This is an optimization exercise on Yosys and OpenROAD, whose aim is small area, a short achievable clock period and few clock cycles per item, not a production implementation.
At most, simulation tests tie the RTL to the original design; equivalence was not proved.
Some runs may be left out. An edit can pass the tests and still lose a function that they never use.
Only the layout flow was run in run 8; the RTL was not checked for function there.

Figure 1. Sequential cells colored by netlist name (run 1).
Bar = 200 um. Other sequential cells in the stronger gray, the rest of the logic in the fainter gray.
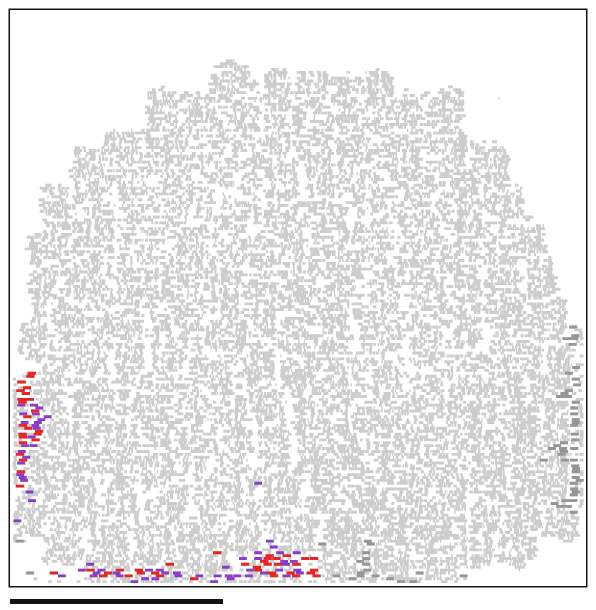
Figure 2. Metal layers overlaid (run 1).
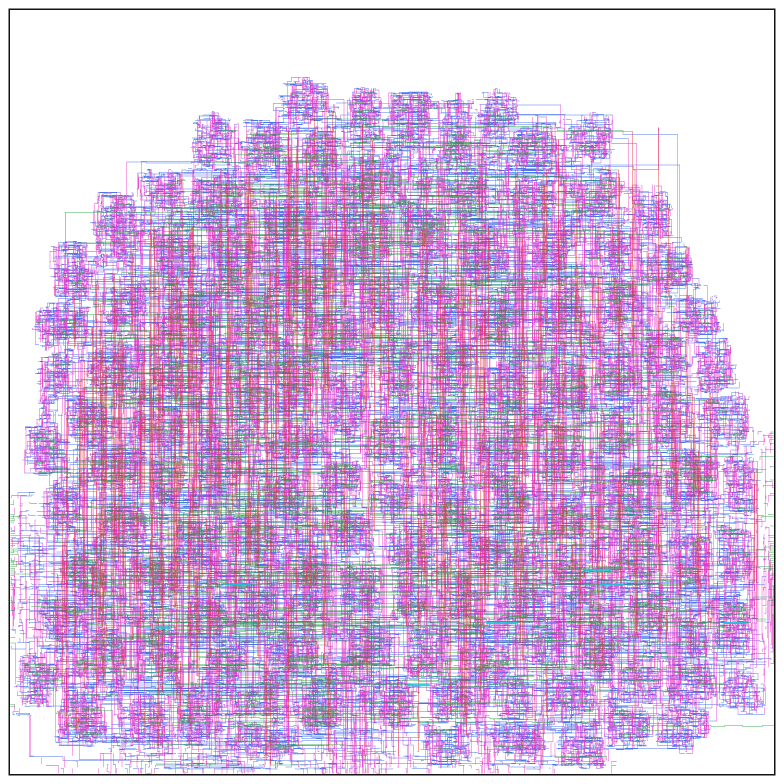
Figure 3. The worst timing path (run 1).
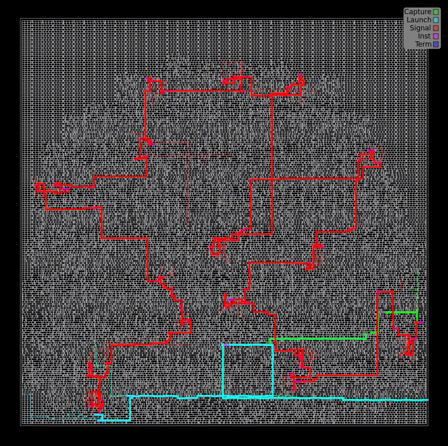
==> design/flow/design.v <==
module ip #(
    parameter logic EN = 1
) (
    input [63:0] data_in,
    output [63:0] data_out
);
generate
    if (EN)
        assign data_out = {
            data_in[64-58], data_in[64-50], data_in[64-42], data_in[64-34],
            data_in[64-26], data_in[64-18], data_in[64-10], data_in[64-2],
            data_in[64-60], data_in[64-52], data_in[64-44], data_in[64-36],
            data_in[64-28], data_in[64-20], data_in[64-12], data_in[64-4],
            data_in[64-62], data_in[64-54], data_in[64-46], data_in[64-38],
            data_in[64-30], data_in[64-22], data_in[64-14], data_in[64-6],
            data_in[64-64], data_in[64-56], data_in[64-48], data_in[64-40],
            data_in[64-32], data_in[64-24], data_in[64-16], data_in[64-8],
            data_in[64-57], data_in[64-49], data_in[64-41], data_in[64-33],
            data_in[64-25], data_in[64-17], data_in[64-9], data_in[64-1],
            data_in[64-59], data_in[64-51], data_in[64-43], data_in[64-35],
            data_in[64-27], data_in[64-19], data_in[64-11], data_in[64-3],
            data_in[64-61], data_in[64-53], data_in[64-45], data_in[64-37],
            data_in[64-29], data_in[64-21], data_in[64-13], data_in[64-5],
            data_in[64-63], data_in[64-55], data_in[64-47], data_in[64-39],
            data_in[64-31], data_in[64-23], data_in[64-15], data_in[64-7]
        };
    else
        assign data_out = {
            data_in[64-40], data_in[64-8], data_in[64-48], data_in[64-16],
            data_in[64-56], data_in[64-24], data_in[64-64], data_in[64-32],
            data_in[64-39], data_in[64-7], data_in[64-47], data_in[64-15],
            data_in[64-55], data_in[64-23], data_in[64-63], data_in[64-31],
            data_in[64-38], data_in[64-6], data_in[64-46], data_in[64-14],
            data_in[64-54], data_in[64-22], data_in[64-62], data_in[64-30],
            data_in[64-37], data_in[64-5], data_in[64-45], data_in[64-13],
            data_in[64-53], data_in[64-21], data_in[64-61], data_in[64-29],
            data_in[64-36], data_in[64-4], data_in[64-44], data_in[64-12],
            data_in[64-52], data_in[64-20], data_in[64-60], data_in[64-28],
            data_in[64-35], data_in[64-3], data_in[64-43], data_in[64-11],
            data_in[64-51], data_in[64-19], data_in[64-59], data_in[64-27],
            data_in[64-34], data_in[64-2], data_in[64-42], data_in[64-10],
            data_in[64-50], data_in[64-18], data_in[64-58], data_in[64-26],
            data_in[64-33], data_in[64-1], data_in[64-41], data_in[64-9],
            data_in[64-49], data_in[64-17], data_in[64-57], data_in[64-25]
        };
endgenerate
endmodule
module key_schedule (
    input [63:0] data_in,
    output [767:0] data_out
);
wire [55:0] data_mid[17];
assign data_mid[0] = {
    data_in[64-57], data_in[64-49], data_in[64-41], data_in[64-33],
    data_in[64-25], data_in[64-17], data_in[64-9], data_in[64-1],
    data_in[64-58], data_in[64-50], data_in[64-42], data_in[64-34],
    data_in[64-26], data_in[64-18], data_in[64-10], data_in[64-2],
    data_in[64-59], data_in[64-51], data_in[64-43], data_in[64-35],
    data_in[64-27], data_in[64-19], data_in[64-11], data_in[64-3],
    data_in[64-60], data_in[64-52], data_in[64-44], data_in[64-36],
    data_in[64-63], data_in[64-55], data_in[64-47], data_in[64-39],
    data_in[64-31], data_in[64-23], data_in[64-15], data_in[64-7],
    data_in[64-62], data_in[64-54], data_in[64-46], data_in[64-38],
    data_in[64-30], data_in[64-22], data_in[64-14], data_in[64-6],
    data_in[64-61], data_in[64-53], data_in[64-45], data_in[64-37],
    data_in[64-29], data_in[64-21], data_in[64-13], data_in[64-5],
    data_in[64-28], data_in[64-20], data_in[64-12], data_in[64-4]
};
genvar index;
generate
    for (index = 0; index < 16; index = index + 1) begin: gen_key
        localparam int N = index == 0 || index == 1 || index == 8 || index == 15 ? 0 : 1;
        localparam int IN = index + 1;
        assign data_mid[IN] = {
            data_mid[index][55-N-1:28],
            data_mid[index][55:55-N],
            data_mid[index][27-N-1:0],
            data_mid[index][27:27-N]
        };
        assign data_out[index*48+:48] = {
            data_mid[IN][56-14], data_mid[IN][56-17], data_mid[IN][56-11],
            data_mid[IN][56-24], data_mid[IN][56-1], data_mid[IN][56-5],
            data_mid[IN][56-3], data_mid[IN][56-28], data_mid[IN][56-15],
            data_mid[IN][56-6], data_mid[IN][56-21], data_mid[IN][56-10],
            data_mid[IN][56-23], data_mid[IN][56-19], data_mid[IN][56-12],
            data_mid[IN][56-4], data_mid[IN][56-26], data_mid[IN][56-8],
            data_mid[IN][56-16], data_mid[IN][56-7], data_mid[IN][56-27],
            data_mid[IN][56-20], data_mid[IN][56-13], data_mid[IN][56-2],
            data_mid[IN][56-41], data_mid[IN][56-52], data_mid[IN][56-31],
            data_mid[IN][56-37], data_mid[IN][56-47], data_mid[IN][56-55],
            data_mid[IN][56-30], data_mid[IN][56-40], data_mid[IN][56-51],
            data_mid[IN][56-45], data_mid[IN][56-33], data_mid[IN][56-48],
            data_mid[IN][56-44], data_mid[IN][56-49], data_mid[IN][56-39],
            data_mid[IN][56-56], data_mid[IN][56-34], data_mid[IN][56-53],
            data_mid[IN][56-46], data_mid[IN][56-42], data_mid[IN][56-50],
            data_mid[IN][56-36], data_mid[IN][56-29], data_mid[IN][56-32]
        };
    end
endgenerate
endmodule
module sbox (
    input [47:0] data_in,
    output [31:0] data_out
);
wire [2047:0] DATA = {
    4'd14, 4'd4, 4'd13, 4'd1, 4'd2, 4'd15, 4'd11, 4'd8,
    4'd3, 4'd10, 4'd6, 4'd12, 4'd5, 4'd9, 4'd0, 4'd7,
    4'd0, 4'd15, 4'd7, 4'd4, 4'd14, 4'd2, 4'd13, 4'd1,
    4'd10, 4'd6, 4'd12, 4'd11, 4'd9, 4'd5, 4'd3, 4'd8,
    4'd4, 4'd1, 4'd14, 4'd8, 4'd13, 4'd6, 4'd2, 4'd11,
    4'd15, 4'd12, 4'd9, 4'd7, 4'd3, 4'd10, 4'd5, 4'd0,
    4'd15, 4'd12, 4'd8, 4'd2, 4'd4, 4'd9, 4'd1, 4'd7,
    4'd5, 4'd11, 4'd3, 4'd14, 4'd10, 4'd0, 4'd6, 4'd13,
    4'd15, 4'd1, 4'd8, 4'd14, 4'd6, 4'd11, 4'd3, 4'd4,
    4'd9, 4'd7, 4'd2, 4'd13, 4'd12, 4'd0, 4'd5, 4'd10,
    4'd3, 4'd13, 4'd4, 4'd7, 4'd15, 4'd2, 4'd8, 4'd14,
    4'd12, 4'd0, 4'd1, 4'd10, 4'd6, 4'd9, 4'd11, 4'd5,
    4'd0, 4'd14, 4'd7, 4'd11, 4'd10, 4'd4, 4'd13, 4'd1,
    4'd5, 4'd8, 4'd12, 4'd6, 4'd9, 4'd3, 4'd2, 4'd15,
    4'd13, 4'd8, 4'd10, 4'd1, 4'd3, 4'd15, 4'd4, 4'd2,
    4'd11, 4'd6, 4'd7, 4'd12, 4'd0, 4'd5, 4'd14, 4'd9,
    4'd10, 4'd0, 4'd9, 4'd14, 4'd6, 4'd3, 4'd15, 4'd5,
    4'd1, 4'd13, 4'd12, 4'd7, 4'd11, 4'd4, 4'd2, 4'd8,
    4'd13, 4'd7, 4'd0, 4'd9, 4'd3, 4'd4, 4'd6, 4'd10,
    4'd2, 4'd8, 4'd5, 4'd14, 4'd12, 4'd11, 4'd15, 4'd1,
    4'd13, 4'd6, 4'd4, 4'd9, 4'd8, 4'd15, 4'd3, 4'd0,
    4'd11, 4'd1, 4'd2, 4'd12, 4'd5, 4'd10, 4'd14, 4'd7,
    4'd1, 4'd10, 4'd13, 4'd0, 4'd6, 4'd9, 4'd8, 4'd7,
    4'd4, 4'd15, 4'd14, 4'd3, 4'd11, 4'd5, 4'd2, 4'd12,
    4'd7, 4'd13, 4'd14, 4'd3, 4'd0, 4'd6, 4'd9, 4'd10,
    4'd1, 4'd2, 4'd8, 4'd5, 4'd11, 4'd12, 4'd4, 4'd15,
    4'd13, 4'd8, 4'd11, 4'd5, 4'd6, 4'd15, 4'd0, 4'd3,
    4'd4, 4'd7, 4'd2, 4'd12, 4'd1, 4'd10, 4'd14, 4'd9,
    4'd10, 4'd6, 4'd9, 4'd0, 4'd12, 4'd11, 4'd7, 4'd13,
    4'd15, 4'd1, 4'd3, 4'd14, 4'd5, 4'd2, 4'd8, 4'd4,
    4'd3, 4'd15, 4'd0, 4'd6, 4'd10, 4'd1, 4'd13, 4'd8,
    4'd9, 4'd4, 4'd5, 4'd11, 4'd12, 4'd7, 4'd2, 4'd14,
    4'd2, 4'd12, 4'd4, 4'd1, 4'd7, 4'd10, 4'd11, 4'd6,
    4'd8, 4'd5, 4'd3, 4'd15, 4'd13, 4'd0, 4'd14, 4'd9,
    4'd14, 4'd11, 4'd2, 4'd12, 4'd4, 4'd7, 4'd13, 4'd1,
    4'd5, 4'd0, 4'd15, 4'd10, 4'd3, 4'd9, 4'd8, 4'd6,
    4'd4, 4'd2, 4'd1, 4'd11, 4'd10, 4'd13, 4'd7, 4'd8,
    4'd15, 4'd9, 4'd12, 4'd5, 4'd6, 4'd3, 4'd0, 4'd14,
    4'd11, 4'd8, 4'd12, 4'd7, 4'd1, 4'd14, 4'd2, 4'd13,
    4'd6, 4'd15, 4'd0, 4'd9, 4'd10, 4'd4, 4'd5, 4'd3,
    4'd12, 4'd1, 4'd10, 4'd15, 4'd9, 4'd2, 4'd6, 4'd8,
    4'd0, 4'd13, 4'd3, 4'd4, 4'd14, 4'd7, 4'd5, 4'd11,
    4'd10, 4'd15, 4'd4, 4'd2, 4'd7, 4'd12, 4'd9, 4'd5,
    4'd6, 4'd1, 4'd13, 4'd14, 4'd0, 4'd11, 4'd3, 4'd8,
    4'd9, 4'd14, 4'd15, 4'd5, 4'd2, 4'd8, 4'd12, 4'd3,
    4'd7, 4'd0, 4'd4, 4'd10, 4'd1, 4'd13, 4'd11, 4'd6,
    4'd4, 4'd3, 4'd2, 4'd12, 4'd9, 4'd5, 4'd15, 4'd10,
    4'd11, 4'd14, 4'd1, 4'd7, 4'd6, 4'd0, 4'd8, 4'd13,
    4'd4, 4'd11, 4'd2, 4'd14, 4'd15, 4'd0, 4'd8, 4'd13,
    4'd3, 4'd12, 4'd9, 4'd7, 4'd5, 4'd10, 4'd6, 4'd1,
    4'd13, 4'd0, 4'd11, 4'd7, 4'd4, 4'd9, 4'd1, 4'd10,
    4'd14, 4'd3, 4'd5, 4'd12, 4'd2, 4'd15, 4'd8, 4'd6,
    4'd1, 4'd4, 4'd11, 4'd13, 4'd12, 4'd3, 4'd7, 4'd14,
    4'd10, 4'd15, 4'd6, 4'd8, 4'd0, 4'd5, 4'd9, 4'd2,
    4'd6, 4'd11, 4'd13, 4'd8, 4'd1, 4'd4, 4'd10, 4'd7,
    4'd9, 4'd5, 4'd0, 4'd15, 4'd14, 4'd2, 4'd3, 4'd12,
    4'd13, 4'd2, 4'd8, 4'd4, 4'd6, 4'd15, 4'd11, 4'd1,
    4'd10, 4'd9, 4'd3, 4'd14, 4'd5, 4'd0, 4'd12, 4'd7,
    4'd1, 4'd15, 4'd13, 4'd8, 4'd10, 4'd3, 4'd7, 4'd4,
    4'd12, 4'd5, 4'd6, 4'd11, 4'd0, 4'd14, 4'd9, 4'd2,
    4'd7, 4'd11, 4'd4, 4'd1, 4'd9, 4'd12, 4'd14, 4'd2,
    4'd0, 4'd6, 4'd10, 4'd13, 4'd15, 4'd3, 4'd5, 4'd8,
    4'd2, 4'd1, 4'd14, 4'd7, 4'd4, 4'd10, 4'd8, 4'd13,
    4'd15, 4'd12, 4'd9, 4'd0, 4'd3, 4'd5, 4'd6, 4'd11
};
genvar index;
generate
for (index = 0; index < 8; index = index + 1) begin: gen_sbox
    localparam int START = index * 256;
    wire [7:0] index_now = {
        ~data_in[index * 6 + 5],
        ~data_in[index * 6 + 0],
        ~data_in[index * 6 + 4],
        ~data_in[index * 6 + 3],
        ~data_in[index * 6 + 2],
        ~data_in[index * 6 + 1],
        2'b00
    };
    assign data_out[index*4+:4] = DATA[START+index_now+:4];
end
endgenerate
endmodule
module feistel (
    input [63:0] data_in,
    input [47:0] key,
    output [63:0] data_out
);
wire [31:0] data_right;
wire [31:0] data_sbox;
wire [47:0] data_expansion;
assign data_right = data_in[31:0];
assign data_out[63:32] = data_in[31:0];
assign data_expansion = {
    data_right[32-32], data_right[32-1], data_right[32-2],
    data_right[32-3], data_right[32-4], data_right[32-5],
    data_right[32-4], data_right[32-5], data_right[32-6],
    data_right[32-7], data_right[32-8], data_right[32-9],
    data_right[32-8], data_right[32-9], data_right[32-10],
    data_right[32-11], data_right[32-12], data_right[32-13],
    data_right[32-12], data_right[32-13], data_right[32-14],
    data_right[32-15], data_right[32-16], data_right[32-17],
    data_right[32-16], data_right[32-17], data_right[32-18],
    data_right[32-19], data_right[32-20], data_right[32-21],
    data_right[32-20], data_right[32-21], data_right[32-22],
    data_right[32-23], data_right[32-24], data_right[32-25],
    data_right[32-24], data_right[32-25], data_right[32-26],
    data_right[32-27], data_right[32-28], data_right[32-29],
    data_right[32-28], data_right[32-29], data_right[32-30],
    data_right[32-31], data_right[32-32], data_right[32-1]
} ^ key;
sbox sbox_inst (
    .data_in(data_expansion),
    .data_out(data_sbox)
);
assign data_out[31:0] = {
    data_sbox[32-16], data_sbox[32-7], data_sbox[32-20], data_sbox[32-21],
    data_sbox[32-29], data_sbox[32-12], data_sbox[32-28], data_sbox[32-17],
    data_sbox[32-1], data_sbox[32-15], data_sbox[32-23], data_sbox[32-26],
    data_sbox[32-5], data_sbox[32-18], data_sbox[32-31], data_sbox[32-10],
    data_sbox[32-2], data_sbox[32-8], data_sbox[32-24], data_sbox[32-14],
    data_sbox[32-32], data_sbox[32-27], data_sbox[32-3], data_sbox[32-9],
    data_sbox[32-19], data_sbox[32-13], data_sbox[32-30], data_sbox[32-6],
    data_sbox[32-22], data_sbox[32-11], data_sbox[32-4], data_sbox[32-25]
} ^ data_in[63:32];
endmodule
module des_en (
    input [63:0] data_in,
    input [63:0] key,
    output [63:0] data_out
);
wire [767:0] keys_all;
wire [1087:0] data_mid;
ip #(
    .EN(1'b1)
) ip_inst1 (
    .data_in(data_in),
    .data_out(data_mid[63:0])
);
key_schedule keys_inst (
    .data_in(key),
    .data_out(keys_all)
);
genvar index;
generate
    for (index = 0; index < 16; index = index + 1) begin: gen_feistel
        feistel feistel_inst (
            .data_in(data_mid[index*64+:64]),
            .key(keys_all[index*48+:48]),
            .data_out(data_mid[index*64+64+:64])
        );
    end
endgenerate
ip #(
    .EN(1'b0)
) ip_inst2 (
    .data_in({data_mid[1055:1024], data_mid[1087:1056]}),
    .data_out(data_out)
);
endmodule
module des_enc (
    input         clk,
    input         rst,
    input         in_valid,
    output        in_ready,
    input  [63:0] in_block,
    input  [63:0] in_key,
    output        out_valid,
    output [63:0] out_block
);
reg        valid_q;
reg        out_valid_q;
reg [63:0] block_q;
reg [63:0] key_q;
reg [63:0] out_q;
wire [63:0] cipher;
des_en des_inst (
    .data_in(block_q),
    .key(key_q),
    .data_out(cipher)
);
always @(posedge clk) begin
    if (rst) begin
        valid_q <= 1'b0;
        out_valid_q <= 1'b0;
    end else begin
        valid_q <= in_valid;
        out_valid_q <= valid_q;
    end
    block_q <= in_block;
    key_q <= in_key;
    out_q <= cipher;
end
assign in_ready = 1'b1;
assign out_valid = out_valid_q;
assign out_block = out_q;
endmodule
==> design/flow/run.sh <==
#!/bin/bash
# synth_recipe.tcl (not shown) runs the flow's synth.tcl, then flattens the netlist and writes it again
# the make line also repeats each setting of config.mk as NAME=value (left out here)
make -C /OpenROAD-flow-scripts/flow DESIGN_CONFIG=/design/flow/config.mk WORK_HOME=/design/flow/orfs CLKGATE_MAP_FILE= SYNTH_SCRIPT=/design/flow/synth_recipe.tcl finish
==> design/flow/config.mk <==
export PLATFORM = sky130hd
export DESIGN_NAME = des_enc
export DESIGN_NICKNAME = des_enc
export VERILOG_FILES = /design/flow/design.v
export SDC_FILE = /design/flow/constraint.sdc
export NUM_CORES = 8
export LEC_CHECK = 0
export CAP_MARGIN = 20
export CORE_MARGIN = 2
export CORE_UTILIZATION = 40
export SLEW_MARGIN = 20
==> design/flow/constraint.sdc <==
create_clock -name core_clock -period 50.0 [get_ports {clk}]
set_input_delay 10.0000 -clock core_clock [delete_from_list [all_inputs] [get_ports {clk}]]
set_output_delay 10.0000 -clock core_clock [all_outputs]
set_load 0.01 [all_outputs]
==> results_dict.tcl, run 1 <==
set metrics [dict create \
    seq_cell_count 186 \
    dp.cells 18600 \
    skew_ns 0.0431 \
    slew_violations 0 \
    core_um2 288000 \
    hold_start "valid_q" \
    synth.area.top_cells "xnor2_1, ha_1, mux2i_1" \
    nNetsFinal 15900 \
    finalCritPeriodShare 0.804 \
    register_area_um2 3790 \
    taps 3781 \
    reg2reg_depth 113 \
    synth_compound_area_frac 0.300 \
    cts_buffer_depth 3 \
    grt_use_met3 0.0857 \
    inverters 832 \
    yosysTopAreaCellShare 0.114 \
    dp.final_hpwl_um 401000 \
    placed_area_um2 121000 \
    synthToLayoutAreaGrowth_pct 5.57 \
    routed.top_layer "met5" \
    die-area_um2 293000 \
    crit_path_end "out_q[44]" \
    layout.area.top_class "multi-input gates" \
    critical_path.max_stage_delay_ns 0.90 \
    fmax_ghz 0.0249 \
    dr.pass1.iters 8 \
    cap_viol_max_count 0 \
    cts_inserted_buffers 25 \
    most-common-layout-cells "xnor2_1, nor2_1, ha_1, nand2_1, a21oi_1" \
    post_cts_buffers 0 \
    synth_top_family_by_area "compound AO/OA/AOI/OAI gates" \
    antenna_left 0 \
    start_util 0.402 \
    buffer_area_frac 0.0405 \
    grt_max_degree 36 \
    preCtsSetupSlack_ns 11.06 \
    grt_pass1_wl_um 740000 \
    clockNetworkAreaShare 0.00584 \
    cp-end-kind "register" \
    slew_headroom 0.101 \
    synthSimpleGateAreaFrac 0.187 \
    synthMuxAreaShare 0.101 \
    design_area_um2 122000 \
    syn_inst 15100 \
    rows 197 \
    cpMaxStageDelayCell "xnor2_1" \
    synthXorXnorAreaFrac 0.211 \
    synth_most_common_cell "xnor2_1" \
    num-fill-cells 29300 \
    worst-path-stages 113 \
    io_pins 197 \
    setup_viol 0 \
    grt_pass1_vias 107000 \
    hold_end "out_valid_q" \
    clock-root-buffer "clkbuf_16" \
    die_w_um 541 \
    cp.arrival_ns 40.64 \
    postSynthAreaPerCell_um2 7.66 \
    synth_fa_ha_area_frac 0.102 \
    viasPerCell 6.66 \
    grtUsageMet2 0.471 \
    busiest_layer "met2" \
    synth.yosys.warnings 2 \
    crit_path_start "key_q[10]" \
    tightest_slew_ns 1.34 \
    synth_top_cell_by_area "xnor2_1" \
    syn_area_um2 116000 \
    path_delay_family "compound AO/OA/AOI/OAI gates" \
    dr.first_iter.drc_count 17700 \
    grtUsageMet1 0.433 \
    rsz0062_at_grt "no" \
    clkbuf_count 29 \
    wl_met1_um 203000 \
    insertion_delay_ns 0.58 \
    reg_top3 "block_q x64, out_q x64, key_q x56" \
    status "timing/DRC/antenna clean" \
    synth_edf_count 0 \
    nNonClkBuffers 594 \
    htreeDepth 4 \
    final_common_cell "xnor2_1" \
    synth_commonest_cells "xnor2_1, nor2_1, ha_1" \
    regToRegStartpoint "key_q[10]" \
    grt_overflow 0 \
    synthArstFlopShare 0 \
    crit_type "register to register" \
    timing.hold.ws_ns 0.469 \
    ys_ff_latch 186 \
    reg2reg_to "out_q[44]" \
    cts.repair.resized 0 \
    clk_pin_slew_ns 0.08 \
    wl_met2_um 207000 \
    worstPathMaxFanout 15 \
]
Testbench counts for the RTL of run 1, summed over its fixed seeds: cycles 2,064, items 2,048.
## Picture notes: Figure 1
legend:
  purple:
    name_in_the_netlist: `block_q`
    flops: 64
  red:
    name_in_the_netlist: `key_q`
    flops: 56
not colored: 66

## Picture notes: Figure 2
legend:
  cyan:
    layer: M5
    wire_length: 107 um
  green:
    layer: M3
    wire_length: 60.6 mm
  magenta:
    layer: M2
    wire_length: 207 mm
  blue:
    layer: M1
    wire_length: 203 mm
  red:
    layer: M4
    wire_length: 44.8 mm
vias after detailed routing: 124k
GRT Util Overall: 0.332
WL final: 516,000 um
routed len/inst: 27.7 um

## Picture notes: Figure 3
Final TNS setup: 0 ns
final non-filler cell total: 18.6k
Final min period: 40.22 ns
Final WS setup: 9.78 ns

==> run 2: a larger rewrite; changed files in full <==
==> design/flow/design.v <==
module des_ip (
    input  [63:0] x,
    output [63:0] y
);
assign y = {x[6], x[14], x[22], x[30], x[38], x[46], x[54], x[62], x[4], x[12], x[20], x[28], x[36], x[44], x[52], x[60], x[2], x[10], x[18], x[26], x[34], x[42], x[50], x[58], x[0], x[8], x[16], x[24], x[32], x[40], x[48], x[56], x[7], x[15], x[23], x[31], x[39], x[47], x[55], x[63], x[5], x[13], x[21], x[29], x[37], x[45], x[53], x[61], x[3], x[11], x[19], x[27], x[35], x[43], x[51], x[59], x[1], x[9], x[17], x[25], x[33], x[41], x[49], x[57]};
endmodule
module des_fp (
    input  [63:0] x,
    output [63:0] y
);
assign y = {x[24], x[56], x[16], x[48], x[8], x[40], x[0], x[32], x[25], x[57], x[17], x[49], x[9], x[41], x[1], x[33], x[26], x[58], x[18], x[50], x[10], x[42], x[2], x[34], x[27], x[59], x[19], x[51], x[11], x[43], x[3], x[35], x[28], x[60], x[20], x[52], x[12], x[44], x[4], x[36], x[29], x[61], x[21], x[53], x[13], x[45], x[5], x[37], x[30], x[62], x[22], x[54], x[14], x[46], x[6], x[38], x[31], x[63], x[23], x[55], x[15], x[47], x[7], x[39]};
endmodule
module des_pc1 (
    input  [63:0] key,
    output [55:0] cd
);
assign cd = {key[7], key[15], key[23], key[31], key[39], key[47], key[55], key[63], key[6], key[14], key[22], key[30], key[38], key[46], key[54], key[62], key[5], key[13], key[21], key[29], key[37], key[45], key[53], key[61], key[4], key[12], key[20], key[28], key[1], key[9], key[17], key[25], key[33], key[41], key[49], key[57], key[2], key[10], key[18], key[26], key[34], key[42], key[50], key[58], key[3], key[11], key[19], key[27], key[35], key[43], key[51], key[59], key[36], key[44], key[52], key[60]};
endmodule
module des_subkey1 (
    input  [55:0] cd,
    output [47:0] k
);
assign k = {cd[41], cd[38], cd[44], cd[31], cd[54], cd[50], cd[52], cd[55], cd[40], cd[49], cd[34], cd[45], cd[32], cd[36], cd[43], cd[51], cd[29], cd[47], cd[39], cd[48], cd[28], cd[35], cd[42], cd[53], cd[14], cd[3], cd[24], cd[18], cd[8], cd[0], cd[25], cd[15], cd[4], cd[10], cd[22], cd[7], cd[11], cd[6], cd[16], cd[27], cd[21], cd[2], cd[9], cd[13], cd[5], cd[19], cd[26], cd[23]};
endmodule
module des_subkey2 (
    input  [55:0] cd,
    output [47:0] k
);
assign k = {cd[40], cd[37], cd[43], cd[30], cd[53], cd[49], cd[51], cd[54], cd[39], cd[48], cd[33], cd[44], cd[31], cd[35], cd[42], cd[50], cd[28], cd[46], cd[38], cd[47], cd[55], cd[34], cd[41], cd[52], cd[13], cd[2], cd[23], cd[17], cd[7], cd[27], cd[24], cd[14], cd[3], cd[9], cd[21], cd[6], cd[10], cd[5], cd[15], cd[26], cd[20], cd[1], cd[8], cd[12], cd[4], cd[18], cd[25], cd[22]};
endmodule
module des_subkey3 (
    input  [55:0] cd,
    output [47:0] k
);
assign k = {cd[38], cd[35], cd[41], cd[28], cd[51], cd[47], cd[49], cd[52], cd[37], cd[46], cd[31], cd[42], cd[29], cd[33], cd[40], cd[48], cd[54], cd[44], cd[36], cd[45], cd[53], cd[32], cd[39], cd[50], cd[11], cd[0], cd[21], cd[15], cd[5], cd[25], cd[22], cd[12], cd[1], cd[7], cd[19], cd[4], cd[8], cd[3], cd[13], cd[24], cd[18], cd[27], cd[6], cd[10], cd[2], cd[16], cd[23], cd[20]};
endmodule
module des_subkey4 (
    input  [55:0] cd,
    output [47:0] k
);
assign k = {cd[36], cd[33], cd[39], cd[54], cd[49], cd[45], cd[47], cd[50], cd[35], cd[44], cd[29], cd[40], cd[55], cd[31], cd[38], cd[46], cd[52], cd[42], cd[34], cd[43], cd[51], cd[30], cd[37], cd[48], cd[9], cd[26], cd[19], cd[13], cd[3], cd[23], cd[20], cd[10], cd[27], cd[5], cd[17], cd[2], cd[6], cd[1], cd[11], cd[22], cd[16], cd[25], cd[4], cd[8], cd[0], cd[14], cd[21], cd[18]};
endmodule
module des_subkey5 (
    input  [55:0] cd,
    output [47:0] k
);
assign k = {cd[34], cd[31], cd[37], cd[52], cd[47], cd[43], cd[45], cd[48], cd[33], cd[42], cd[55], cd[38], cd[53], cd[29], cd[36], cd[44], cd[50], cd[40], cd[32], cd[41], cd[49], cd[28], cd[35], cd[46], cd[7], cd[24], cd[17], cd[11], cd[1], cd[21], cd[18], cd[8], cd[25], cd[3], cd[15], cd[0], cd[4], cd[27], cd[9], cd[20], cd[14], cd[23], cd[2], cd[6], cd[26], cd[12], cd[19], cd[16]};
endmodule
module des_subkey6 (
    input  [55:0] cd,
    output [47:0] k
);
assign k = {cd[32], cd[29], cd[35], cd[50], cd[45], cd[41], cd[43], cd[46], cd[31], cd[40], cd[53], cd[36], cd[51], cd[55], cd[34], cd[42], cd[48], cd[38], cd[30], cd[39], cd[47], cd[54], cd[33], cd[44], cd[5], cd[22], cd[15], cd[9], cd[27], cd[19], cd[16], cd[6], cd[23], cd[1], cd[13], cd[26], cd[2], cd[25], cd[7], cd[18], cd[12], cd[21], cd[0], cd[4], cd[24], cd[10], cd[17], cd[14]};
endmodule
module des_subkey7 (
    input  [55:0] cd,
    output [47:0] k
);
assign k = {cd[30], cd[55], cd[33], cd[48], cd[43], cd[39], cd[41], cd[44], cd[29], cd[38], cd[51], cd[34], cd[49], cd[53], cd[32], cd[40], cd[46], cd[36], cd[28], cd[37], cd[45], cd[52], cd[31], cd[42], cd[3], cd[20], cd[13], cd[7], cd[25], cd[17], cd[14], cd[4], cd[21], cd[27], cd[11], cd[24], cd[0], cd[23], cd[5], cd[16], cd[10], cd[19], cd[26], cd[2], cd[22], cd[8], cd[15], cd[12]};
endmodule
module des_subkey8 (
    input  [55:0] cd,
    output [47:0] k
);
assign k = {cd[28], cd[53], cd[31], cd[46], cd[41], cd[37], cd[39], cd[42], cd[55], cd[36], cd[49], cd[32], cd[47], cd[51], cd[30], cd[38], cd[44], cd[34], cd[54], cd[35], cd[43], cd[50], cd[29], cd[40], cd[1], cd[18], cd[11], cd[5], cd[23], cd[15], cd[12], cd[2], cd[19], cd[25], cd[9], cd[22], cd[26], cd[21], cd[3], cd[14], cd[8], cd[17], cd[24], cd[0], cd[20], cd[6], cd[13], cd[10]};
endmodule
module des_subkey9 (
    input  [55:0] cd,
    output [47:0] k
);
assign k = {cd[55], cd[52], cd[30], cd[45], cd[40], cd[36], cd[38], cd[41], cd[54], cd[35], cd[48], cd[31], cd[46], cd[50], cd[29], cd[37], cd[43], cd[33], cd[53], cd[34], cd[42], cd[49], cd[28], cd[39], cd[0], cd[17], cd[10], cd[4], cd[22], cd[14], cd[11], cd[1], cd[18], cd[24], cd[8], cd[21], cd[25], cd[20], cd[2], cd[13], cd[7], cd[16], cd[23], cd[27], cd[19], cd[5], cd[12], cd[9]};
endmodule
module des_subkey10 (
    input  [55:0] cd,
    output [47:0] k
);
assign k = {cd[53], cd[50], cd[28], cd[43], cd[38], cd[34], cd[36], cd[39], cd[52], cd[33], cd[46], cd[29], cd[44], cd[48], cd[55], cd[35], cd[41], cd[31], cd[51], cd[32], cd[40], cd[47], cd[54], cd[37], cd[26], cd[15], cd[8], cd[2], cd[20], cd[12], cd[9], cd[27], cd[16], cd[22], cd[6], cd[19], cd[23], cd[18], cd[0], cd[11], cd[5], cd[14], cd[21], cd[25], cd[17], cd[3], cd[10], cd[7]};
endmodule
module des_subkey11 (
    input  [55:0] cd,
    output [47:0] k
);
assign k = {cd[51], cd[48], cd[54], cd[41], cd[36], cd[32], cd[34], cd[37], cd[50], cd[31], cd[44], cd[55], cd[42], cd[46], cd[53], cd[33], cd[39], cd[29], cd[49], cd[30], cd[38], cd[45], cd[52], cd[35], cd[24], cd[13], cd[6], cd[0], cd[18], cd[10], cd[7], cd[25], cd[14], cd[20], cd[4], cd[17], cd[21], cd[16], cd[26], cd[9], cd[3], cd[12], cd[19], cd[23], cd[15], cd[1], cd[8], cd[5]};
endmodule
module des_subkey12 (
    input  [55:0] cd,
    output [47:0] k
);
assign k = {cd[49], cd[46], cd[52], cd[39], cd[34], cd[30], cd[32], cd[35], cd[48], cd[29], cd[42], cd[53], cd[40], cd[44], cd[51], cd[31], cd[37], cd[55], cd[47], cd[28], cd[36], cd[43], cd[50], cd[33], cd[22], cd[11], cd[4], cd[26], cd[16], cd[8], cd[5], cd[23], cd[12], cd[18], cd[2], cd[15], cd[19], cd[14], cd[24], cd[7], cd[1], cd[10], cd[17], cd[21], cd[13], cd[27], cd[6], cd[3]};
endmodule
module des_subkey13 (
    input  [55:0] cd,
    output [47:0] k
);
assign k = {cd[47], cd[44], cd[50], cd[37], cd[32], cd[28], cd[30], cd[33], cd[46], cd[55], cd[40], cd[51], cd[38], cd[42], cd[49], cd[29], cd[35], cd[53], cd[45], cd[54], cd[34], cd[41], cd[48], cd[31], cd[20], cd[9], cd[2], cd[24], cd[14], cd[6], cd[3], cd[21], cd[10], cd[16], cd[0], cd[13], cd[17], cd[12], cd[22], cd[5], cd[27], cd[8], cd[15], cd[19], cd[11], cd[25], cd[4], cd[1]};
endmodule
module des_subkey14 (
    input  [55:0] cd,
    output [47:0] k
);
assign k = {cd[45], cd[42], cd[48], cd[35], cd[30], cd[54], cd[28], cd[31], cd[44], cd[53], cd[38], cd[49], cd[36], cd[40], cd[47], cd[55], cd[33], cd[51], cd[43], cd[52], cd[32], cd[39], cd[46], cd[29], cd[18], cd[7], cd[0], cd[22], cd[12], cd[4], cd[1], cd[19], cd[8], cd[14], cd[26], cd[11], cd[15], cd[10], cd[20], cd[3], cd[25], cd[6], cd[13], cd[17], cd[9], cd[23], cd[2], cd[27]};
endmodule
module des_subkey15 (
    input  [55:0] cd,
    output [47:0] k
);
assign k = {cd[43], cd[40], cd[46], cd[33], cd[28], cd[52], cd[54], cd[29], cd[42], cd[51], cd[36], cd[47], cd[34], cd[38], cd[45], cd[53], cd[31], cd[49], cd[41], cd[50], cd[30], cd[37], cd[44], cd[55], cd[16], cd[5], cd[26], cd[20], cd[10], cd[2], cd[27], cd[17], cd[6], cd[12], cd[24], cd[9], cd[13], cd[8], cd[18], cd[1], cd[23], cd[4], cd[11], cd[15], cd[7], cd[21], cd[0], cd[25]};
endmodule
module des_subkey16 (
    input  [55:0] cd,
    output [47:0] k
);
assign k = {cd[42], cd[39], cd[45], cd[32], cd[55], cd[51], cd[53], cd[28], cd[41], cd[50], cd[35], cd[46], cd[33], cd[37], cd[44], cd[52], cd[30], cd[48], cd[40], cd[49], cd[29], cd[36], cd[43], cd[54], cd[15], cd[4], cd[25], cd[19], cd[9], cd[1], cd[26], cd[16], cd[5], cd[11], cd[23], cd[8], cd[12], cd[7], cd[17], cd[0], cd[22], cd[3], cd[10], cd[14], cd[6], cd[20], cd[27], cd[24]};
endmodule
module des_sbk1 (
    input  [5:0] r,
    input  [5:0] k,
    input  [3:0] l,
    output [3:0] o
);
wire [5:0] b = r ^ k;
reg  [3:0] v;
always @* begin
    case (b)
        6'd0: v = 4'd14;
        6'd1: v = 4'd0;
        6'd2: v = 4'd4;
        6'd3: v = 4'd15;
        6'd4: v = 4'd13;
        6'd5: v = 4'd7;
        6'd6: v = 4'd1;
        6'd7: v = 4'd4;
        6'd8: v = 4'd2;
        6'd9: v = 4'd14;
        6'd10: v = 4'd15;
        6'd11: v = 4'd2;
        6'd12: v = 4'd11;
        6'd13: v = 4'd13;
        6'd14: v = 4'd8;
        6'd15: v = 4'd1;
        6'd16: v = 4'd3;
        6'd17: v = 4'd10;
        6'd18: v = 4'd10;
        6'd19: v = 4'd6;
        6'd20: v = 4'd6;
        6'd21: v = 4'd12;
        6'd22: v = 4'd12;
        6'd23: v = 4'd11;
        6'd24: v = 4'd5;
        6'd25: v = 4'd9;
        6'd26: v = 4'd9;
        6'd27: v = 4'd5;
        6'd28: v = 4'd0;
        6'd29: v = 4'd3;
        6'd30: v = 4'd7;
        6'd31: v = 4'd8;
        6'd32: v = 4'd4;
        6'd33: v = 4'd15;
        6'd34: v = 4'd1;
        6'd35: v = 4'd12;
        6'd36: v = 4'd14;
        6'd37: v = 4'd8;
        6'd38: v = 4'd8;
        6'd39: v = 4'd2;
        6'd40: v = 4'd13;
        6'd41: v = 4'd4;
        6'd42: v = 4'd6;
        6'd43: v = 4'd9;
        6'd44: v = 4'd2;
        6'd45: v = 4'd1;
        6'd46: v = 4'd11;
        6'd47: v = 4'd7;
        6'd48: v = 4'd15;
        6'd49: v = 4'd5;
        6'd50: v = 4'd12;
        6'd51: v = 4'd11;
        6'd52: v = 4'd9;
        6'd53: v = 4'd3;
        6'd54: v = 4'd7;
        6'd55: v = 4'd14;
        6'd56: v = 4'd3;
        6'd57: v = 4'd10;
        6'd58: v = 4'd10;
        6'd59: v = 4'd0;
        6'd60: v = 4'd5;
        6'd61: v = 4'd6;
        6'd62: v = 4'd0;
        6'd63: v = 4'd13;
        default: v = 4'd0;
    endcase
end
assign o = l ^ v;
endmodule
module des_sbk2 (
    input  [5:0] r,
    input  [5:0] k,
    input  [3:0] l,
    output [3:0] o
);
wire [5:0] b = r ^ k;
reg  [3:0] v;
always @* begin
    case (b)
        6'd0: v = 4'd15;
        6'd1: v = 4'd3;
        6'd2: v = 4'd1;
        6'd3: v = 4'd13;
        6'd4: v = 4'd8;
        6'd5: v = 4'd4;
        6'd6: v = 4'd14;
        6'd7: v = 4'd7;
        6'd8: v = 4'd6;
        6'd9: v = 4'd15;
        6'd10: v = 4'd11;
        6'd11: v = 4'd2;
        6'd12: v = 4'd3;
        6'd13: v = 4'd8;
        6'd14: v = 4'd4;
        6'd15: v = 4'd14;
        6'd16: v = 4'd9;
        6'd17: v = 4'd12;
        6'd18: v = 4'd7;
        6'd19: v = 4'd0;
        6'd20: v = 4'd2;
        6'd21: v = 4'd1;
        6'd22: v = 4'd13;
        6'd23: v = 4'd10;
        6'd24: v = 4'd12;
        6'd25: v = 4'd6;
        6'd26: v = 4'd0;
        6'd27: v = 4'd9;
        6'd28: v = 4'd5;
        6'd29: v = 4'd11;
        6'd30: v = 4'd10;
        6'd31: v = 4'd5;
        6'd32: v = 4'd0;
        6'd33: v = 4'd13;
        6'd34: v = 4'd14;
        6'd35: v = 4'd8;
        6'd36: v = 4'd7;
        6'd37: v = 4'd10;
        6'd38: v = 4'd11;
        6'd39: v = 4'd1;
        6'd40: v = 4'd10;
        6'd41: v = 4'd3;
        6'd42: v = 4'd4;
        6'd43: v = 4'd15;
        6'd44: v = 4'd13;
        6'd45: v = 4'd4;
        6'd46: v = 4'd1;
        6'd47: v = 4'd2;
        6'd48: v = 4'd5;
        6'd49: v = 4'd11;
        6'd50: v = 4'd8;
        6'd51: v = 4'd6;
        6'd52: v = 4'd12;
        6'd53: v = 4'd7;
        6'd54: v = 4'd6;
        6'd55: v = 4'd12;
        6'd56: v = 4'd9;
        6'd57: v = 4'd0;
        6'd58: v = 4'd3;
        6'd59: v = 4'd5;
        6'd60: v = 4'd2;
        6'd61: v = 4'd14;
        6'd62: v = 4'd15;
        6'd63: v = 4'd9;
        default: v = 4'd0;
    endcase
end
assign o = l ^ v;
endmodule
module des_sbk3 (
    input  [5:0] r,
    input  [5:0] k,
    input  [3:0] l,
    output [3:0] o
);
wire [5:0] b = r ^ k;
reg  [3:0] v;
always @* begin
    case (b)
        6'd0: v = 4'd10;
        6'd1: v = 4'd13;
        6'd2: v = 4'd0;
        6'd3: v = 4'd7;
        6'd4: v = 4'd9;
        6'd5: v = 4'd0;
        6'd6: v = 4'd14;
        6'd7: v = 4'd9;
        6'd8: v = 4'd6;
        6'd9: v = 4'd3;
        6'd10: v = 4'd3;
        6'd11: v = 4'd4;
        6'd12: v = 4'd15;
        6'd13: v = 4'd6;
        6'd14: v = 4'd5;
        6'd15: v = 4'd10;
        6'd16: v = 4'd1;
        6'd17: v = 4'd2;
        6'd18: v = 4'd13;
        6'd19: v = 4'd8;
        6'd20: v = 4'd12;
        6'd21: v = 4'd5;
        6'd22: v = 4'd7;
        6'd23: v = 4'd14;
        6'd24: v = 4'd11;
        6'd25: v = 4'd12;
        6'd26: v = 4'd4;
        6'd27: v = 4'd11;
        6'd28: v = 4'd2;
        6'd29: v = 4'd15;
        6'd30: v = 4'd8;
        6'd31: v = 4'd1;
        6'd32: v = 4'd13;
        6'd33: v = 4'd1;
        6'd34: v = 4'd6;
        6'd35: v = 4'd10;
        6'd36: v = 4'd4;
        6'd37: v = 4'd13;
        6'd38: v = 4'd9;
        6'd39: v = 4'd0;
        6'd40: v = 4'd8;
        6'd41: v = 4'd6;
        6'd42: v = 4'd15;
        6'd43: v = 4'd9;
        6'd44: v = 4'd3;
        6'd45: v = 4'd8;
        6'd46: v = 4'd0;
        6'd47: v = 4'd7;
        6'd48: v = 4'd11;
        6'd49: v = 4'd4;
        6'd50: v = 4'd1;
        6'd51: v = 4'd15;
        6'd52: v = 4'd2;
        6'd53: v = 4'd14;
        6'd54: v = 4'd12;
        6'd55: v = 4'd3;
        6'd56: v = 4'd5;
        6'd57: v = 4'd11;
        6'd58: v = 4'd10;
        6'd59: v = 4'd5;
        6'd60: v = 4'd14;
        6'd61: v = 4'd2;
        6'd62: v = 4'd7;
        6'd63: v = 4'd12;
        default: v = 4'd0;
    endcase
end
assign o = l ^ v;
endmodule
module des_sbk4 (
    input  [5:0] r,
    input  [5:0] k,
    input  [3:0] l,
    output [3:0] o
);
wire [5:0] b = r ^ k;
reg  [3:0] v;
always @* begin
    case (b)
        6'd0: v = 4'd7;
        6'd1: v = 4'd13;
        6'd2: v = 4'd13;
        6'd3: v = 4'd8;
        6'd4: v = 4'd14;
        6'd5: v = 4'd11;
        6'd6: v = 4'd3;
        6'd7: v = 4'd5;
        6'd8: v = 4'd0;
        6'd9: v = 4'd6;
        6'd10: v = 4'd6;
        6'd11: v = 4'd15;
        6'd12: v = 4'd9;
        6'd13: v = 4'd0;
        6'd14: v = 4'd10;
        6'd15: v = 4'd3;
        6'd16: v = 4'd1;
        6'd17: v = 4'd4;
        6'd18: v = 4'd2;
        6'd19: v = 4'd7;
        6'd20: v = 4'd8;
        6'd21: v = 4'd2;
        6'd22: v = 4'd5;
        6'd23: v = 4'd12;
        6'd24: v = 4'd11;
        6'd25: v = 4'd1;
        6'd26: v = 4'd12;
        6'd27: v = 4'd10;
        6'd28: v = 4'd4;
        6'd29: v = 4'd14;
        6'd30: v = 4'd15;
        6'd31: v = 4'd9;
        6'd32: v = 4'd10;
        6'd33: v = 4'd3;
        6'd34: v = 4'd6;
        6'd35: v = 4'd15;
        6'd36: v = 4'd9;
        6'd37: v = 4'd0;
        6'd38: v = 4'd0;
        6'd39: v = 4'd6;
        6'd40: v = 4'd12;
        6'd41: v = 4'd10;
        6'd42: v = 4'd11;
        6'd43: v = 4'd1;
        6'd44: v = 4'd7;
        6'd45: v = 4'd13;
        6'd46: v = 4'd13;
        6'd47: v = 4'd8;
        6'd48: v = 4'd15;
        6'd49: v = 4'd9;
        6'd50: v = 4'd1;
        6'd51: v = 4'd4;
        6'd52: v = 4'd3;
        6'd53: v = 4'd5;
        6'd54: v = 4'd14;
        6'd55: v = 4'd11;
        6'd56: v = 4'd5;
        6'd57: v = 4'd12;
        6'd58: v = 4'd2;
        6'd59: v = 4'd7;
        6'd60: v = 4'd8;
        6'd61: v = 4'd2;
        6'd62: v = 4'd4;
        6'd63: v = 4'd14;
        default: v = 4'd0;
    endcase
end
assign o = l ^ v;
endmodule
module des_sbk5 (
    input  [5:0] r,
    input  [5:0] k,
    input  [3:0] l,
    output [3:0] o
);
wire [5:0] b = r ^ k;
reg  [3:0] v;
always @* begin
    case (b)
        6'd0: v = 4'd2;
        6'd1: v = 4'd14;
        6'd2: v = 4'd12;
        6'd3: v = 4'd11;
        6'd4: v = 4'd4;
        6'd5: v = 4'd2;
        6'd6: v = 4'd1;
        6'd7: v = 4'd12;
        6'd8: v = 4'd7;
        6'd9: v = 4'd4;
        6'd10: v = 4'd10;
        6'd11: v = 4'd7;
        6'd12: v = 4'd11;
        6'd13: v = 4'd13;
        6'd14: v = 4'd6;
        6'd15: v = 4'd1;
        6'd16: v = 4'd8;
        6'd17: v = 4'd5;
        6'd18: v = 4'd5;
        6'd19: v = 4'd0;
        6'd20: v = 4'd3;
        6'd21: v = 4'd15;
        6'd22: v = 4'd15;
        6'd23: v = 4'd10;
        6'd24: v = 4'd13;
        6'd25: v = 4'd3;
        6'd26: v = 4'd0;
        6'd27: v = 4'd9;
        6'd28: v = 4'd14;
        6'd29: v = 4'd8;
        6'd30: v = 4'd9;
        6'd31: v = 4'd6;
        6'd32: v = 4'd4;
        6'd33: v = 4'd11;
        6'd34: v = 4'd2;
        6'd35: v = 4'd8;
        6'd36: v = 4'd1;
        6'd37: v = 4'd12;
        6'd38: v = 4'd11;
        6'd39: v = 4'd7;
        6'd40: v = 4'd10;
        6'd41: v = 4'd1;
        6'd42: v = 4'd13;
        6'd43: v = 4'd14;
        6'd44: v = 4'd7;
        6'd45: v = 4'd2;
        6'd46: v = 4'd8;
        6'd47: v = 4'd13;
        6'd48: v = 4'd15;
        6'd49: v = 4'd6;
        6'd50: v = 4'd9;
        6'd51: v = 4'd15;
        6'd52: v = 4'd12;
        6'd53: v = 4'd0;
        6'd54: v = 4'd5;
        6'd55: v = 4'd9;
        6'd56: v = 4'd6;
        6'd57: v = 4'd10;
        6'd58: v = 4'd3;
        6'd59: v = 4'd4;
        6'd60: v = 4'd0;
        6'd61: v = 4'd5;
        6'd62: v = 4'd14;
        6'd63: v = 4'd3;
        default: v = 4'd0;
    endcase
end
assign o = l ^ v;
endmodule
module des_sbk6 (
    input  [5:0] r,
    input  [5:0] k,
    input  [3:0] l,
    output [3:0] o
);
wire [5:0] b = r ^ k;
reg  [3:0] v;
always @* begin
    case (b)
        6'd0: v = 4'd12;
        6'd1: v = 4'd10;
        6'd2: v = 4'd1;
        6'd3: v = 4'd15;
        6'd4: v = 4'd10;
        6'd5: v = 4'd4;
        6'd6: v = 4'd15;
        6'd7: v = 4'd2;
        6'd8: v = 4'd9;
        6'd9: v = 4'd7;
        6'd10: v = 4'd2;
        6'd11: v = 4'd12;
        6'd12: v = 4'd6;
        6'd13: v = 4'd9;
        6'd14: v = 4'd8;
        6'd15: v = 4'd5;
        6'd16: v = 4'd0;
        6'd17: v = 4'd6;
        6'd18: v = 4'd13;
        6'd19: v = 4'd1;
        6'd20: v = 4'd3;
        6'd21: v = 4'd13;
        6'd22: v = 4'd4;
        6'd23: v = 4'd14;
        6'd24: v = 4'd14;
        6'd25: v = 4'd0;
        6'd26: v = 4'd7;
        6'd27: v = 4'd11;
        6'd28: v = 4'd5;
        6'd29: v = 4'd3;
        6'd30: v = 4'd11;
        6'd31: v = 4'd8;
        6'd32: v = 4'd9;
        6'd33: v = 4'd4;
        6'd34: v = 4'd14;
        6'd35: v = 4'd3;
        6'd36: v = 4'd15;
        6'd37: v = 4'd2;
        6'd38: v = 4'd5;
        6'd39: v = 4'd12;
        6'd40: v = 4'd2;
        6'd41: v = 4'd9;
        6'd42: v = 4'd8;
        6'd43: v = 4'd5;
        6'd44: v = 4'd12;
        6'd45: v = 4'd15;
        6'd46: v = 4'd3;
        6'd47: v = 4'd10;
        6'd48: v = 4'd7;
        6'd49: v = 4'd11;
        6'd50: v = 4'd0;
        6'd51: v = 4'd14;
        6'd52: v = 4'd4;
        6'd53: v = 4'd1;
        6'd54: v = 4'd10;
        6'd55: v = 4'd7;
        6'd56: v = 4'd1;
        6'd57: v = 4'd6;
        6'd58: v = 4'd13;
        6'd59: v = 4'd0;
        6'd60: v = 4'd11;
        6'd61: v = 4'd8;
        6'd62: v = 4'd6;
        6'd63: v = 4'd13;
        default: v = 4'd0;
    endcase
end
assign o = l ^ v;
endmodule
module des_sbk7 (
    input  [5:0] r,
    input  [5:0] k,
    input  [3:0] l,
    output [3:0] o
);
wire [5:0] b = r ^ k;
reg  [3:0] v;
always @* begin
    case (b)
        6'd0: v = 4'd4;
        6'd1: v = 4'd13;
        6'd2: v = 4'd11;
        6'd3: v = 4'd0;
        6'd4: v = 4'd2;
        6'd5: v = 4'd11;
        6'd6: v = 4'd14;
        6'd7: v = 4'd7;
        6'd8: v = 4'd15;
        6'd9: v = 4'd4;
        6'd10: v = 4'd0;
        6'd11: v = 4'd9;
        6'd12: v = 4'd8;
        6'd13: v = 4'd1;
        6'd14: v = 4'd13;
        6'd15: v = 4'd10;
        6'd16: v = 4'd3;
        6'd17: v = 4'd14;
        6'd18: v = 4'd12;
        6'd19: v = 4'd3;
        6'd20: v = 4'd9;
        6'd21: v = 4'd5;
        6'd22: v = 4'd7;
        6'd23: v = 4'd12;
        6'd24: v = 4'd5;
        6'd25: v = 4'd2;
        6'd26: v = 4'd10;
        6'd27: v = 4'd15;
        6'd28: v = 4'd6;
        6'd29: v = 4'd8;
        6'd30: v = 4'd1;
        6'd31: v = 4'd6;
        6'd32: v = 4'd1;
        6'd33: v = 4'd6;
        6'd34: v = 4'd4;
        6'd35: v = 4'd11;
        6'd36: v = 4'd11;
        6'd37: v = 4'd13;
        6'd38: v = 4'd13;
        6'd39: v = 4'd8;
        6'd40: v = 4'd12;
        6'd41: v = 4'd1;
        6'd42: v = 4'd3;
        6'd43: v = 4'd4;
        6'd44: v = 4'd7;
        6'd45: v = 4'd10;
        6'd46: v = 4'd14;
        6'd47: v = 4'd7;
        6'd48: v = 4'd10;
        6'd49: v = 4'd9;
        6'd50: v = 4'd15;
        6'd51: v = 4'd5;
        6'd52: v = 4'd6;
        6'd53: v = 4'd0;
        6'd54: v = 4'd8;
        6'd55: v = 4'd15;
        6'd56: v = 4'd0;
        6'd57: v = 4'd14;
        6'd58: v = 4'd5;
        6'd59: v = 4'd2;
        6'd60: v = 4'd9;
        6'd61: v = 4'd3;
        6'd62: v = 4'd2;
        6'd63: v = 4'd12;
        default: v = 4'd0;
    endcase
end
assign o = l ^ v;
endmodule
module des_sbk8 (
    input  [5:0] r,
    input  [5:0] k,
    input  [3:0] l,
    output [3:0] o
);
wire [5:0] b = r ^ k;
reg  [3:0] v;
always @* begin
    case (b)
        6'd0: v = 4'd13;
        6'd1: v = 4'd1;
        6'd2: v = 4'd2;
        6'd3: v = 4'd15;
        6'd4: v = 4'd8;
        6'd5: v = 4'd13;
        6'd6: v = 4'd4;
        6'd7: v = 4'd8;
        6'd8: v = 4'd6;
        6'd9: v = 4'd10;
        6'd10: v = 4'd15;
        6'd11: v = 4'd3;
        6'd12: v = 4'd11;
        6'd13: v = 4'd7;
        6'd14: v = 4'd1;
        6'd15: v = 4'd4;
        6'd16: v = 4'd10;
        6'd17: v = 4'd12;
        6'd18: v = 4'd9;
        6'd19: v = 4'd5;
        6'd20: v = 4'd3;
        6'd21: v = 4'd6;
        6'd22: v = 4'd14;
        6'd23: v = 4'd11;
        6'd24: v = 4'd5;
        6'd25: v = 4'd0;
        6'd26: v = 4'd0;
        6'd27: v = 4'd14;
        6'd28: v = 4'd12;
        6'd29: v = 4'd9;
        6'd30: v = 4'd7;
        6'd31: v = 4'd2;
        6'd32: v = 4'd7;
        6'd33: v = 4'd2;
        6'd34: v = 4'd11;
        6'd35: v = 4'd1;
        6'd36: v = 4'd4;
        6'd37: v = 4'd14;
        6'd38: v = 4'd1;
        6'd39: v = 4'd7;
        6'd40: v = 4'd9;
        6'd41: v = 4'd4;
        6'd42: v = 4'd12;
        6'd43: v = 4'd10;
        6'd44: v = 4'd14;
        6'd45: v = 4'd8;
        6'd46: v = 4'd2;
        6'd47: v = 4'd13;
        6'd48: v = 4'd0;
        6'd49: v = 4'd15;
        6'd50: v = 4'd6;
        6'd51: v = 4'd12;
        6'd52: v = 4'd10;
        6'd53: v = 4'd9;
        6'd54: v = 4'd13;
        6'd55: v = 4'd0;
        6'd56: v = 4'd15;
        6'd57: v = 4'd3;
        6'd58: v = 4'd3;
        6'd59: v = 4'd5;
        6'd60: v = 4'd5;
        6'd61: v = 4'd6;
        6'd62: v = 4'd8;
        6'd63: v = 4'd11;
        default: v = 4'd0;
    endcase
end
assign o = l ^ v;
endmodule
module des_round (
    input  [31:0] l,
    input  [31:0] r,
    input  [47:0] k,
    output [31:0] r_new
);
des_sbk1 u_s1 (.r({r[0], r[31], r[30], r[29], r[28], r[27]}), .k({k[47], k[46], k[45], k[44], k[43], k[42]}), .l({l[23], l[15], l[9], l[1]}), .o({r_new[23], r_new[15], r_new[9], r_new[1]}));
des_sbk2 u_s2 (.r({r[28], r[27], r[26], r[25], r[24], r[23]}), .k({k[41], k[40], k[39], k[38], k[37], k[36]}), .l({l[19], l[4], l[30], l[14]}), .o({r_new[19], r_new[4], r_new[30], r_new[14]}));
des_sbk3 u_s3 (.r({r[24], r[23], r[22], r[21], r[20], r[19]}), .k({k[35], k[34], k[33], k[32], k[31], k[30]}), .l({l[8], l[16], l[2], l[26]}), .o({r_new[8], r_new[16], r_new[2], r_new[26]}));
des_sbk4 u_s4 (.r({r[20], r[19], r[18], r[17], r[16], r[15]}), .k({k[29], k[28], k[27], k[26], k[25], k[24]}), .l({l[6], l[12], l[22], l[31]}), .o({r_new[6], r_new[12], r_new[22], r_new[31]}));
des_sbk5 u_s5 (.r({r[16], r[15], r[14], r[13], r[12], r[11]}), .k({k[23], k[22], k[21], k[20], k[19], k[18]}), .l({l[24], l[18], l[7], l[29]}), .o({r_new[24], r_new[18], r_new[7], r_new[29]}));
des_sbk6 u_s6 (.r({r[12], r[11], r[10], r[9], r[8], r[7]}), .k({k[17], k[16], k[15], k[14], k[13], k[12]}), .l({l[28], l[3], l[21], l[13]}), .o({r_new[28], r_new[3], r_new[21], r_new[13]}));
des_sbk7 u_s7 (.r({r[8], r[7], r[6], r[5], r[4], r[3]}), .k({k[11], k[10], k[9], k[8], k[7], k[6]}), .l({l[0], l[20], l[10], l[25]}), .o({r_new[0], r_new[20], r_new[10], r_new[25]}));
des_sbk8 u_s8 (.r({r[4], r[3], r[2], r[1], r[0], r[31]}), .k({k[5], k[4], k[3], k[2], k[1], k[0]}), .l({l[27], l[5], l[17], l[11]}), .o({r_new[27], r_new[5], r_new[17], r_new[11]}));
endmodule
module des_rounds_1_4 (
    input  [63:0] lr_in,
    input  [55:0] cd,
    output [63:0] lr_out
);
wire [31:0] h [0:5];
assign h[0] = lr_in[63:32];
assign h[1] = lr_in[31:0];
wire [47:0] k1;
des_subkey1 u_k1 (.cd(cd), .k(k1));
des_round u_r1 (.l(h[0]), .r(h[1]), .k(k1), .r_new(h[2]));
wire [47:0] k2;
des_subkey2 u_k2 (.cd(cd), .k(k2));
des_round u_r2 (.l(h[1]), .r(h[2]), .k(k2), .r_new(h[3]));
wire [47:0] k3;
des_subkey3 u_k3 (.cd(cd), .k(k3));
des_round u_r3 (.l(h[2]), .r(h[3]), .k(k3), .r_new(h[4]));
wire [47:0] k4;
des_subkey4 u_k4 (.cd(cd), .k(k4));
des_round u_r4 (.l(h[3]), .r(h[4]), .k(k4), .r_new(h[5]));
assign lr_out = {h[4], h[5]};
endmodule
module des_rounds_5_8 (
    input  [63:0] lr_in,
    input  [55:0] cd,
    output [63:0] lr_out
);
wire [31:0] h [4:9];
assign h[4] = lr_in[63:32];
assign h[5] = lr_in[31:0];
wire [47:0] k5;
des_subkey5 u_k5 (.cd(cd), .k(k5));
des_round u_r5 (.l(h[4]), .r(h[5]), .k(k5), .r_new(h[6]));
wire [47:0] k6;
des_subkey6 u_k6 (.cd(cd), .k(k6));
des_round u_r6 (.l(h[5]), .r(h[6]), .k(k6), .r_new(h[7]));
wire [47:0] k7;
des_subkey7 u_k7 (.cd(cd), .k(k7));
des_round u_r7 (.l(h[6]), .r(h[7]), .k(k7), .r_new(h[8]));
wire [47:0] k8;
des_subkey8 u_k8 (.cd(cd), .k(k8));
des_round u_r8 (.l(h[7]), .r(h[8]), .k(k8), .r_new(h[9]));
assign lr_out = {h[8], h[9]};
endmodule
module des_rounds_9_12 (
    input  [63:0] lr_in,
    input  [55:0] cd,
    output [63:0] lr_out
);
wire [31:0] h [8:13];
assign h[8] = lr_in[63:32];
assign h[9] = lr_in[31:0];
wire [47:0] k9;
des_subkey9 u_k9 (.cd(cd), .k(k9));
des_round u_r9 (.l(h[8]), .r(h[9]), .k(k9), .r_new(h[10]));
wire [47:0] k10;
des_subkey10 u_k10 (.cd(cd), .k(k10));
des_round u_r10 (.l(h[9]), .r(h[10]), .k(k10), .r_new(h[11]));
wire [47:0] k11;
des_subkey11 u_k11 (.cd(cd), .k(k11));
des_round u_r11 (.l(h[10]), .r(h[11]), .k(k11), .r_new(h[12]));
wire [47:0] k12;
des_subkey12 u_k12 (.cd(cd), .k(k12));
des_round u_r12 (.l(h[11]), .r(h[12]), .k(k12), .r_new(h[13]));
assign lr_out = {h[12], h[13]};
endmodule
module des_rounds_13_16 (
    input  [63:0] lr_in,
    input  [55:0] cd,
    output [63:0] lr_out
);
wire [31:0] h [12:17];
assign h[12] = lr_in[63:32];
assign h[13] = lr_in[31:0];
wire [47:0] k13;
des_subkey13 u_k13 (.cd(cd), .k(k13));
des_round u_r13 (.l(h[12]), .r(h[13]), .k(k13), .r_new(h[14]));
wire [47:0] k14;
des_subkey14 u_k14 (.cd(cd), .k(k14));
des_round u_r14 (.l(h[13]), .r(h[14]), .k(k14), .r_new(h[15]));
wire [47:0] k15;
des_subkey15 u_k15 (.cd(cd), .k(k15));
des_round u_r15 (.l(h[14]), .r(h[15]), .k(k15), .r_new(h[16]));
wire [47:0] k16;
des_subkey16 u_k16 (.cd(cd), .k(k16));
des_round u_r16 (.l(h[15]), .r(h[16]), .k(k16), .r_new(h[17]));
assign lr_out = {h[16], h[17]};
endmodule
module des_enc (
    input         clk,
    input         rst,
    input         in_valid,
    output        in_ready,
    input  [63:0] in_block,
    input  [63:0] in_key,
    output        out_valid,
    output [63:0] out_block
);
wire [63:0] ip_w;
wire [55:0] cd_w;
des_ip u_ip (.x(in_block), .y(ip_w));
des_pc1 u_pc1 (.key(in_key), .cd(cd_w));
reg [4:0] v_q;
reg [63:0] lr0_q;
reg [55:0] cd0_q;
reg [63:0] lr1_q;
reg [55:0] cd1_q;
reg [63:0] lr2_q;
reg [55:0] cd2_q;
reg [63:0] lr3_q;
reg [55:0] cd3_q;
reg [63:0] out_q;
wire [63:0] st0_w;
des_rounds_1_4 u_st0 (.lr_in(lr0_q), .cd(cd0_q), .lr_out(st0_w));
wire [63:0] st1_w;
des_rounds_5_8 u_st1 (.lr_in(lr1_q), .cd(cd1_q), .lr_out(st1_w));
wire [63:0] st2_w;
des_rounds_9_12 u_st2 (.lr_in(lr2_q), .cd(cd2_q), .lr_out(st2_w));
wire [63:0] st3_w;
des_rounds_13_16 u_st3 (.lr_in(lr3_q), .cd(cd3_q), .lr_out(st3_w));
wire [63:0] fp_w;
des_fp u_fp (.x({st3_w[31:0], st3_w[63:32]}), .y(fp_w));
always @(posedge clk) begin
    if (rst) v_q <= 0;
    else v_q <= {v_q[3:0], in_valid};
    lr0_q <= ip_w;
    cd0_q <= cd_w;
    lr1_q <= st0_w;
    cd1_q <= cd0_q;
    lr2_q <= st1_w;
    cd2_q <= cd1_q;
    lr3_q <= st2_w;
    cd3_q <= cd2_q;
    out_q <= fp_w;
end
assign in_ready = 1'b1;
assign out_valid = v_q[4];
assign out_block = out_q;
endmodule
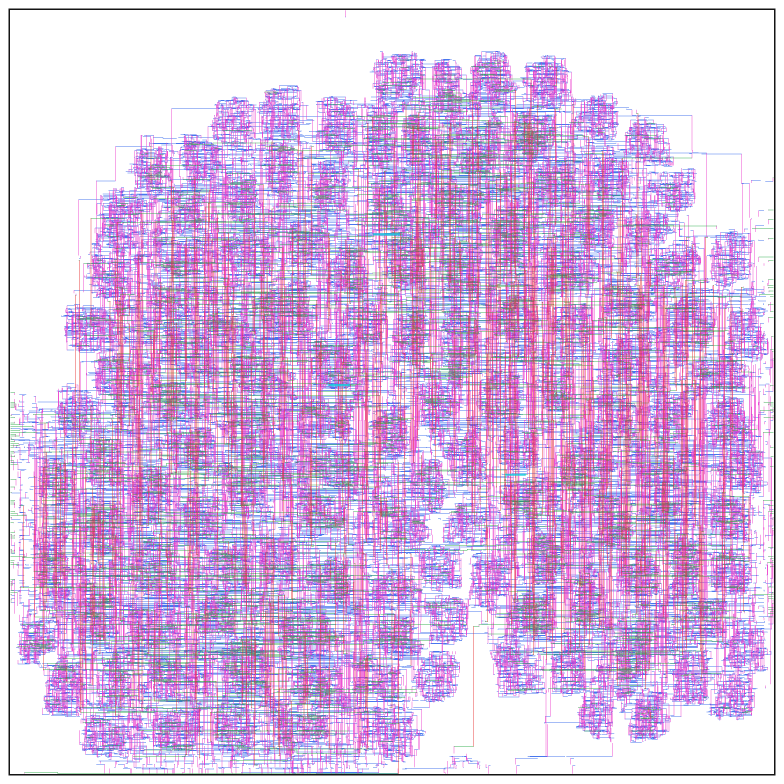
Figure 4: run 2, metal layers overlaid.
legend:
  blue:
    layer: M1
    wire_length: 200 mm
  red:
    layer: M4
    wire_length: 42.1 mm
  cyan:
    layer: M5
    wire_length: 44.2 um
  green:
    layer: M3
    wire_length: 43.8 mm
  magenta:
    layer: M2
    wire_length: 203 mm

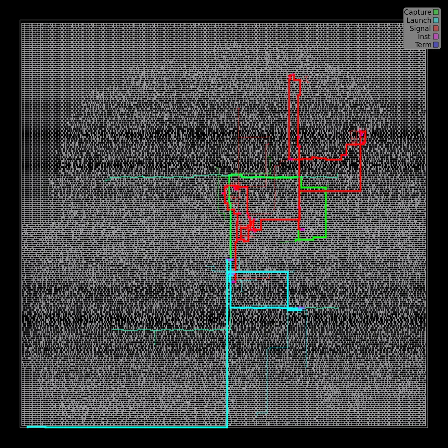
Figure 5: run 2, the worst timing path.
final core utilization: 0.428
Final WS setup: 38.19 ns
final non-filler cell total: 19.0k
Final min period: 11.81 ns

==> run 2 against run 1 <==
Wire length fell by 5.2%. Hold slack got worse by 0.031 ns. Still clean on timing, DRC and antenna. Design area rose by 4.3%.
==> results_dict.tcl, run 2 <==
set metrics [dict create \
    viasPerCell 6.45 \
    routed.top_layer "met5" \
    grt_pass1_wl_um 716000 \
    ys_ff_latch 549 \
    hold_start "v_q[3]" \
    cts.repair.resized 0 \
    grt_max_degree 38 \
    grt_pass1_vias 107000 \
    synth_top_family_by_area "compound AO/OA/AOI/OAI gates" \
    hold_end "v_q[4]" \
    syn_area_um2 120000 \
    track_usage 0.306 \
    status "timing/DRC/antenna clean" \
    antenna_left 0 \
    clk_pin_slew_ns 0.06 \
    cts_buffer_depth 3 \
    grt_use_met3 0.0543 \
    dr.pass1.iters 14 \
    yosysTopAreaCellShare 0.0949 \
    worstPathMaxFanout 14 \
    critical_path.max_stage_delay_ns 0.90 \
    wl_met2_um 203000 \
    most-common-layout-cells "nand2_1, nor2_1, xnor2_1, ha_1, a21oi_1" \
    grt_overflow 0 \
    synthMuxAreaShare 0.0960 \
    crit_path_start "lr2_q[23]" \
    layout.area.top_class "multi-input gates" \
    rows 200 \
    start_util 0.403 \
    preCtsSetupSlack_ns 38.59 \
    regToRegStartpoint "lr2_q[23]" \
    synth_commonest_cells "nand2_1, xnor2_1, nor2_1" \
    synth_top_cell_by_area "ha_1" \
    fin_setup_tns_ns 0 \
    synthSimpleGateAreaFrac 0.184 \
    fmax_ghz 0.0847 \
    core_um2 297000 \
    path_delay_family "compound AO/OA/AOI/OAI gates" \
    num-fill-cells 30200 \
    cp.arrival_ns 12.37 \
    clkbuf_count 96 \
    crit_path_end "lr3_q[17]" \
    htreeDepth 3 \
    dp.final_hpwl_um 380000 \
    io_pins 197 \
    nNonClkBuffers 562 \
    synth_fa_ha_area_frac 0.0949 \
    clockNetworkAreaShare 0.0207 \
    buffer_area_frac 0.0369 \
    reg2reg_depth 26 \
    dr.first_iter.drc_count 15500 \
    synthToLayoutAreaGrowth_pct 6.25 \
    cts_inserted_buffers 75 \
    slew_headroom 0.110 \
    slew_violations 0 \
    synth_compound_area_frac 0.291 \
    seq_cell_count 549 \
    tightest_slew_ns 1.30 \
    synth_most_common_cell "nand2_1" \
    post_cts_buffers 0 \
    wl_per_cell_um 25.7 \
    synthArstFlopShare 0 \
    grtUsageMet2 0.451 \
    skew_ns 0.0295 \
    die_w_um 551 \
    synth_edf_count 0 \
    taps 3939 \
    synth.yosys.warnings 13 \
    die-area_um2 304000 \
    synth.area.top_cells "ha_1, dfxtp_1, xnor2_1" \
    postSynthAreaPerCell_um2 7.77 \
    insertion_delay_ns 0.74 \
    nNetsFinal 16000 \
    register_area_um2 11000 \
    cap_viol_max_count 0 \
    syn_inst 15400 \
    crit_type "register to register" \
    worst-path-stages 26 \
    rsz0062_at_grt "no" \
    synthXorXnorAreaFrac 0.177 \
    final_common_cell "nand2_1" \
    finalCritPeriodShare 0.236 \
    placed_area_um2 124000 \
    grtUsageMet1 0.401 \
    cp-end-kind "register" \
]
Testbench counts for the RTL of run 2, summed over its fixed seeds: cycles 2,088, items 2,048.
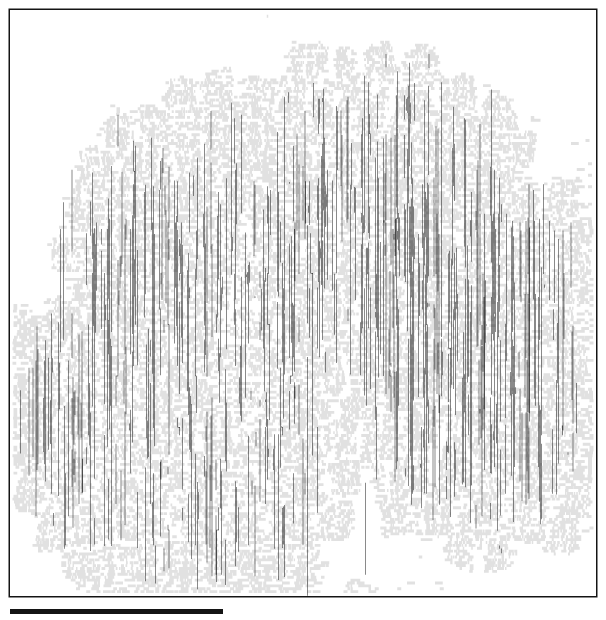
Figure 6: run 2, signal wires on met4.
Bar = 200 um.
nets with wire on the layer: 430
longest straight run: 241 um
wire length on this layer: 42.1 mm
main direction: vertical
vias after detailed routing: 122k
WL final: 489,000 um

## Run 3: large edit since run 2, in outline
new, not shown: design/flow/flow/run.sh
new, not shown: design/flow/flow/sbk_gates.v
new, not shown: design/flow/flow/swap.tcl
new, not shown: design/flow/standard.sh
removed: design/flow/run.sh
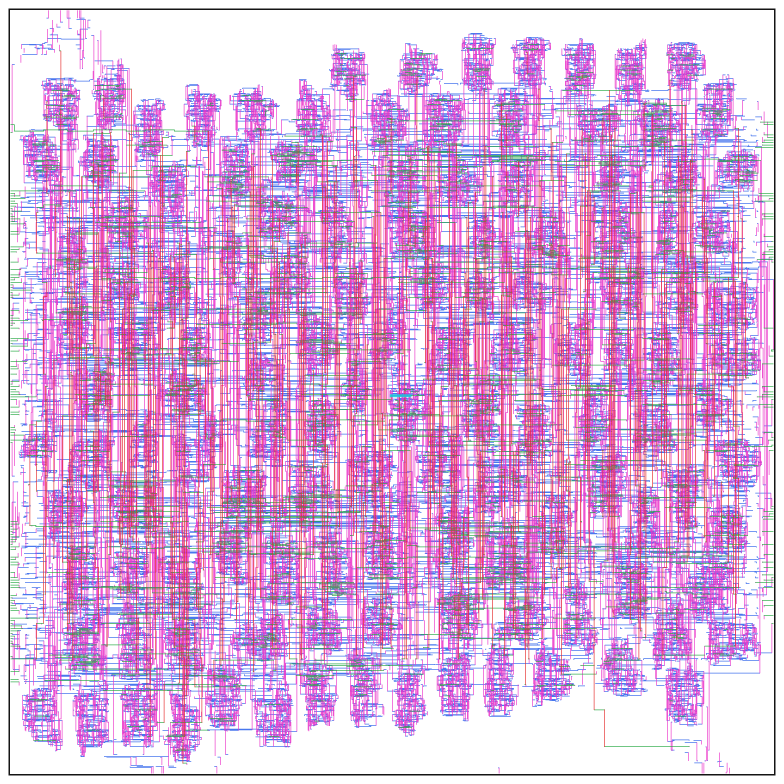
Figure 7: run 3, metal layers overlaid.
legend:
  red:
    layer: M4
    wire_length: 32.0 mm
  green:
    layer: M3
    wire_length: 18,800 um
  blue:
    layer: M1
    wire_length: 100 mm
  magenta:
    layer: M2
    wire_length: 123 mm
  cyan:
    layer: M5
    wire_length: 10.1 um

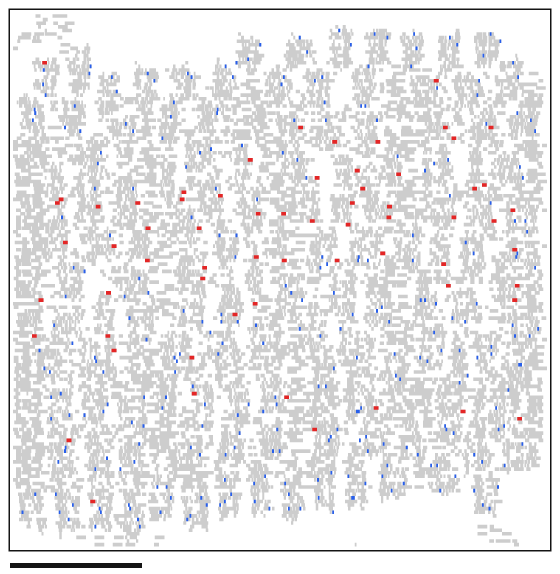
Figure 8: run 3, gate-type map.
Bar = 100 um.
legend:
  red:
    family: mux cells
    cells: 64
  blue:
    family: inv cells
    cells: 288
    where: all over the die
multi-input gate share of total cell area: 0.722
most common cell after layout, fill and taps aside: nand2_1
final non-filler cell total: 12.3k

==> run 3 against run 2 <==
Still clean on timing, DRC and antenna. Via count fell by 38%. Count of clock-buffer cells in the layout fell by 14. Critical path depth rose by 7. Flip-flop and latch count did not move. Setup slack got worse by 0.44 ns. Sequential share of layout area rose by 6.2 points. Final cell count fell by 35%. Die area fell by 45%. Design area fell by 42%. Global-route usage rose by 0.24 points. Utilization rose by 2.9 points.
==> results_dict.tcl, run 3 <==
set metrics [dict create \
    status "timing/DRC/antenna clean" \
    crit_path_end "lr1_q[17]" \
    grt_pass1_wl_um 401000 \
    insertion_delay_ns 0.70 \
    synth_compound_area_frac 0.331 \
    cap_viol_max_count 0 \
    cpMaxStageDelayCell "xor2_1" \
    synth_commonest_cells "nand2_1, o21ai_0, xnor2_1" \
    cts_buffer_depth 3 \
    dr.first_iter.drc_count 9029 \
    clockNetworkAreaShare 0.0308 \
    dp.final_hpwl_um 217000 \
    synth.yosys.warnings 5 \
    critical_path.max_stage_delay_ns 0.95 \
    wl_per_cell_um 22.3 \
    syn_area_um2 65400 \
    synth_top_family_by_area "compound AO/OA/AOI/OAI gates" \
    worst-path-stages 33 \
    preCtsSetupSlack_ns 38.12 \
    busiest_layer "met2" \
    synthArstFlopShare 0 \
    fin_setup_tns_ns 0 \
    taps 2175 \
    cts.repair.resized 0 \
    synth_edf_count 0 \
    nNonClkBuffers 412 \
    grtUsageMet1 0.345 \
    synth.area.top_cells "dfxtp_1, xnor2_1, xor2_1" \
    core_um2 163000 \
    crit_path_start "cd0_q[34]" \
    final_util 0.457 \
    setup_ws_ns 37.75 \
    synth_top_cell_by_area "dfxtp_1" \
    synth_fa_ha_area_frac 0 \
    wl_met2_um 123000 \
    clkbuf_count 82 \
    htreeDepth 3 \
    fmax_ghz 0.0816 \
    synthToLayoutAreaGrowth_pct 13.5 \
    nNetsFinal 10200 \
    period_needed_ns 12.25 \
    hold_start "cd2_q[11]" \
    die_w_um 408 \
    clk_pin_slew_ns 0.06 \
    grt_pass1_vias 66900 \
    skew_ns 0.0535 \
    synthMuxAreaShare 0.00979 \
    dp.cells 12200 \
    ys_ff_latch 549 \
    antenna_left 0 \
    reg2reg_to "lr1_q[17]" \
    path_delay_family "XOR/XNOR gates" \
    die-area_um2 167000 \
    reg2reg_depth 33 \
    post_cts_buffers 0 \
    rsz0062_at_grt "no" \
    synthXorXnorAreaFrac 0.233 \
    placed_area_um2 71800 \
    buffer_area_frac 0.0479 \
    dr.pass1.iters 6 \
    yosysTopAreaCellShare 0.168 \
    rows 148 \
    register_area_um2 11000 \
    postSynthAreaPerCell_um2 6.81 \
    most-common-layout-cells "nand2_1, o21ai_0, xnor2_1, nor2_1, a21oi_1" \
    synthSimpleGateAreaFrac 0.241 \
    hold_end "cd3_q[11]" \
    design_area_um2 74300 \
    cp-end-kind "register" \
    track_usage 0.308 \
    syn_inst 9612 \
]
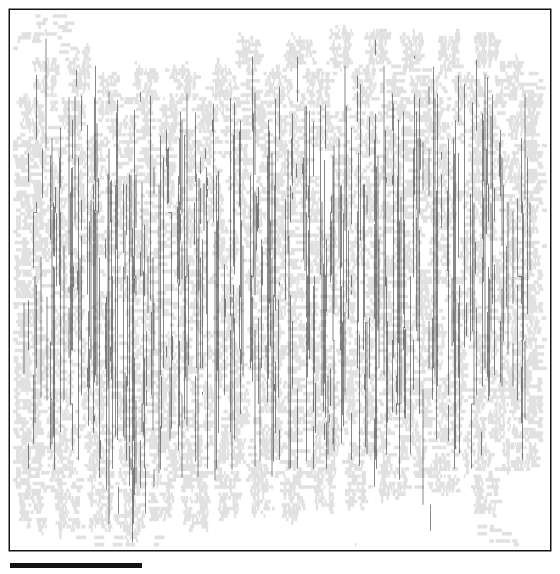
Figure 9: run 3, signal wires on met4.
Bar = 100 um.
vias after detailed routing: 75.7k
WL final: 274,000 um

## Run 4: what changed since run 3
--- a/design/flow/flow/run.sh
+++ b/design/flow/flow/run.sh
@@ -5,5 +5,5 @@
 W=$(pwd)
 export SYNTH_CANONICALIZE_TCL=$W/flow/swap.tcl
-bash standard.sh finish > $W/standard.log 2>&1 || { tail -50 $W/standard.log; exit 1; }
+bash standard.sh SETUP_SLACK_MARGIN=39 finish > $W/standard.log 2>&1 || { tail -50 $W/standard.log; exit 1; }
 for f in $W/orfs/logs/*/*/*/*.log; do cp "$f" $W/ 2>/dev/null || true; done
 tail -5 $W/standard.log
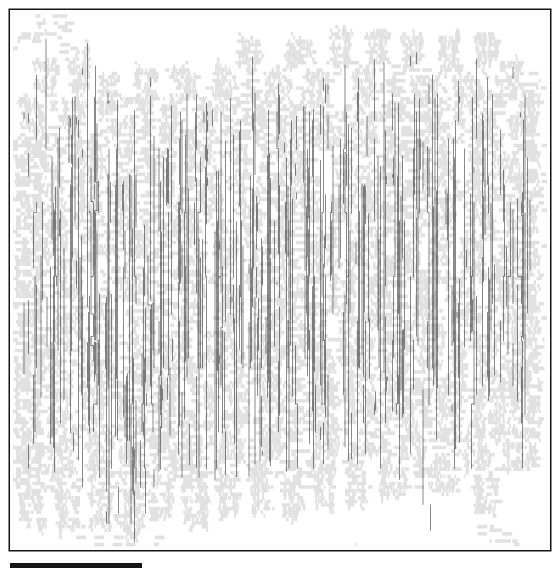
Figure 10: run 4, signal wires on met4.
Bar = 100 um.
WL final: 275,000 um
vias after detailed routing: 76.1k

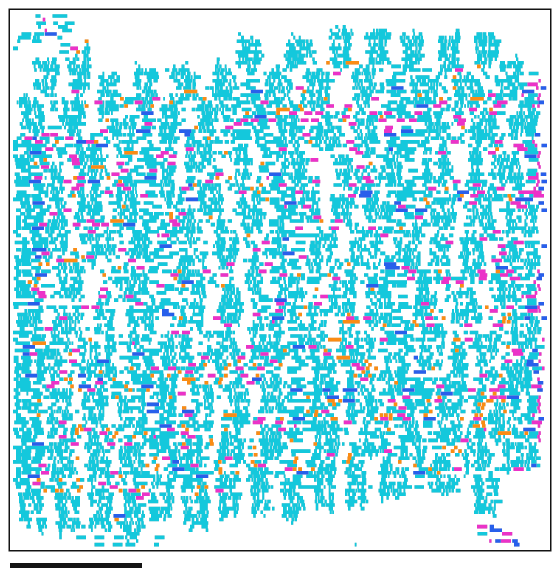
Figure 11: run 4, cells by drive strength.
Bar = 100 um.
legend:
  blue:
    size: x6 and larger
    cells: 119
    most_used: clkbuf_16
  orange:
    size: x3 and x4
    cells: 262
    most_used: buf_4
  cyan:
    size: x1 and smaller
    cells: 9,430
    most_used: nand2_1
  magenta:
    size: x2
    cells: 344
    most_used: xnor2_2
Non-Clock Buffer Count: 423
post-route cell area: 76,300 um2

==> run 4 against run 3 <==
Hold slack about the same. Highest routed layer unchanged. Critical path depth is 32 lower. Maximum frequency increased by 10%. Utilization increased by 1.2 points. First-iteration DRC count rose by 3.2%. Via count is 0.61% higher. Synthesized cell count stayed put. Count of clock-buffer cells in the layout unchanged.
==> results_dict.tcl, run 4 <==
set metrics [dict create \
    status "timing/DRC/antenna clean" \
    wl_met1_um 100000 \
    clk_pin_slew_ns 0.06 \
    multi_input_area_share 0.730 \
    synth_fa_ha_area_frac 0 \
    grt_pass1_vias 67100 \
    reg2reg_to "lr1_q[17]" \
    rows 148 \
    dr.pass1.iters 7 \
    clockNetworkAreaShare 0.0300 \
    synth.area.top_cells "dfxtp_1, xnor2_1, xor2_1" \
    crit_path_end "out_block[60]" \
    wl_met2_um 124000 \
    post_cts_buffers 6 \
    regToRegStartpoint "cd0_q[47]" \
    synth_top_cell_by_area "dfxtp_1" \
    synth_top_family_by_area "compound AO/OA/AOI/OAI gates" \
    synth_compound_area_frac 0.331 \
    postSynthAreaPerCell_um2 6.81 \
    buffer_area_frac 0.0459 \
    timing.hold.ws_ns 0.440 \
    finalCritPeriodShare 0.223 \
    grt_pass1_wl_um 402000 \
    nNetsFinal 10200 \
    cap_viol_max_count 0 \
    synth_most_common_cell "nand2_1" \
    final_common_cell "nand2_1" \
    yosysTopAreaCellShare 0.168 \
    synth.yosys.warnings 5 \
    viasPerCell 6.17 \
    cpMaxStageDelayCell "dfxtp_2" \
    final_cells 12300 \
    busiest_layer "met2" \
    io_pins 197 \
    die-area_um2 167000 \
    taps 2175 \
    clock-root-buffer "clkbuf_16" \
    reg2reg_depth 32 \
    synth_commonest_cells "nand2_1, o21ai_0, xnor2_1" \
    cp.arrival_ns 1.13 \
    grt_use_met3 0.0381 \
    cts_buffer_depth 3 \
    ys_ff_latch 549 \
]
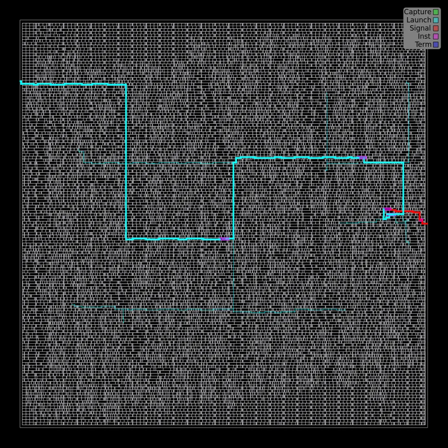
Figure 12: run 4, the worst timing path.
Final WS setup: 38.87 ns
Final min period: 11.13 ns

## Run 5: what changed since run 4
--- a/design/flow/config.mk
+++ b/design/flow/config.mk
@@ -8,4 +8,5 @@
 export CAP_MARGIN = 20
 export CORE_MARGIN = 2
-export CORE_UTILIZATION = 40
+export CORE_UTILIZATION = 65
+export PLACE_DENSITY = 0.75
 export SLEW_MARGIN = 20
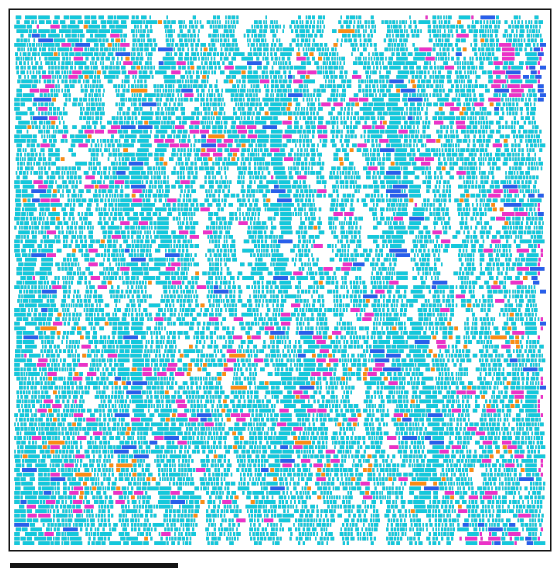
Figure 13: run 5, cells by drive strength.
Bar = 100 um.
legend:
  cyan:
    size: x1 and smaller
    cells: 9,431
    most_used: nand2_1
  blue:
    size: x6 and larger
    cells: 130
    most_used: clkbuf_16
  magenta:
    size: x2
    cells: 341
    most_used: xnor2_2
  orange:
    size: x3 and x4
    cells: 220
    most_used: buf_4
Final WS setup: 38.86 ns
post-route cell area: 74,900 um2
Non-Clock Buffer Count: 386

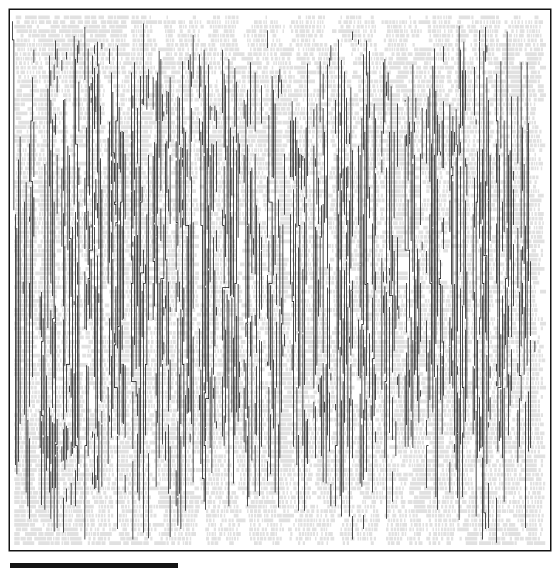
Figure 14: run 5, signal wires on met4.
Bar = 100 um.
share of all routed wire: 13%
wire length on this layer: 35.6 mm
WL final: 265,000 um
vias after detailed routing: 79.6k

==> run 5 against run 4 <==
Final cell count decreased by 7.4%. First-iteration DRC count is 44% higher. Flip-flop and latch count unchanged. Highest routed layer unchanged.
==> results_dict.tcl, run 5 <==
set metrics [dict create \
    status "timing/DRC/antenna clean" \
    rsz0062_at_grt "yes" \
    critical_path.max_stage_delay_ns 0.32 \
    die_w_um 321 \
    worstPathMaxFanout 1 \
    synth_most_common_cell "nand2_1" \
    clkbuf_count 84 \
    inverters 288 \
    grt_pass1_vias 68900 \
    seq_cell_count 549 \
    preCtsSetupSlack_ns 37.62 \
    synthArstFlopShare 0 \
    slew_headroom 0.197 \
    io_pins 197 \
    most-common-layout-cells "nand2_1, o21ai_0, nor2_1, a21oi_1, xnor2_1" \
    clk_pin_slew_ns 0.07 \
    cap_viol_max_count 0 \
    track_usage 0.480 \
    synthSimpleGateAreaFrac 0.241 \
    synth_compound_area_frac 0.331 \
    antenna_left 0 \
    cp.arrival_ns 1.14 \
    synth_commonest_cells "nand2_1, o21ai_0, xnor2_1" \
    timing.hold.ws_ns 0.406 \
    path_delay_family "flip-flops" \
    hold_end "cd1_q[12]" \
    synthToLayoutAreaGrowth_pct 14.5 \
    yosysTopAreaCellShare 0.168 \
    placed_area_um2 70300 \
    synth_fa_ha_area_frac 0 \
    synthXorXnorAreaFrac 0.233 \
    fin_setup_tns_ns 0 \
    wl_per_cell_um 23.2 \
    dp.cells 11300 \
    grtUsageMet2 0.751 \
    synth.yosys.warnings 5 \
    crit_path_start "out_q[37]" \
    register_area_um2 11000 \
    viasPerCell 6.97 \
    syn_inst 9612 \
    busiest_layer "met2" \
    grtUsageMet1 0.508 \
    cts.repair.resized 330 \
    cpMaxStageDelayCell "dfxtp_2" \
    die-area_um2 103000 \
    postSynthAreaPerCell_um2 6.81 \
    num-fill-cells 7865 \
    grt_max_degree 18 \
    reg2reg_depth 35 \
]
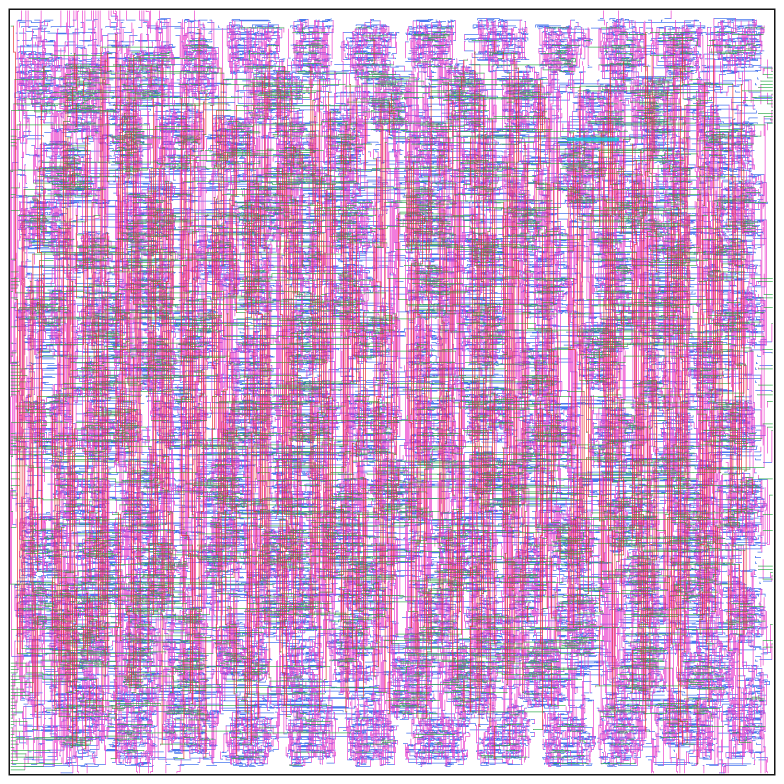
Figure 15: run 5, metal layers overlaid.
legend:
  green:
    layer: M3
    wire_length: 30.2 mm
  red:
    layer: M4
    wire_length: 35.6 mm
  cyan:
    layer: M5
    wire_length: 20.2 um
  blue:
    layer: M1
    wire_length: 84.7 mm
  magenta:
    layer: M2
    wire_length: 114 mm

## Run 6: what changed since run 5
--- a/design/flow/config.mk
+++ b/design/flow/config.mk
@@ -8,5 +8,7 @@
 export CAP_MARGIN = 20
 export CORE_MARGIN = 2
-export CORE_UTILIZATION = 65
-export PLACE_DENSITY = 0.75
+export CORE_UTILIZATION = 40
+export CTS_BUF_LIST = sky130_fd_sc_hd__clkbuf_8 sky130_fd_sc_hd__clkbuf_16
+export CTS_CLUSTER_DIAMETER = 60
+export CTS_CLUSTER_SIZE = 20
 export SLEW_MARGIN = 20
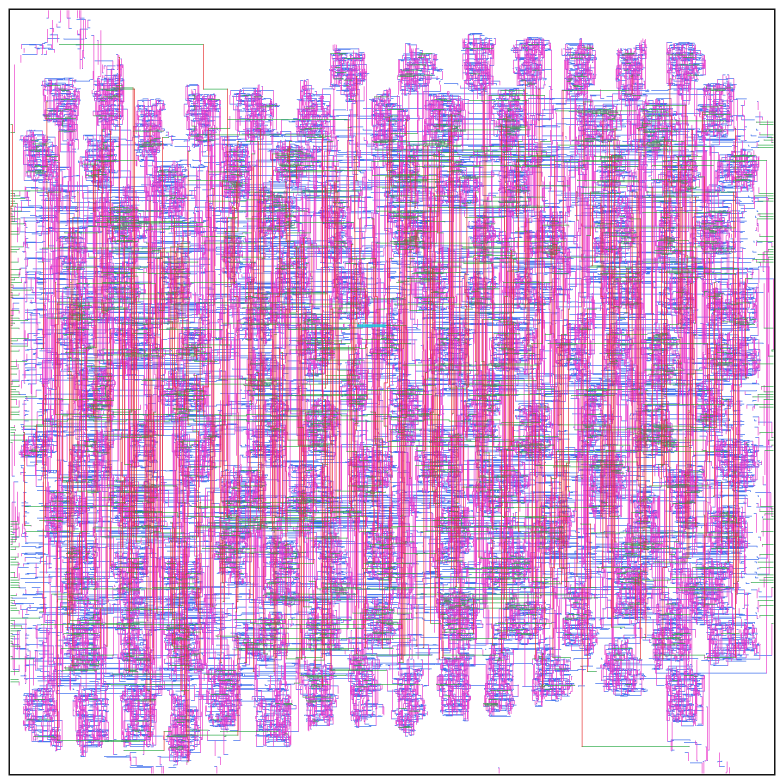
Figure 16: run 6, metal layers overlaid.
legend:
  magenta:
    layer: M2
    wire_length: 125 mm
  cyan:
    layer: M5
    wire_length: 13.8 um
  blue:
    layer: M1
    wire_length: 99.4 mm
  red:
    layer: M4
    wire_length: 31.3 mm
  green:
    layer: M3
    wire_length: 19,400 um
vias after detailed routing: 75.7k
GRT Util Overall: 0.308
WL final: 275,000 um
routed len/inst: 22.3 um

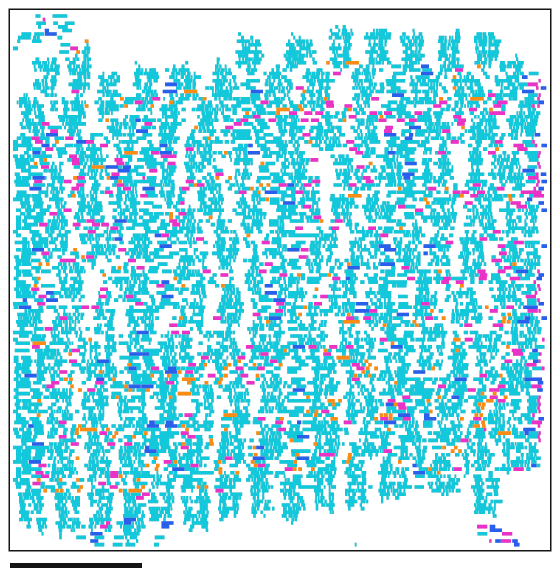
Figure 17: run 6, cells by drive strength.
Bar = 100 um.
legend:
  blue:
    size: x6 and larger
    cells: 144
    most_used: clkbuf_16
  orange:
    size: x3 and x4
    cells: 255
    most_used: buf_4
  cyan:
    size: x1 and smaller
    cells: 9,425
    most_used: nand2_1
  magenta:
    size: x2
    cells: 337
    most_used: xnor2_2
post-route cell area: 76,500 um2
area delta synth->final: 17.0%
Non-Clock Buffer Count: 423
Final WS setup: 38.84 ns

==> run 6 against run 5 <==
Die area grew 62%. Synthesized cell count is the same. First-iteration DRC count shrank 29%. Design area grew 2.2%. Still clean on timing, DRC and antenna. Global-route usage shrank 17 points. Wire length grew 3.9%.
==> results_dict.tcl, run 6 <==
set metrics [dict create \
    multi_input_area_share 0.728 \
    preCtsSetupSlack_ns 38.12 \
    synthXorXnorAreaFrac 0.233 \
    seq_cell_count 549 \
    wl_met2_um 125000 \
    buffer_area_frac 0.0456 \
    rows 148 \
    synthArstFlopShare 0 \
    synth_most_common_cell "nand2_1" \
    grt_pass1_wl_um 402000 \
    grtUsageMet2 0.501 \
    ys_ff_latch 549 \
    synthMuxAreaShare 0.00979 \
    synth.area.top_cells "dfxtp_1, xnor2_1, xor2_1" \
    crit_path_start "out_q[43]" \
    clkbuf_count 73 \
    regToRegStartpoint "cd0_q[47]" \
    dp.final_hpwl_um 217000 \
    taps 2175 \
    status "timing/DRC/antenna clean" \
    syn_area_um2 65400 \
    synth_commonest_cells "nand2_1, o21ai_0, xnor2_1" \
    fmax_ghz 0.0896 \
    htreeDepth 3 \
    synth.yosys.warnings 5 \
    timing.hold.ws_ns 0.441 \
    layout.area.top_class "multi-input gates" \
    crit_type "register to output port" \
    synth_compound_area_frac 0.331 \
    synth_edf_count 0 \
    cp-end-kind "output port" \
    fin_setup_tns_ns 0 \
    slew_headroom 0.156 \
    postSynthAreaPerCell_um2 6.81 \
    synth_top_cell_by_area "dfxtp_1" \
    cpMaxStageDelayCell "dfxtp_2" \
    cts_inserted_buffers 70 \
    synth_fa_ha_area_frac 0 \
    reg2reg_to "lr1_q[17]" \
    wl_met1_um 99400 \
    clockNetworkAreaShare 0.0330 \
    antenna_left 0 \
    syn_inst 9612 \
    tightest_slew_ns 1.26 \
]
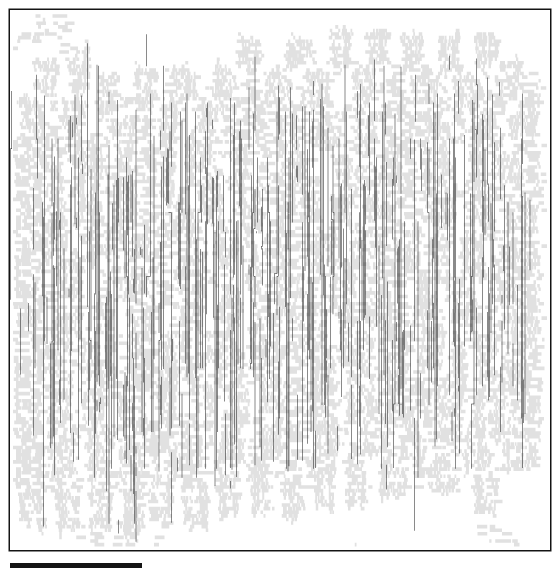
Figure 18: run 6, signal wires on met4.
Bar = 100 um.
wire length on this layer: 31.3 mm
longest straight run: 286 um
share of all routed wire: 11%

## Run 7: what changed since run 6
==> design/flow/flow/run.sh (replaced) <==
#!/bin/bash
# Own flow: the standard layout (standard.sh), with the S-box modules replaced by
# pre-mapped gate-level netlists during synthesis (see swap.tcl).
set -euo pipefail
W=$(pwd)
export SYNTH_CANONICALIZE_TCL=$W/flow/swap.tcl
BUFFER_PORTS_ARGS="-buffer_cell sky130_fd_sc_hd__buf_1" bash standard.sh SETUP_SLACK_MARGIN=39 finish > $W/standard.log 2>&1 || { tail -50 $W/standard.log; exit 1; }
for f in $W/orfs/logs/*/*/*/*.log; do cp "$f" $W/ 2>/dev/null || true; done
tail -5 $W/standard.log
--- a/design/flow/config.mk
+++ b/design/flow/config.mk
@@ -9,6 +9,3 @@
 export CORE_MARGIN = 2
 export CORE_UTILIZATION = 40
-export CTS_BUF_LIST = sky130_fd_sc_hd__clkbuf_8 sky130_fd_sc_hd__clkbuf_16
-export CTS_CLUSTER_DIAMETER = 60
-export CTS_CLUSTER_SIZE = 20
 export SLEW_MARGIN = 20
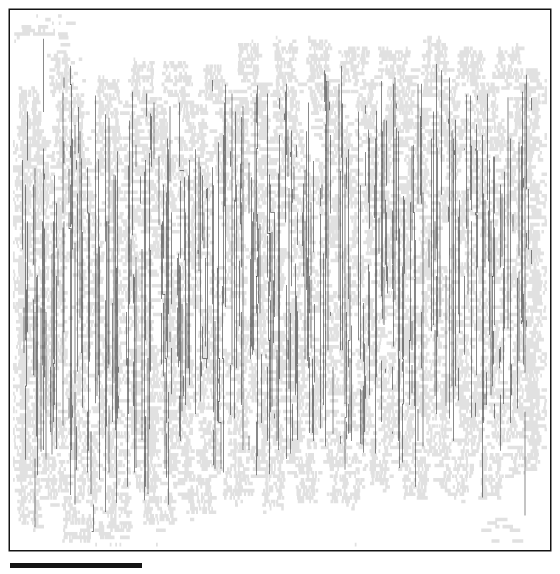
Figure 19: run 7, signal wires on met4.
Bar = 100 um.
share of all routed wire: 12%
nets with wire on the layer: 327
wire length on this layer: 32.1 mm

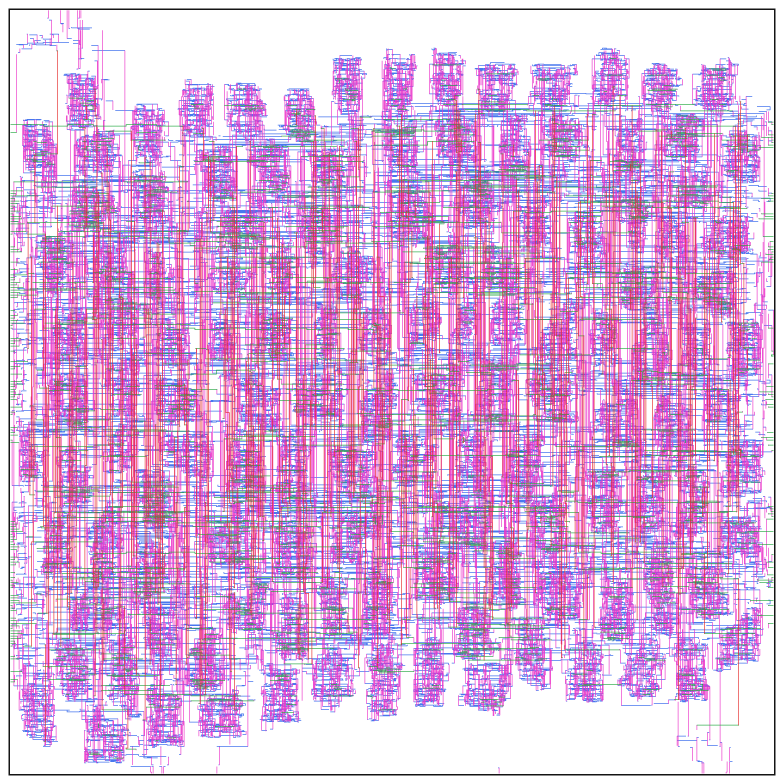
Figure 20: run 7, metal layers overlaid.
legend:
  green:
    layer: M3
    wire_length: 18,900 um
  blue:
    layer: M1
    wire_length: 101 mm
  red:
    layer: M4
    wire_length: 32.1 mm
  magenta:
    layer: M2
    wire_length: 124 mm

==> run 7 against run 6 <==
Hold slack worse by 0.0056 ns. Critical path depth is the same. Largest cell class unchanged. Critical path type unchanged. Setup slack improved by 0.022 ns. Count of clock-buffer cells in the layout up 10. Wire length is 0.12% higher. Design area shrank 1.1%. Sequential share of layout area rose by 0.16 points. Flip-flop and latch count unchanged. Via count is 0.56% higher. Critical endpoint is now out_block[11].
==> results_dict.tcl, run 7 <==
set metrics [dict create \
    status "timing/DRC/antenna clean" \
    design_area_um2 75700 \
    rows 148 \
    htreeDepth 3 \
    syn_inst 9612 \
    placed_area_um2 70600 \
    inverters 288 \
    busiest_layer "met2" \
    postSynthAreaPerCell_um2 6.81 \
    grt_max_degree 18 \
    post_cts_buffers 2 \
    rsz0062_at_grt "yes" \
    ys_ff_latch 549 \
    wl_met2_um 124000 \
    multi_input_area_share 0.734 \
    cpMaxStageDelayCell "dfxtp_2" \
    cts_buffer_depth 3 \
    track_usage 0.310 \
    finalCritPeriodShare 0.223 \
    synthSimpleGateAreaFrac 0.241 \
    antenna_left 0 \
    clockNetworkAreaShare 0.0338 \
    synth_top_family_by_area "compound AO/OA/AOI/OAI gates" \
    grt_pass1_wl_um 405000 \
    core_um2 163000 \
    synth.area.top_cells "dfxtp_1, xnor2_1, xor2_1" \
    setup_viol 0 \
    synthArstFlopShare 0 \
    synth_edf_count 0 \
    cts.repair.resized 145 \
    final_common_cell "nand2_1" \
    yosysTopAreaCellShare 0.168 \
    path_delay_family "flip-flops" \
    regToRegStartpoint "lr2_q[20]" \
    synth.yosys.warnings 5 \
    start_util 0.403 \
    synth_fa_ha_area_frac 0 \
    clk_pin_slew_ns 0.06 \
    die_w_um 408 \
    most-common-layout-cells "nand2_1, o21ai_0, nor2_1, a21oi_1, xnor2_1" \
    nNonClkBuffers 430 \
    cp-end-kind "output port" \
    preCtsSetupSlack_ns 37.99 \
    synthXorXnorAreaFrac 0.233 \
    grt_use_met3 0.0368 \
    timing.hold.ws_ns 0.436 \
    cts_inserted_buffers 72 \
    grt_pass1_vias 68200 \
    synth_compound_area_frac 0.331 \
    totalWireLength_um 275000 \
    nNetsFinal 10200 \
    layout.area.top_class "multi-input gates" \
    critical_path.max_stage_delay_ns 0.32 \
    wl_met1_um 101000 \
    insertion_delay_ns 0.72 \
    vias 76200 \
    grtUsageMet1 0.350 \
    synth_most_common_cell "nand2_1" \
    crit_path_end "out_block[11]" \
    clock-root-buffer "clkbuf_16" \
    wl_per_cell_um 22.3 \
    num-fill-cells 16700 \
    reg2reg_to "lr3_q[30]" \
    reg2reg_depth 34 \
    worstPathMaxFanout 1 \
    crit_path_start "out_q[11]" \
    clkbuf_count 83 \
    hold_end "v_q[1]" \
    hold_start "v_q[0]" \
    period_needed_ns 11.14 \
    synth_commonest_cells "nand2_1, o21ai_0, xnor2_1" \
    slew_headroom 0.130 \
    io_pins 197 \
    taps 2175 \
    syn_area_um2 65400 \
    seq_cell_count 549 \
    final_cells 12300 \
    routed.top_layer "met4" \
    slew_violations 0 \
    dr.pass1.iters 6 \
    crit_type "register to output port" \
    skew_ns 0.0397 \
    fmax_ghz 0.0898 \
    synthMuxAreaShare 0.00979 \
]
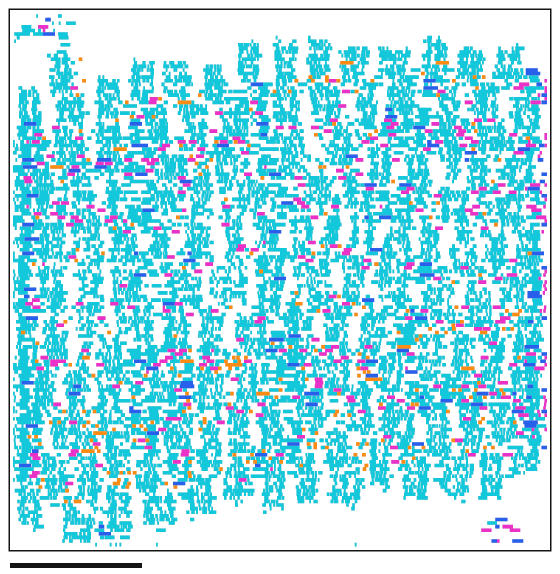
Figure 21: run 7, cells by drive strength.
Bar = 100 um.
Final WS setup: 38.86 ns
area delta synth->final: 15.7%

## Run 8: what changed since run 7
--- a/design/flow/design.v
+++ b/design/flow/design.v
@@ -760,10 +760,10 @@
 des_sbk8 u_s8 (.r({r[4], r[3], r[2], r[1], r[0], r[31]}), .k({k[5], k[4], k[3], k[2], k[1], k[0]}), .l({l[27], l[5], l[17], l[11]}), .o({r_new[27], r_new[5], r_new[17], r_new[11]}));
 endmodule
-module des_rounds_1_4 (
+module des_rounds_1_5 (
     input  [63:0] lr_in,
     input  [55:0] cd,
     output [63:0] lr_out
 );
-wire [31:0] h [0:5];
+wire [31:0] h [0:6];
 assign h[0] = lr_in[63:32];
 assign h[1] = lr_in[31:0];
@@ -780,17 +780,17 @@
 des_subkey4 u_k4 (.cd(cd), .k(k4));
 des_round u_r4 (.l(h[3]), .r(h[4]), .k(k4), .r_new(h[5]));
-assign lr_out = {h[4], h[5]};
+wire [47:0] k5;
+des_subkey5 u_k5 (.cd(cd), .k(k5));
+des_round u_r5 (.l(h[4]), .r(h[5]), .k(k5), .r_new(h[6]));
+assign lr_out = {h[5], h[6]};
 endmodule
-module des_rounds_5_8 (
+module des_rounds_6_10 (
     input  [63:0] lr_in,
     input  [55:0] cd,
     output [63:0] lr_out
 );
-wire [31:0] h [4:9];
-assign h[4] = lr_in[63:32];
-assign h[5] = lr_in[31:0];
-wire [47:0] k5;
-des_subkey5 u_k5 (.cd(cd), .k(k5));
-des_round u_r5 (.l(h[4]), .r(h[5]), .k(k5), .r_new(h[6]));
+wire [31:0] h [5:11];
+assign h[5] = lr_in[63:32];
+assign h[6] = lr_in[31:0];
 wire [47:0] k6;
 des_subkey6 u_k6 (.cd(cd), .k(k6));
@@ -802,14 +802,4 @@
 des_subkey8 u_k8 (.cd(cd), .k(k8));
 des_round u_r8 (.l(h[7]), .r(h[8]), .k(k8), .r_new(h[9]));
-assign lr_out = {h[8], h[9]};
-endmodule
-module des_rounds_9_12 (
-    input  [63:0] lr_in,
-    input  [55:0] cd,
-    output [63:0] lr_out
-);
-wire [31:0] h [8:13];
-assign h[8] = lr_in[63:32];
-assign h[9] = lr_in[31:0];
 wire [47:0] k9;
 des_subkey9 u_k9 (.cd(cd), .k(k9));
@@ -818,4 +808,14 @@
 des_subkey10 u_k10 (.cd(cd), .k(k10));
 des_round u_r10 (.l(h[9]), .r(h[10]), .k(k10), .r_new(h[11]));
+assign lr_out = {h[10], h[11]};
+endmodule
+module des_rounds_11_16 (
+    input  [63:0] lr_in,
+    input  [55:0] cd,
+    output [63:0] lr_out
+);
+wire [31:0] h [10:17];
+assign h[10] = lr_in[63:32];
+assign h[11] = lr_in[31:0];
 wire [47:0] k11;
 des_subkey11 u_k11 (.cd(cd), .k(k11));
@@ -824,14 +824,4 @@
 des_subkey12 u_k12 (.cd(cd), .k(k12));
 des_round u_r12 (.l(h[11]), .r(h[12]), .k(k12), .r_new(h[13]));
-assign lr_out = {h[12], h[13]};
-endmodule
-module des_rounds_13_16 (
-    input  [63:0] lr_in,
-    input  [55:0] cd,
-    output [63:0] lr_out
-);
-wire [31:0] h [12:17];
-assign h[12] = lr_in[63:32];
-assign h[13] = lr_in[31:0];
 wire [47:0] k13;
 des_subkey13 u_k13 (.cd(cd), .k(k13));
@@ -862,5 +852,5 @@
 des_ip u_ip (.x(in_block), .y(ip_w));
 des_pc1 u_pc1 (.key(in_key), .cd(cd_w));
-reg [4:0] v_q;
+reg [3:0] v_q;
 reg [63:0] lr0_q;
 reg [55:0] cd0_q;
@@ -869,20 +859,16 @@
 reg [63:0] lr2_q;
 reg [55:0] cd2_q;
-reg [63:0] lr3_q;
-reg [55:0] cd3_q;
 reg [63:0] out_q;
 wire [63:0] st0_w;
-des_rounds_1_4 u_st0 (.lr_in(lr0_q), .cd(cd0_q), .lr_out(st0_w));
+des_rounds_1_5 u_st0 (.lr_in(lr0_q), .cd(cd0_q), .lr_out(st0_w));
 wire [63:0] st1_w;
-des_rounds_5_8 u_st1 (.lr_in(lr1_q), .cd(cd1_q), .lr_out(st1_w));
+des_rounds_6_10 u_st1 (.lr_in(lr1_q), .cd(cd1_q), .lr_out(st1_w));
 wire [63:0] st2_w;
-des_rounds_9_12 u_st2 (.lr_in(lr2_q), .cd(cd2_q), .lr_out(st2_w));
-wire [63:0] st3_w;
-des_rounds_13_16 u_st3 (.lr_in(lr3_q), .cd(cd3_q), .lr_out(st3_w));
+des_rounds_11_16 u_st2 (.lr_in(lr2_q), .cd(cd2_q), .lr_out(st2_w));
 wire [63:0] fp_w;
-des_fp u_fp (.x({st3_w[31:0], st3_w[63:32]}), .y(fp_w));
+des_fp u_fp (.x({st2_w[31:0], st2_w[63:32]}), .y(fp_w));
 always @(posedge clk) begin
     if (rst) v_q <= 0;
-    else v_q <= {v_q[3:0], in_valid};
+    else v_q <= {v_q[2:0], in_valid};
     lr0_q <= ip_w;
     cd0_q <= cd_w;
@@ -891,10 +877,8 @@
     lr2_q <= st1_w;
     cd2_q <= cd1_q;
-    lr3_q <= st2_w;
-    cd3_q <= cd2_q;
     out_q <= fp_w;
 end
 assign in_ready = 1'b1;
-assign out_valid = v_q[4];
+assign out_valid = v_q[3];
 assign out_block = out_q;
 endmodule
==> design/flow/flow/run.sh (replaced) <==
#!/bin/bash
# Own flow: the standard layout (standard.sh), with the S-box modules replaced by
# pre-mapped gate-level netlists during synthesis (see swap.tcl).
set -euo pipefail
W=$(pwd)
export SYNTH_CANONICALIZE_TCL=$W/flow/swap.tcl
bash standard.sh SETUP_SLACK_MARGIN=39 finish > $W/standard.log 2>&1 || { tail -50 $W/standard.log; exit 1; }
for f in $W/orfs/logs/*/*/*/*.log; do cp "$f" $W/ 2>/dev/null || true; done
tail -5 $W/standard.log
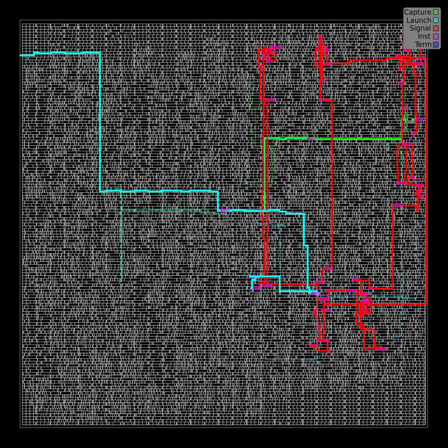
Figure 22: run 8, the worst timing path.
Final WS setup: 38.04 ns
Final min period: 11.96 ns

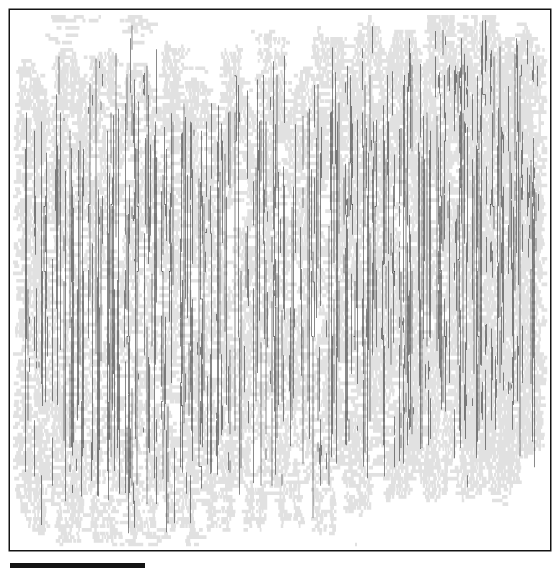
Figure 23: run 8, signal wires on met4.
Bar = 100 um.
vias after detailed routing: 83.4k
WL final: 310,000 um

==> run 8 against run 7 <==
Critical path type is now register to register. Die area fell by 3.7%. Sequential share of layout area down 5.3 points. Utilization rose by 16 points. First-iteration DRC count is 14% higher. Area after synthesis decreased by 3.7%.
==> results_dict.tcl, run 8 <==
set metrics [dict create \
    placed_area_um2 70700 \
    syn_inst 9490 \
    rsz0062_at_grt "yes" \
    inverters 288 \
    dp.cells 12000 \
    final_util 0.628 \
    cp.arrival_ns 12.51 \
    hold_end "v_q[2]" \
    tightest_slew_ns 1.15 \
    cts_inserted_buffers 54 \
    wl_met2_um 142000 \
    preCtsSetupSlack_ns 33.64 \
    dp.final_hpwl_um 216000 \
    num-fill-cells 13000 \
    nNetsFinal 11300 \
    grtUsageMet2 0.563 \
    status "timing/DRC/antenna clean" \
    buffer_area_frac 0.142 \
    synth-seq-area-share 0.136 \
    ys_ff_latch 428 \
    synthArstFlopShare 0 \
    multi_input_area_share 0.709 \
    setup_viol 0 \
    die_w_um 401 \
    taps 2058 \
    synth_commonest_cells "nand2_1, o21ai_0, xnor2_1" \
    start_util 0.403 \
    cap_viol_max_count 0 \
    wl_met1_um 107000 \
    layout.area.top_class "multi-input gates" \
    path_delay_family "compound AO/OA/AOI/OAI gates" \
    synth_fa_ha_area_frac 0 \
    grt_pass1_vias 73000 \
    multi_input_area_um2 69600 \
    final_cells 13300 \
    grt_use_met3 0.0440 \
    synthSimpleGateAreaFrac 0.250 \
    clkbuf_count 66 \
    clk_pin_slew_ns 0.07 \
    antenna_left 0 \
    htreeDepth 2 \
    crit_type "register to register" \
    post_cts_buffers 726 \
    slew_violations 0 \
    reg2reg_to "out_q[14]" \
    seq_cell_count 428 \
    regToRegStartpoint "lr2_q[24]" \
    fmax_ghz 0.0836 \
    clock-root-buffer "clkbuf_16" \
    synth.area.top_cells "dfxtp_1, xnor2_1, xor2_1" \
    cpMaxStageDelayCell "a2111oi_4" \
    busiest_layer "met2" \
    skew_ns 0.0206 \
    synth_compound_area_frac 0.344 \
    synth_edf_count 0 \
    cts_buffer_depth 3 \
    timing.hold.ws_ns 0.432 \
    viasPerCell 6.27 \
    rows 145 \
    cts.repair.resized 1955 \
    antennaDiodeCount 2 \
    synth_top_family_by_area "compound AO/OA/AOI/OAI gates" \
    routed.top_layer "met4" \
    design_area_um2 98200 \
    critical_path.max_stage_delay_ns 0.83 \
    worstPathMaxFanout 5 \
    nNonClkBuffers 1656 \
    synth_top_cell_by_area "dfxtp_1" \
    cp-end-kind "register" \
    synthMuxAreaShare 0.0102 \
    syn_area_um2 63000 \
    fin_setup_tns_ns 0 \
    slew_headroom 0.234 \
    worst-path-stages 65 \
    postSynthAreaPerCell_um2 6.64 \
    multi_input_cells 8787 \
    dr.first_iter.drc_count 10400 \
    io_pins 197 \
    grt_overflow 0 \
    most-common-layout-cells "buf_4, nand2_1, o21ai_0, nor2_1, a21oi_1" \
    register_area_um2 9100 \
    finalCritPeriodShare 0.239 \
    dr.pass1.iters 8 \
    grtUsageMet1 0.376 \
    synthToLayoutAreaGrowth_pct 55.9 \
    crit_path_start "lr2_q[24]" \
    synthXorXnorAreaFrac 0.242 \
    reg2reg_depth 65 \
    synth.yosys.warnings 4 \
    die-area_um2 161000 \
    io_buffers 187 \
]
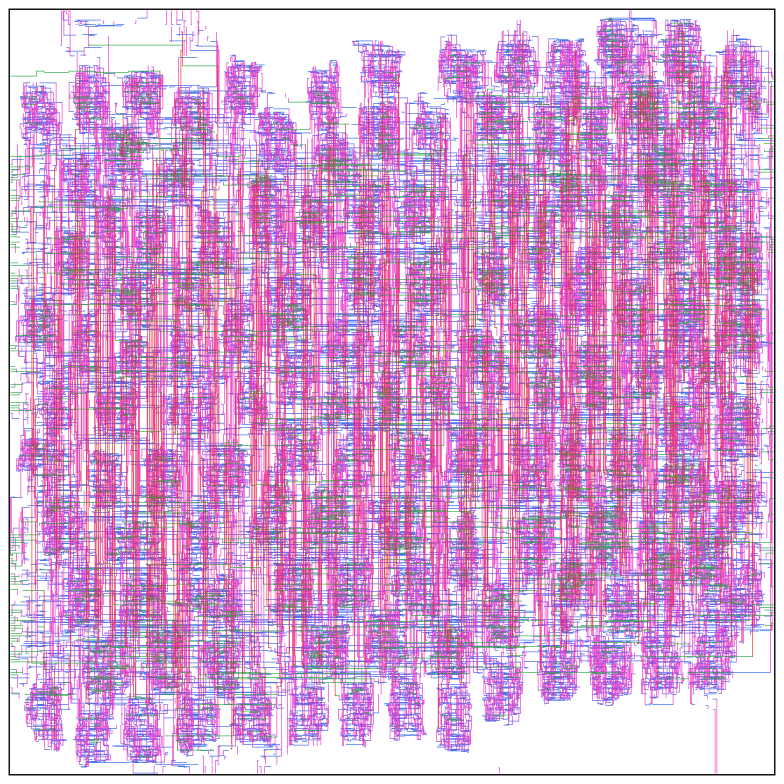
Figure 24: run 8, metal layers overlaid.
legend:
  blue:
    layer: M1
    wire_length: 107 mm
  green:
    layer: M3
    wire_length: 22.6 mm
  red:
    layer: M4
    wire_length: 38.9 mm
  magenta:
    layer: M2
    wire_length: 142 mm
GRT Util Overall: 0.346
routed len/inst: 23.3 um


==> screenshots <==
Gate-type map.
Bar = 100 um.
panel A
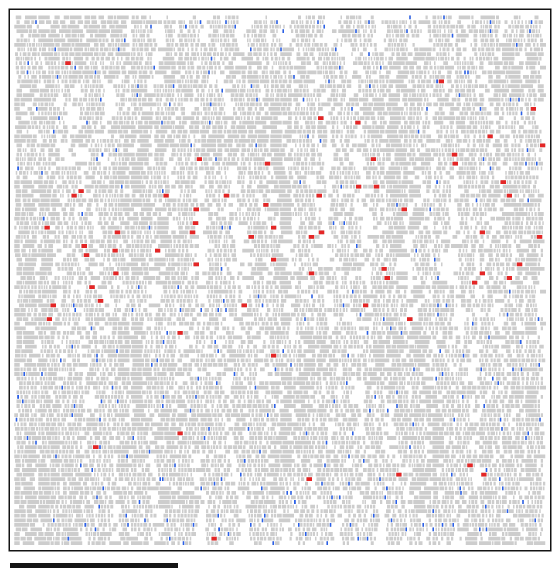
panel B
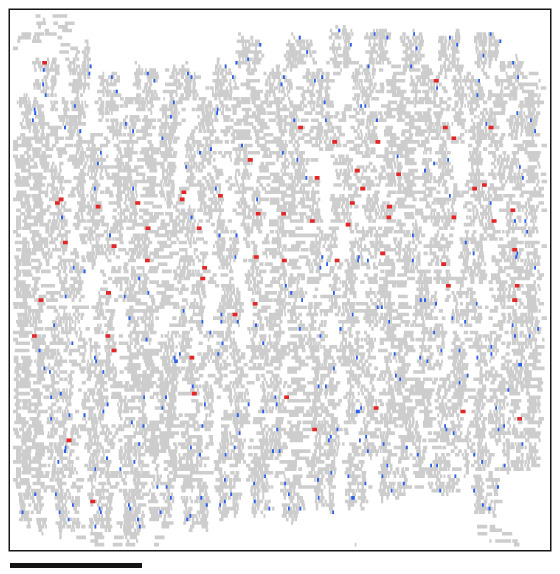
Panel B is run 6.
Panel A is run 5.
- largest die: panel B

Key to panel B:
legend:
  red:
    family: mux cells
    cells: 64
  blue:
    family: inv cells
    cells: 288
    where: all over the die


==> gallery <==
Gate-type map.
Bar = 100 um.
image #1
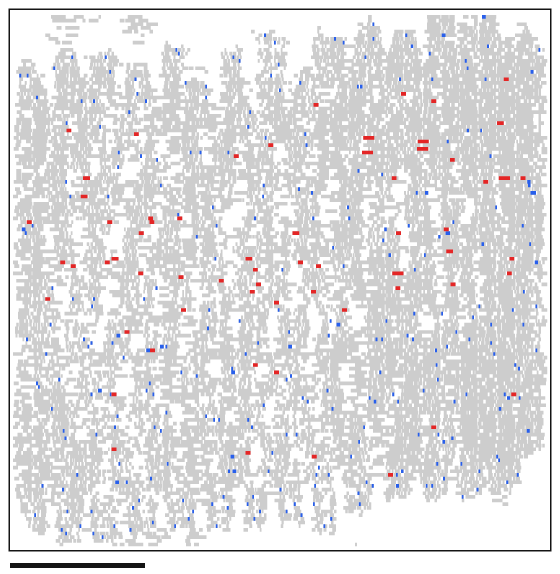
image #2
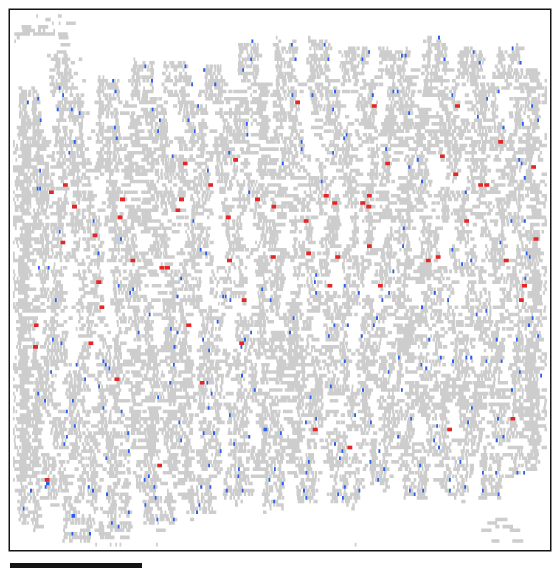
Image #2 comes from run 7.
Image #1 comes from run 8.

## port drivers added, routing unchanged
No port has a modelled driver above. Below, the same layouts with a new extraction and two added sets of constraints.
Step 1 sets driving cells, clkbuf_16 on the clock port and buf_2 on the other inputs (assumed; they add their load-dependent delay and slew).
Step 2 times the ports against the registers' clock, not the clock port: input delays grow and output delays shrink by t, the midpoint of the rising clock arrivals with the driver on.
Slacks: ideal ports / drivers / drivers and shift; pairs: ideal ports / drivers.
run | t (ns) | setup WS [ns] | worst setup path at the end | slew at the worst register clock pin (ns) | worst data-port slew with drivers (ns)
run 1 | 0.641 | 9.777 / 9.777 / 9.777 | register to register | 0.08 / 0.08 | 0.06
run 2 | 0.822 | 38.187 / 38.187 / 38.187 | register to register | 0.08 / 0.08 | 0.08
run 3 | 0.758 | 37.752 / 37.752 / 37.752 | register to register | 0.07 / 0.07 | 0.04
run 4 | 0.758 | 38.874 / 38.786 / 39.270 | input to register | 0.07 / 0.07 | 0.04
run 5 | 0.770 | 38.862 / 38.776 / 38.948 | register to register | 0.07 / 0.07 | 0.06
run 6 | 0.775 | 38.840 / 38.761 / 39.147 | register to register | 0.08 / 0.08 | 0.04
run 7 | 0.784 | 38.862 / 38.779 / 39.421 | register to register | 0.07 / 0.07 | 0.04
run 8 | 0.762 | 38.041 / 38.041 / 38.041 | register to register | 0.07 / 0.07 | 0.05
After both steps every run listed still meets setup and hold.
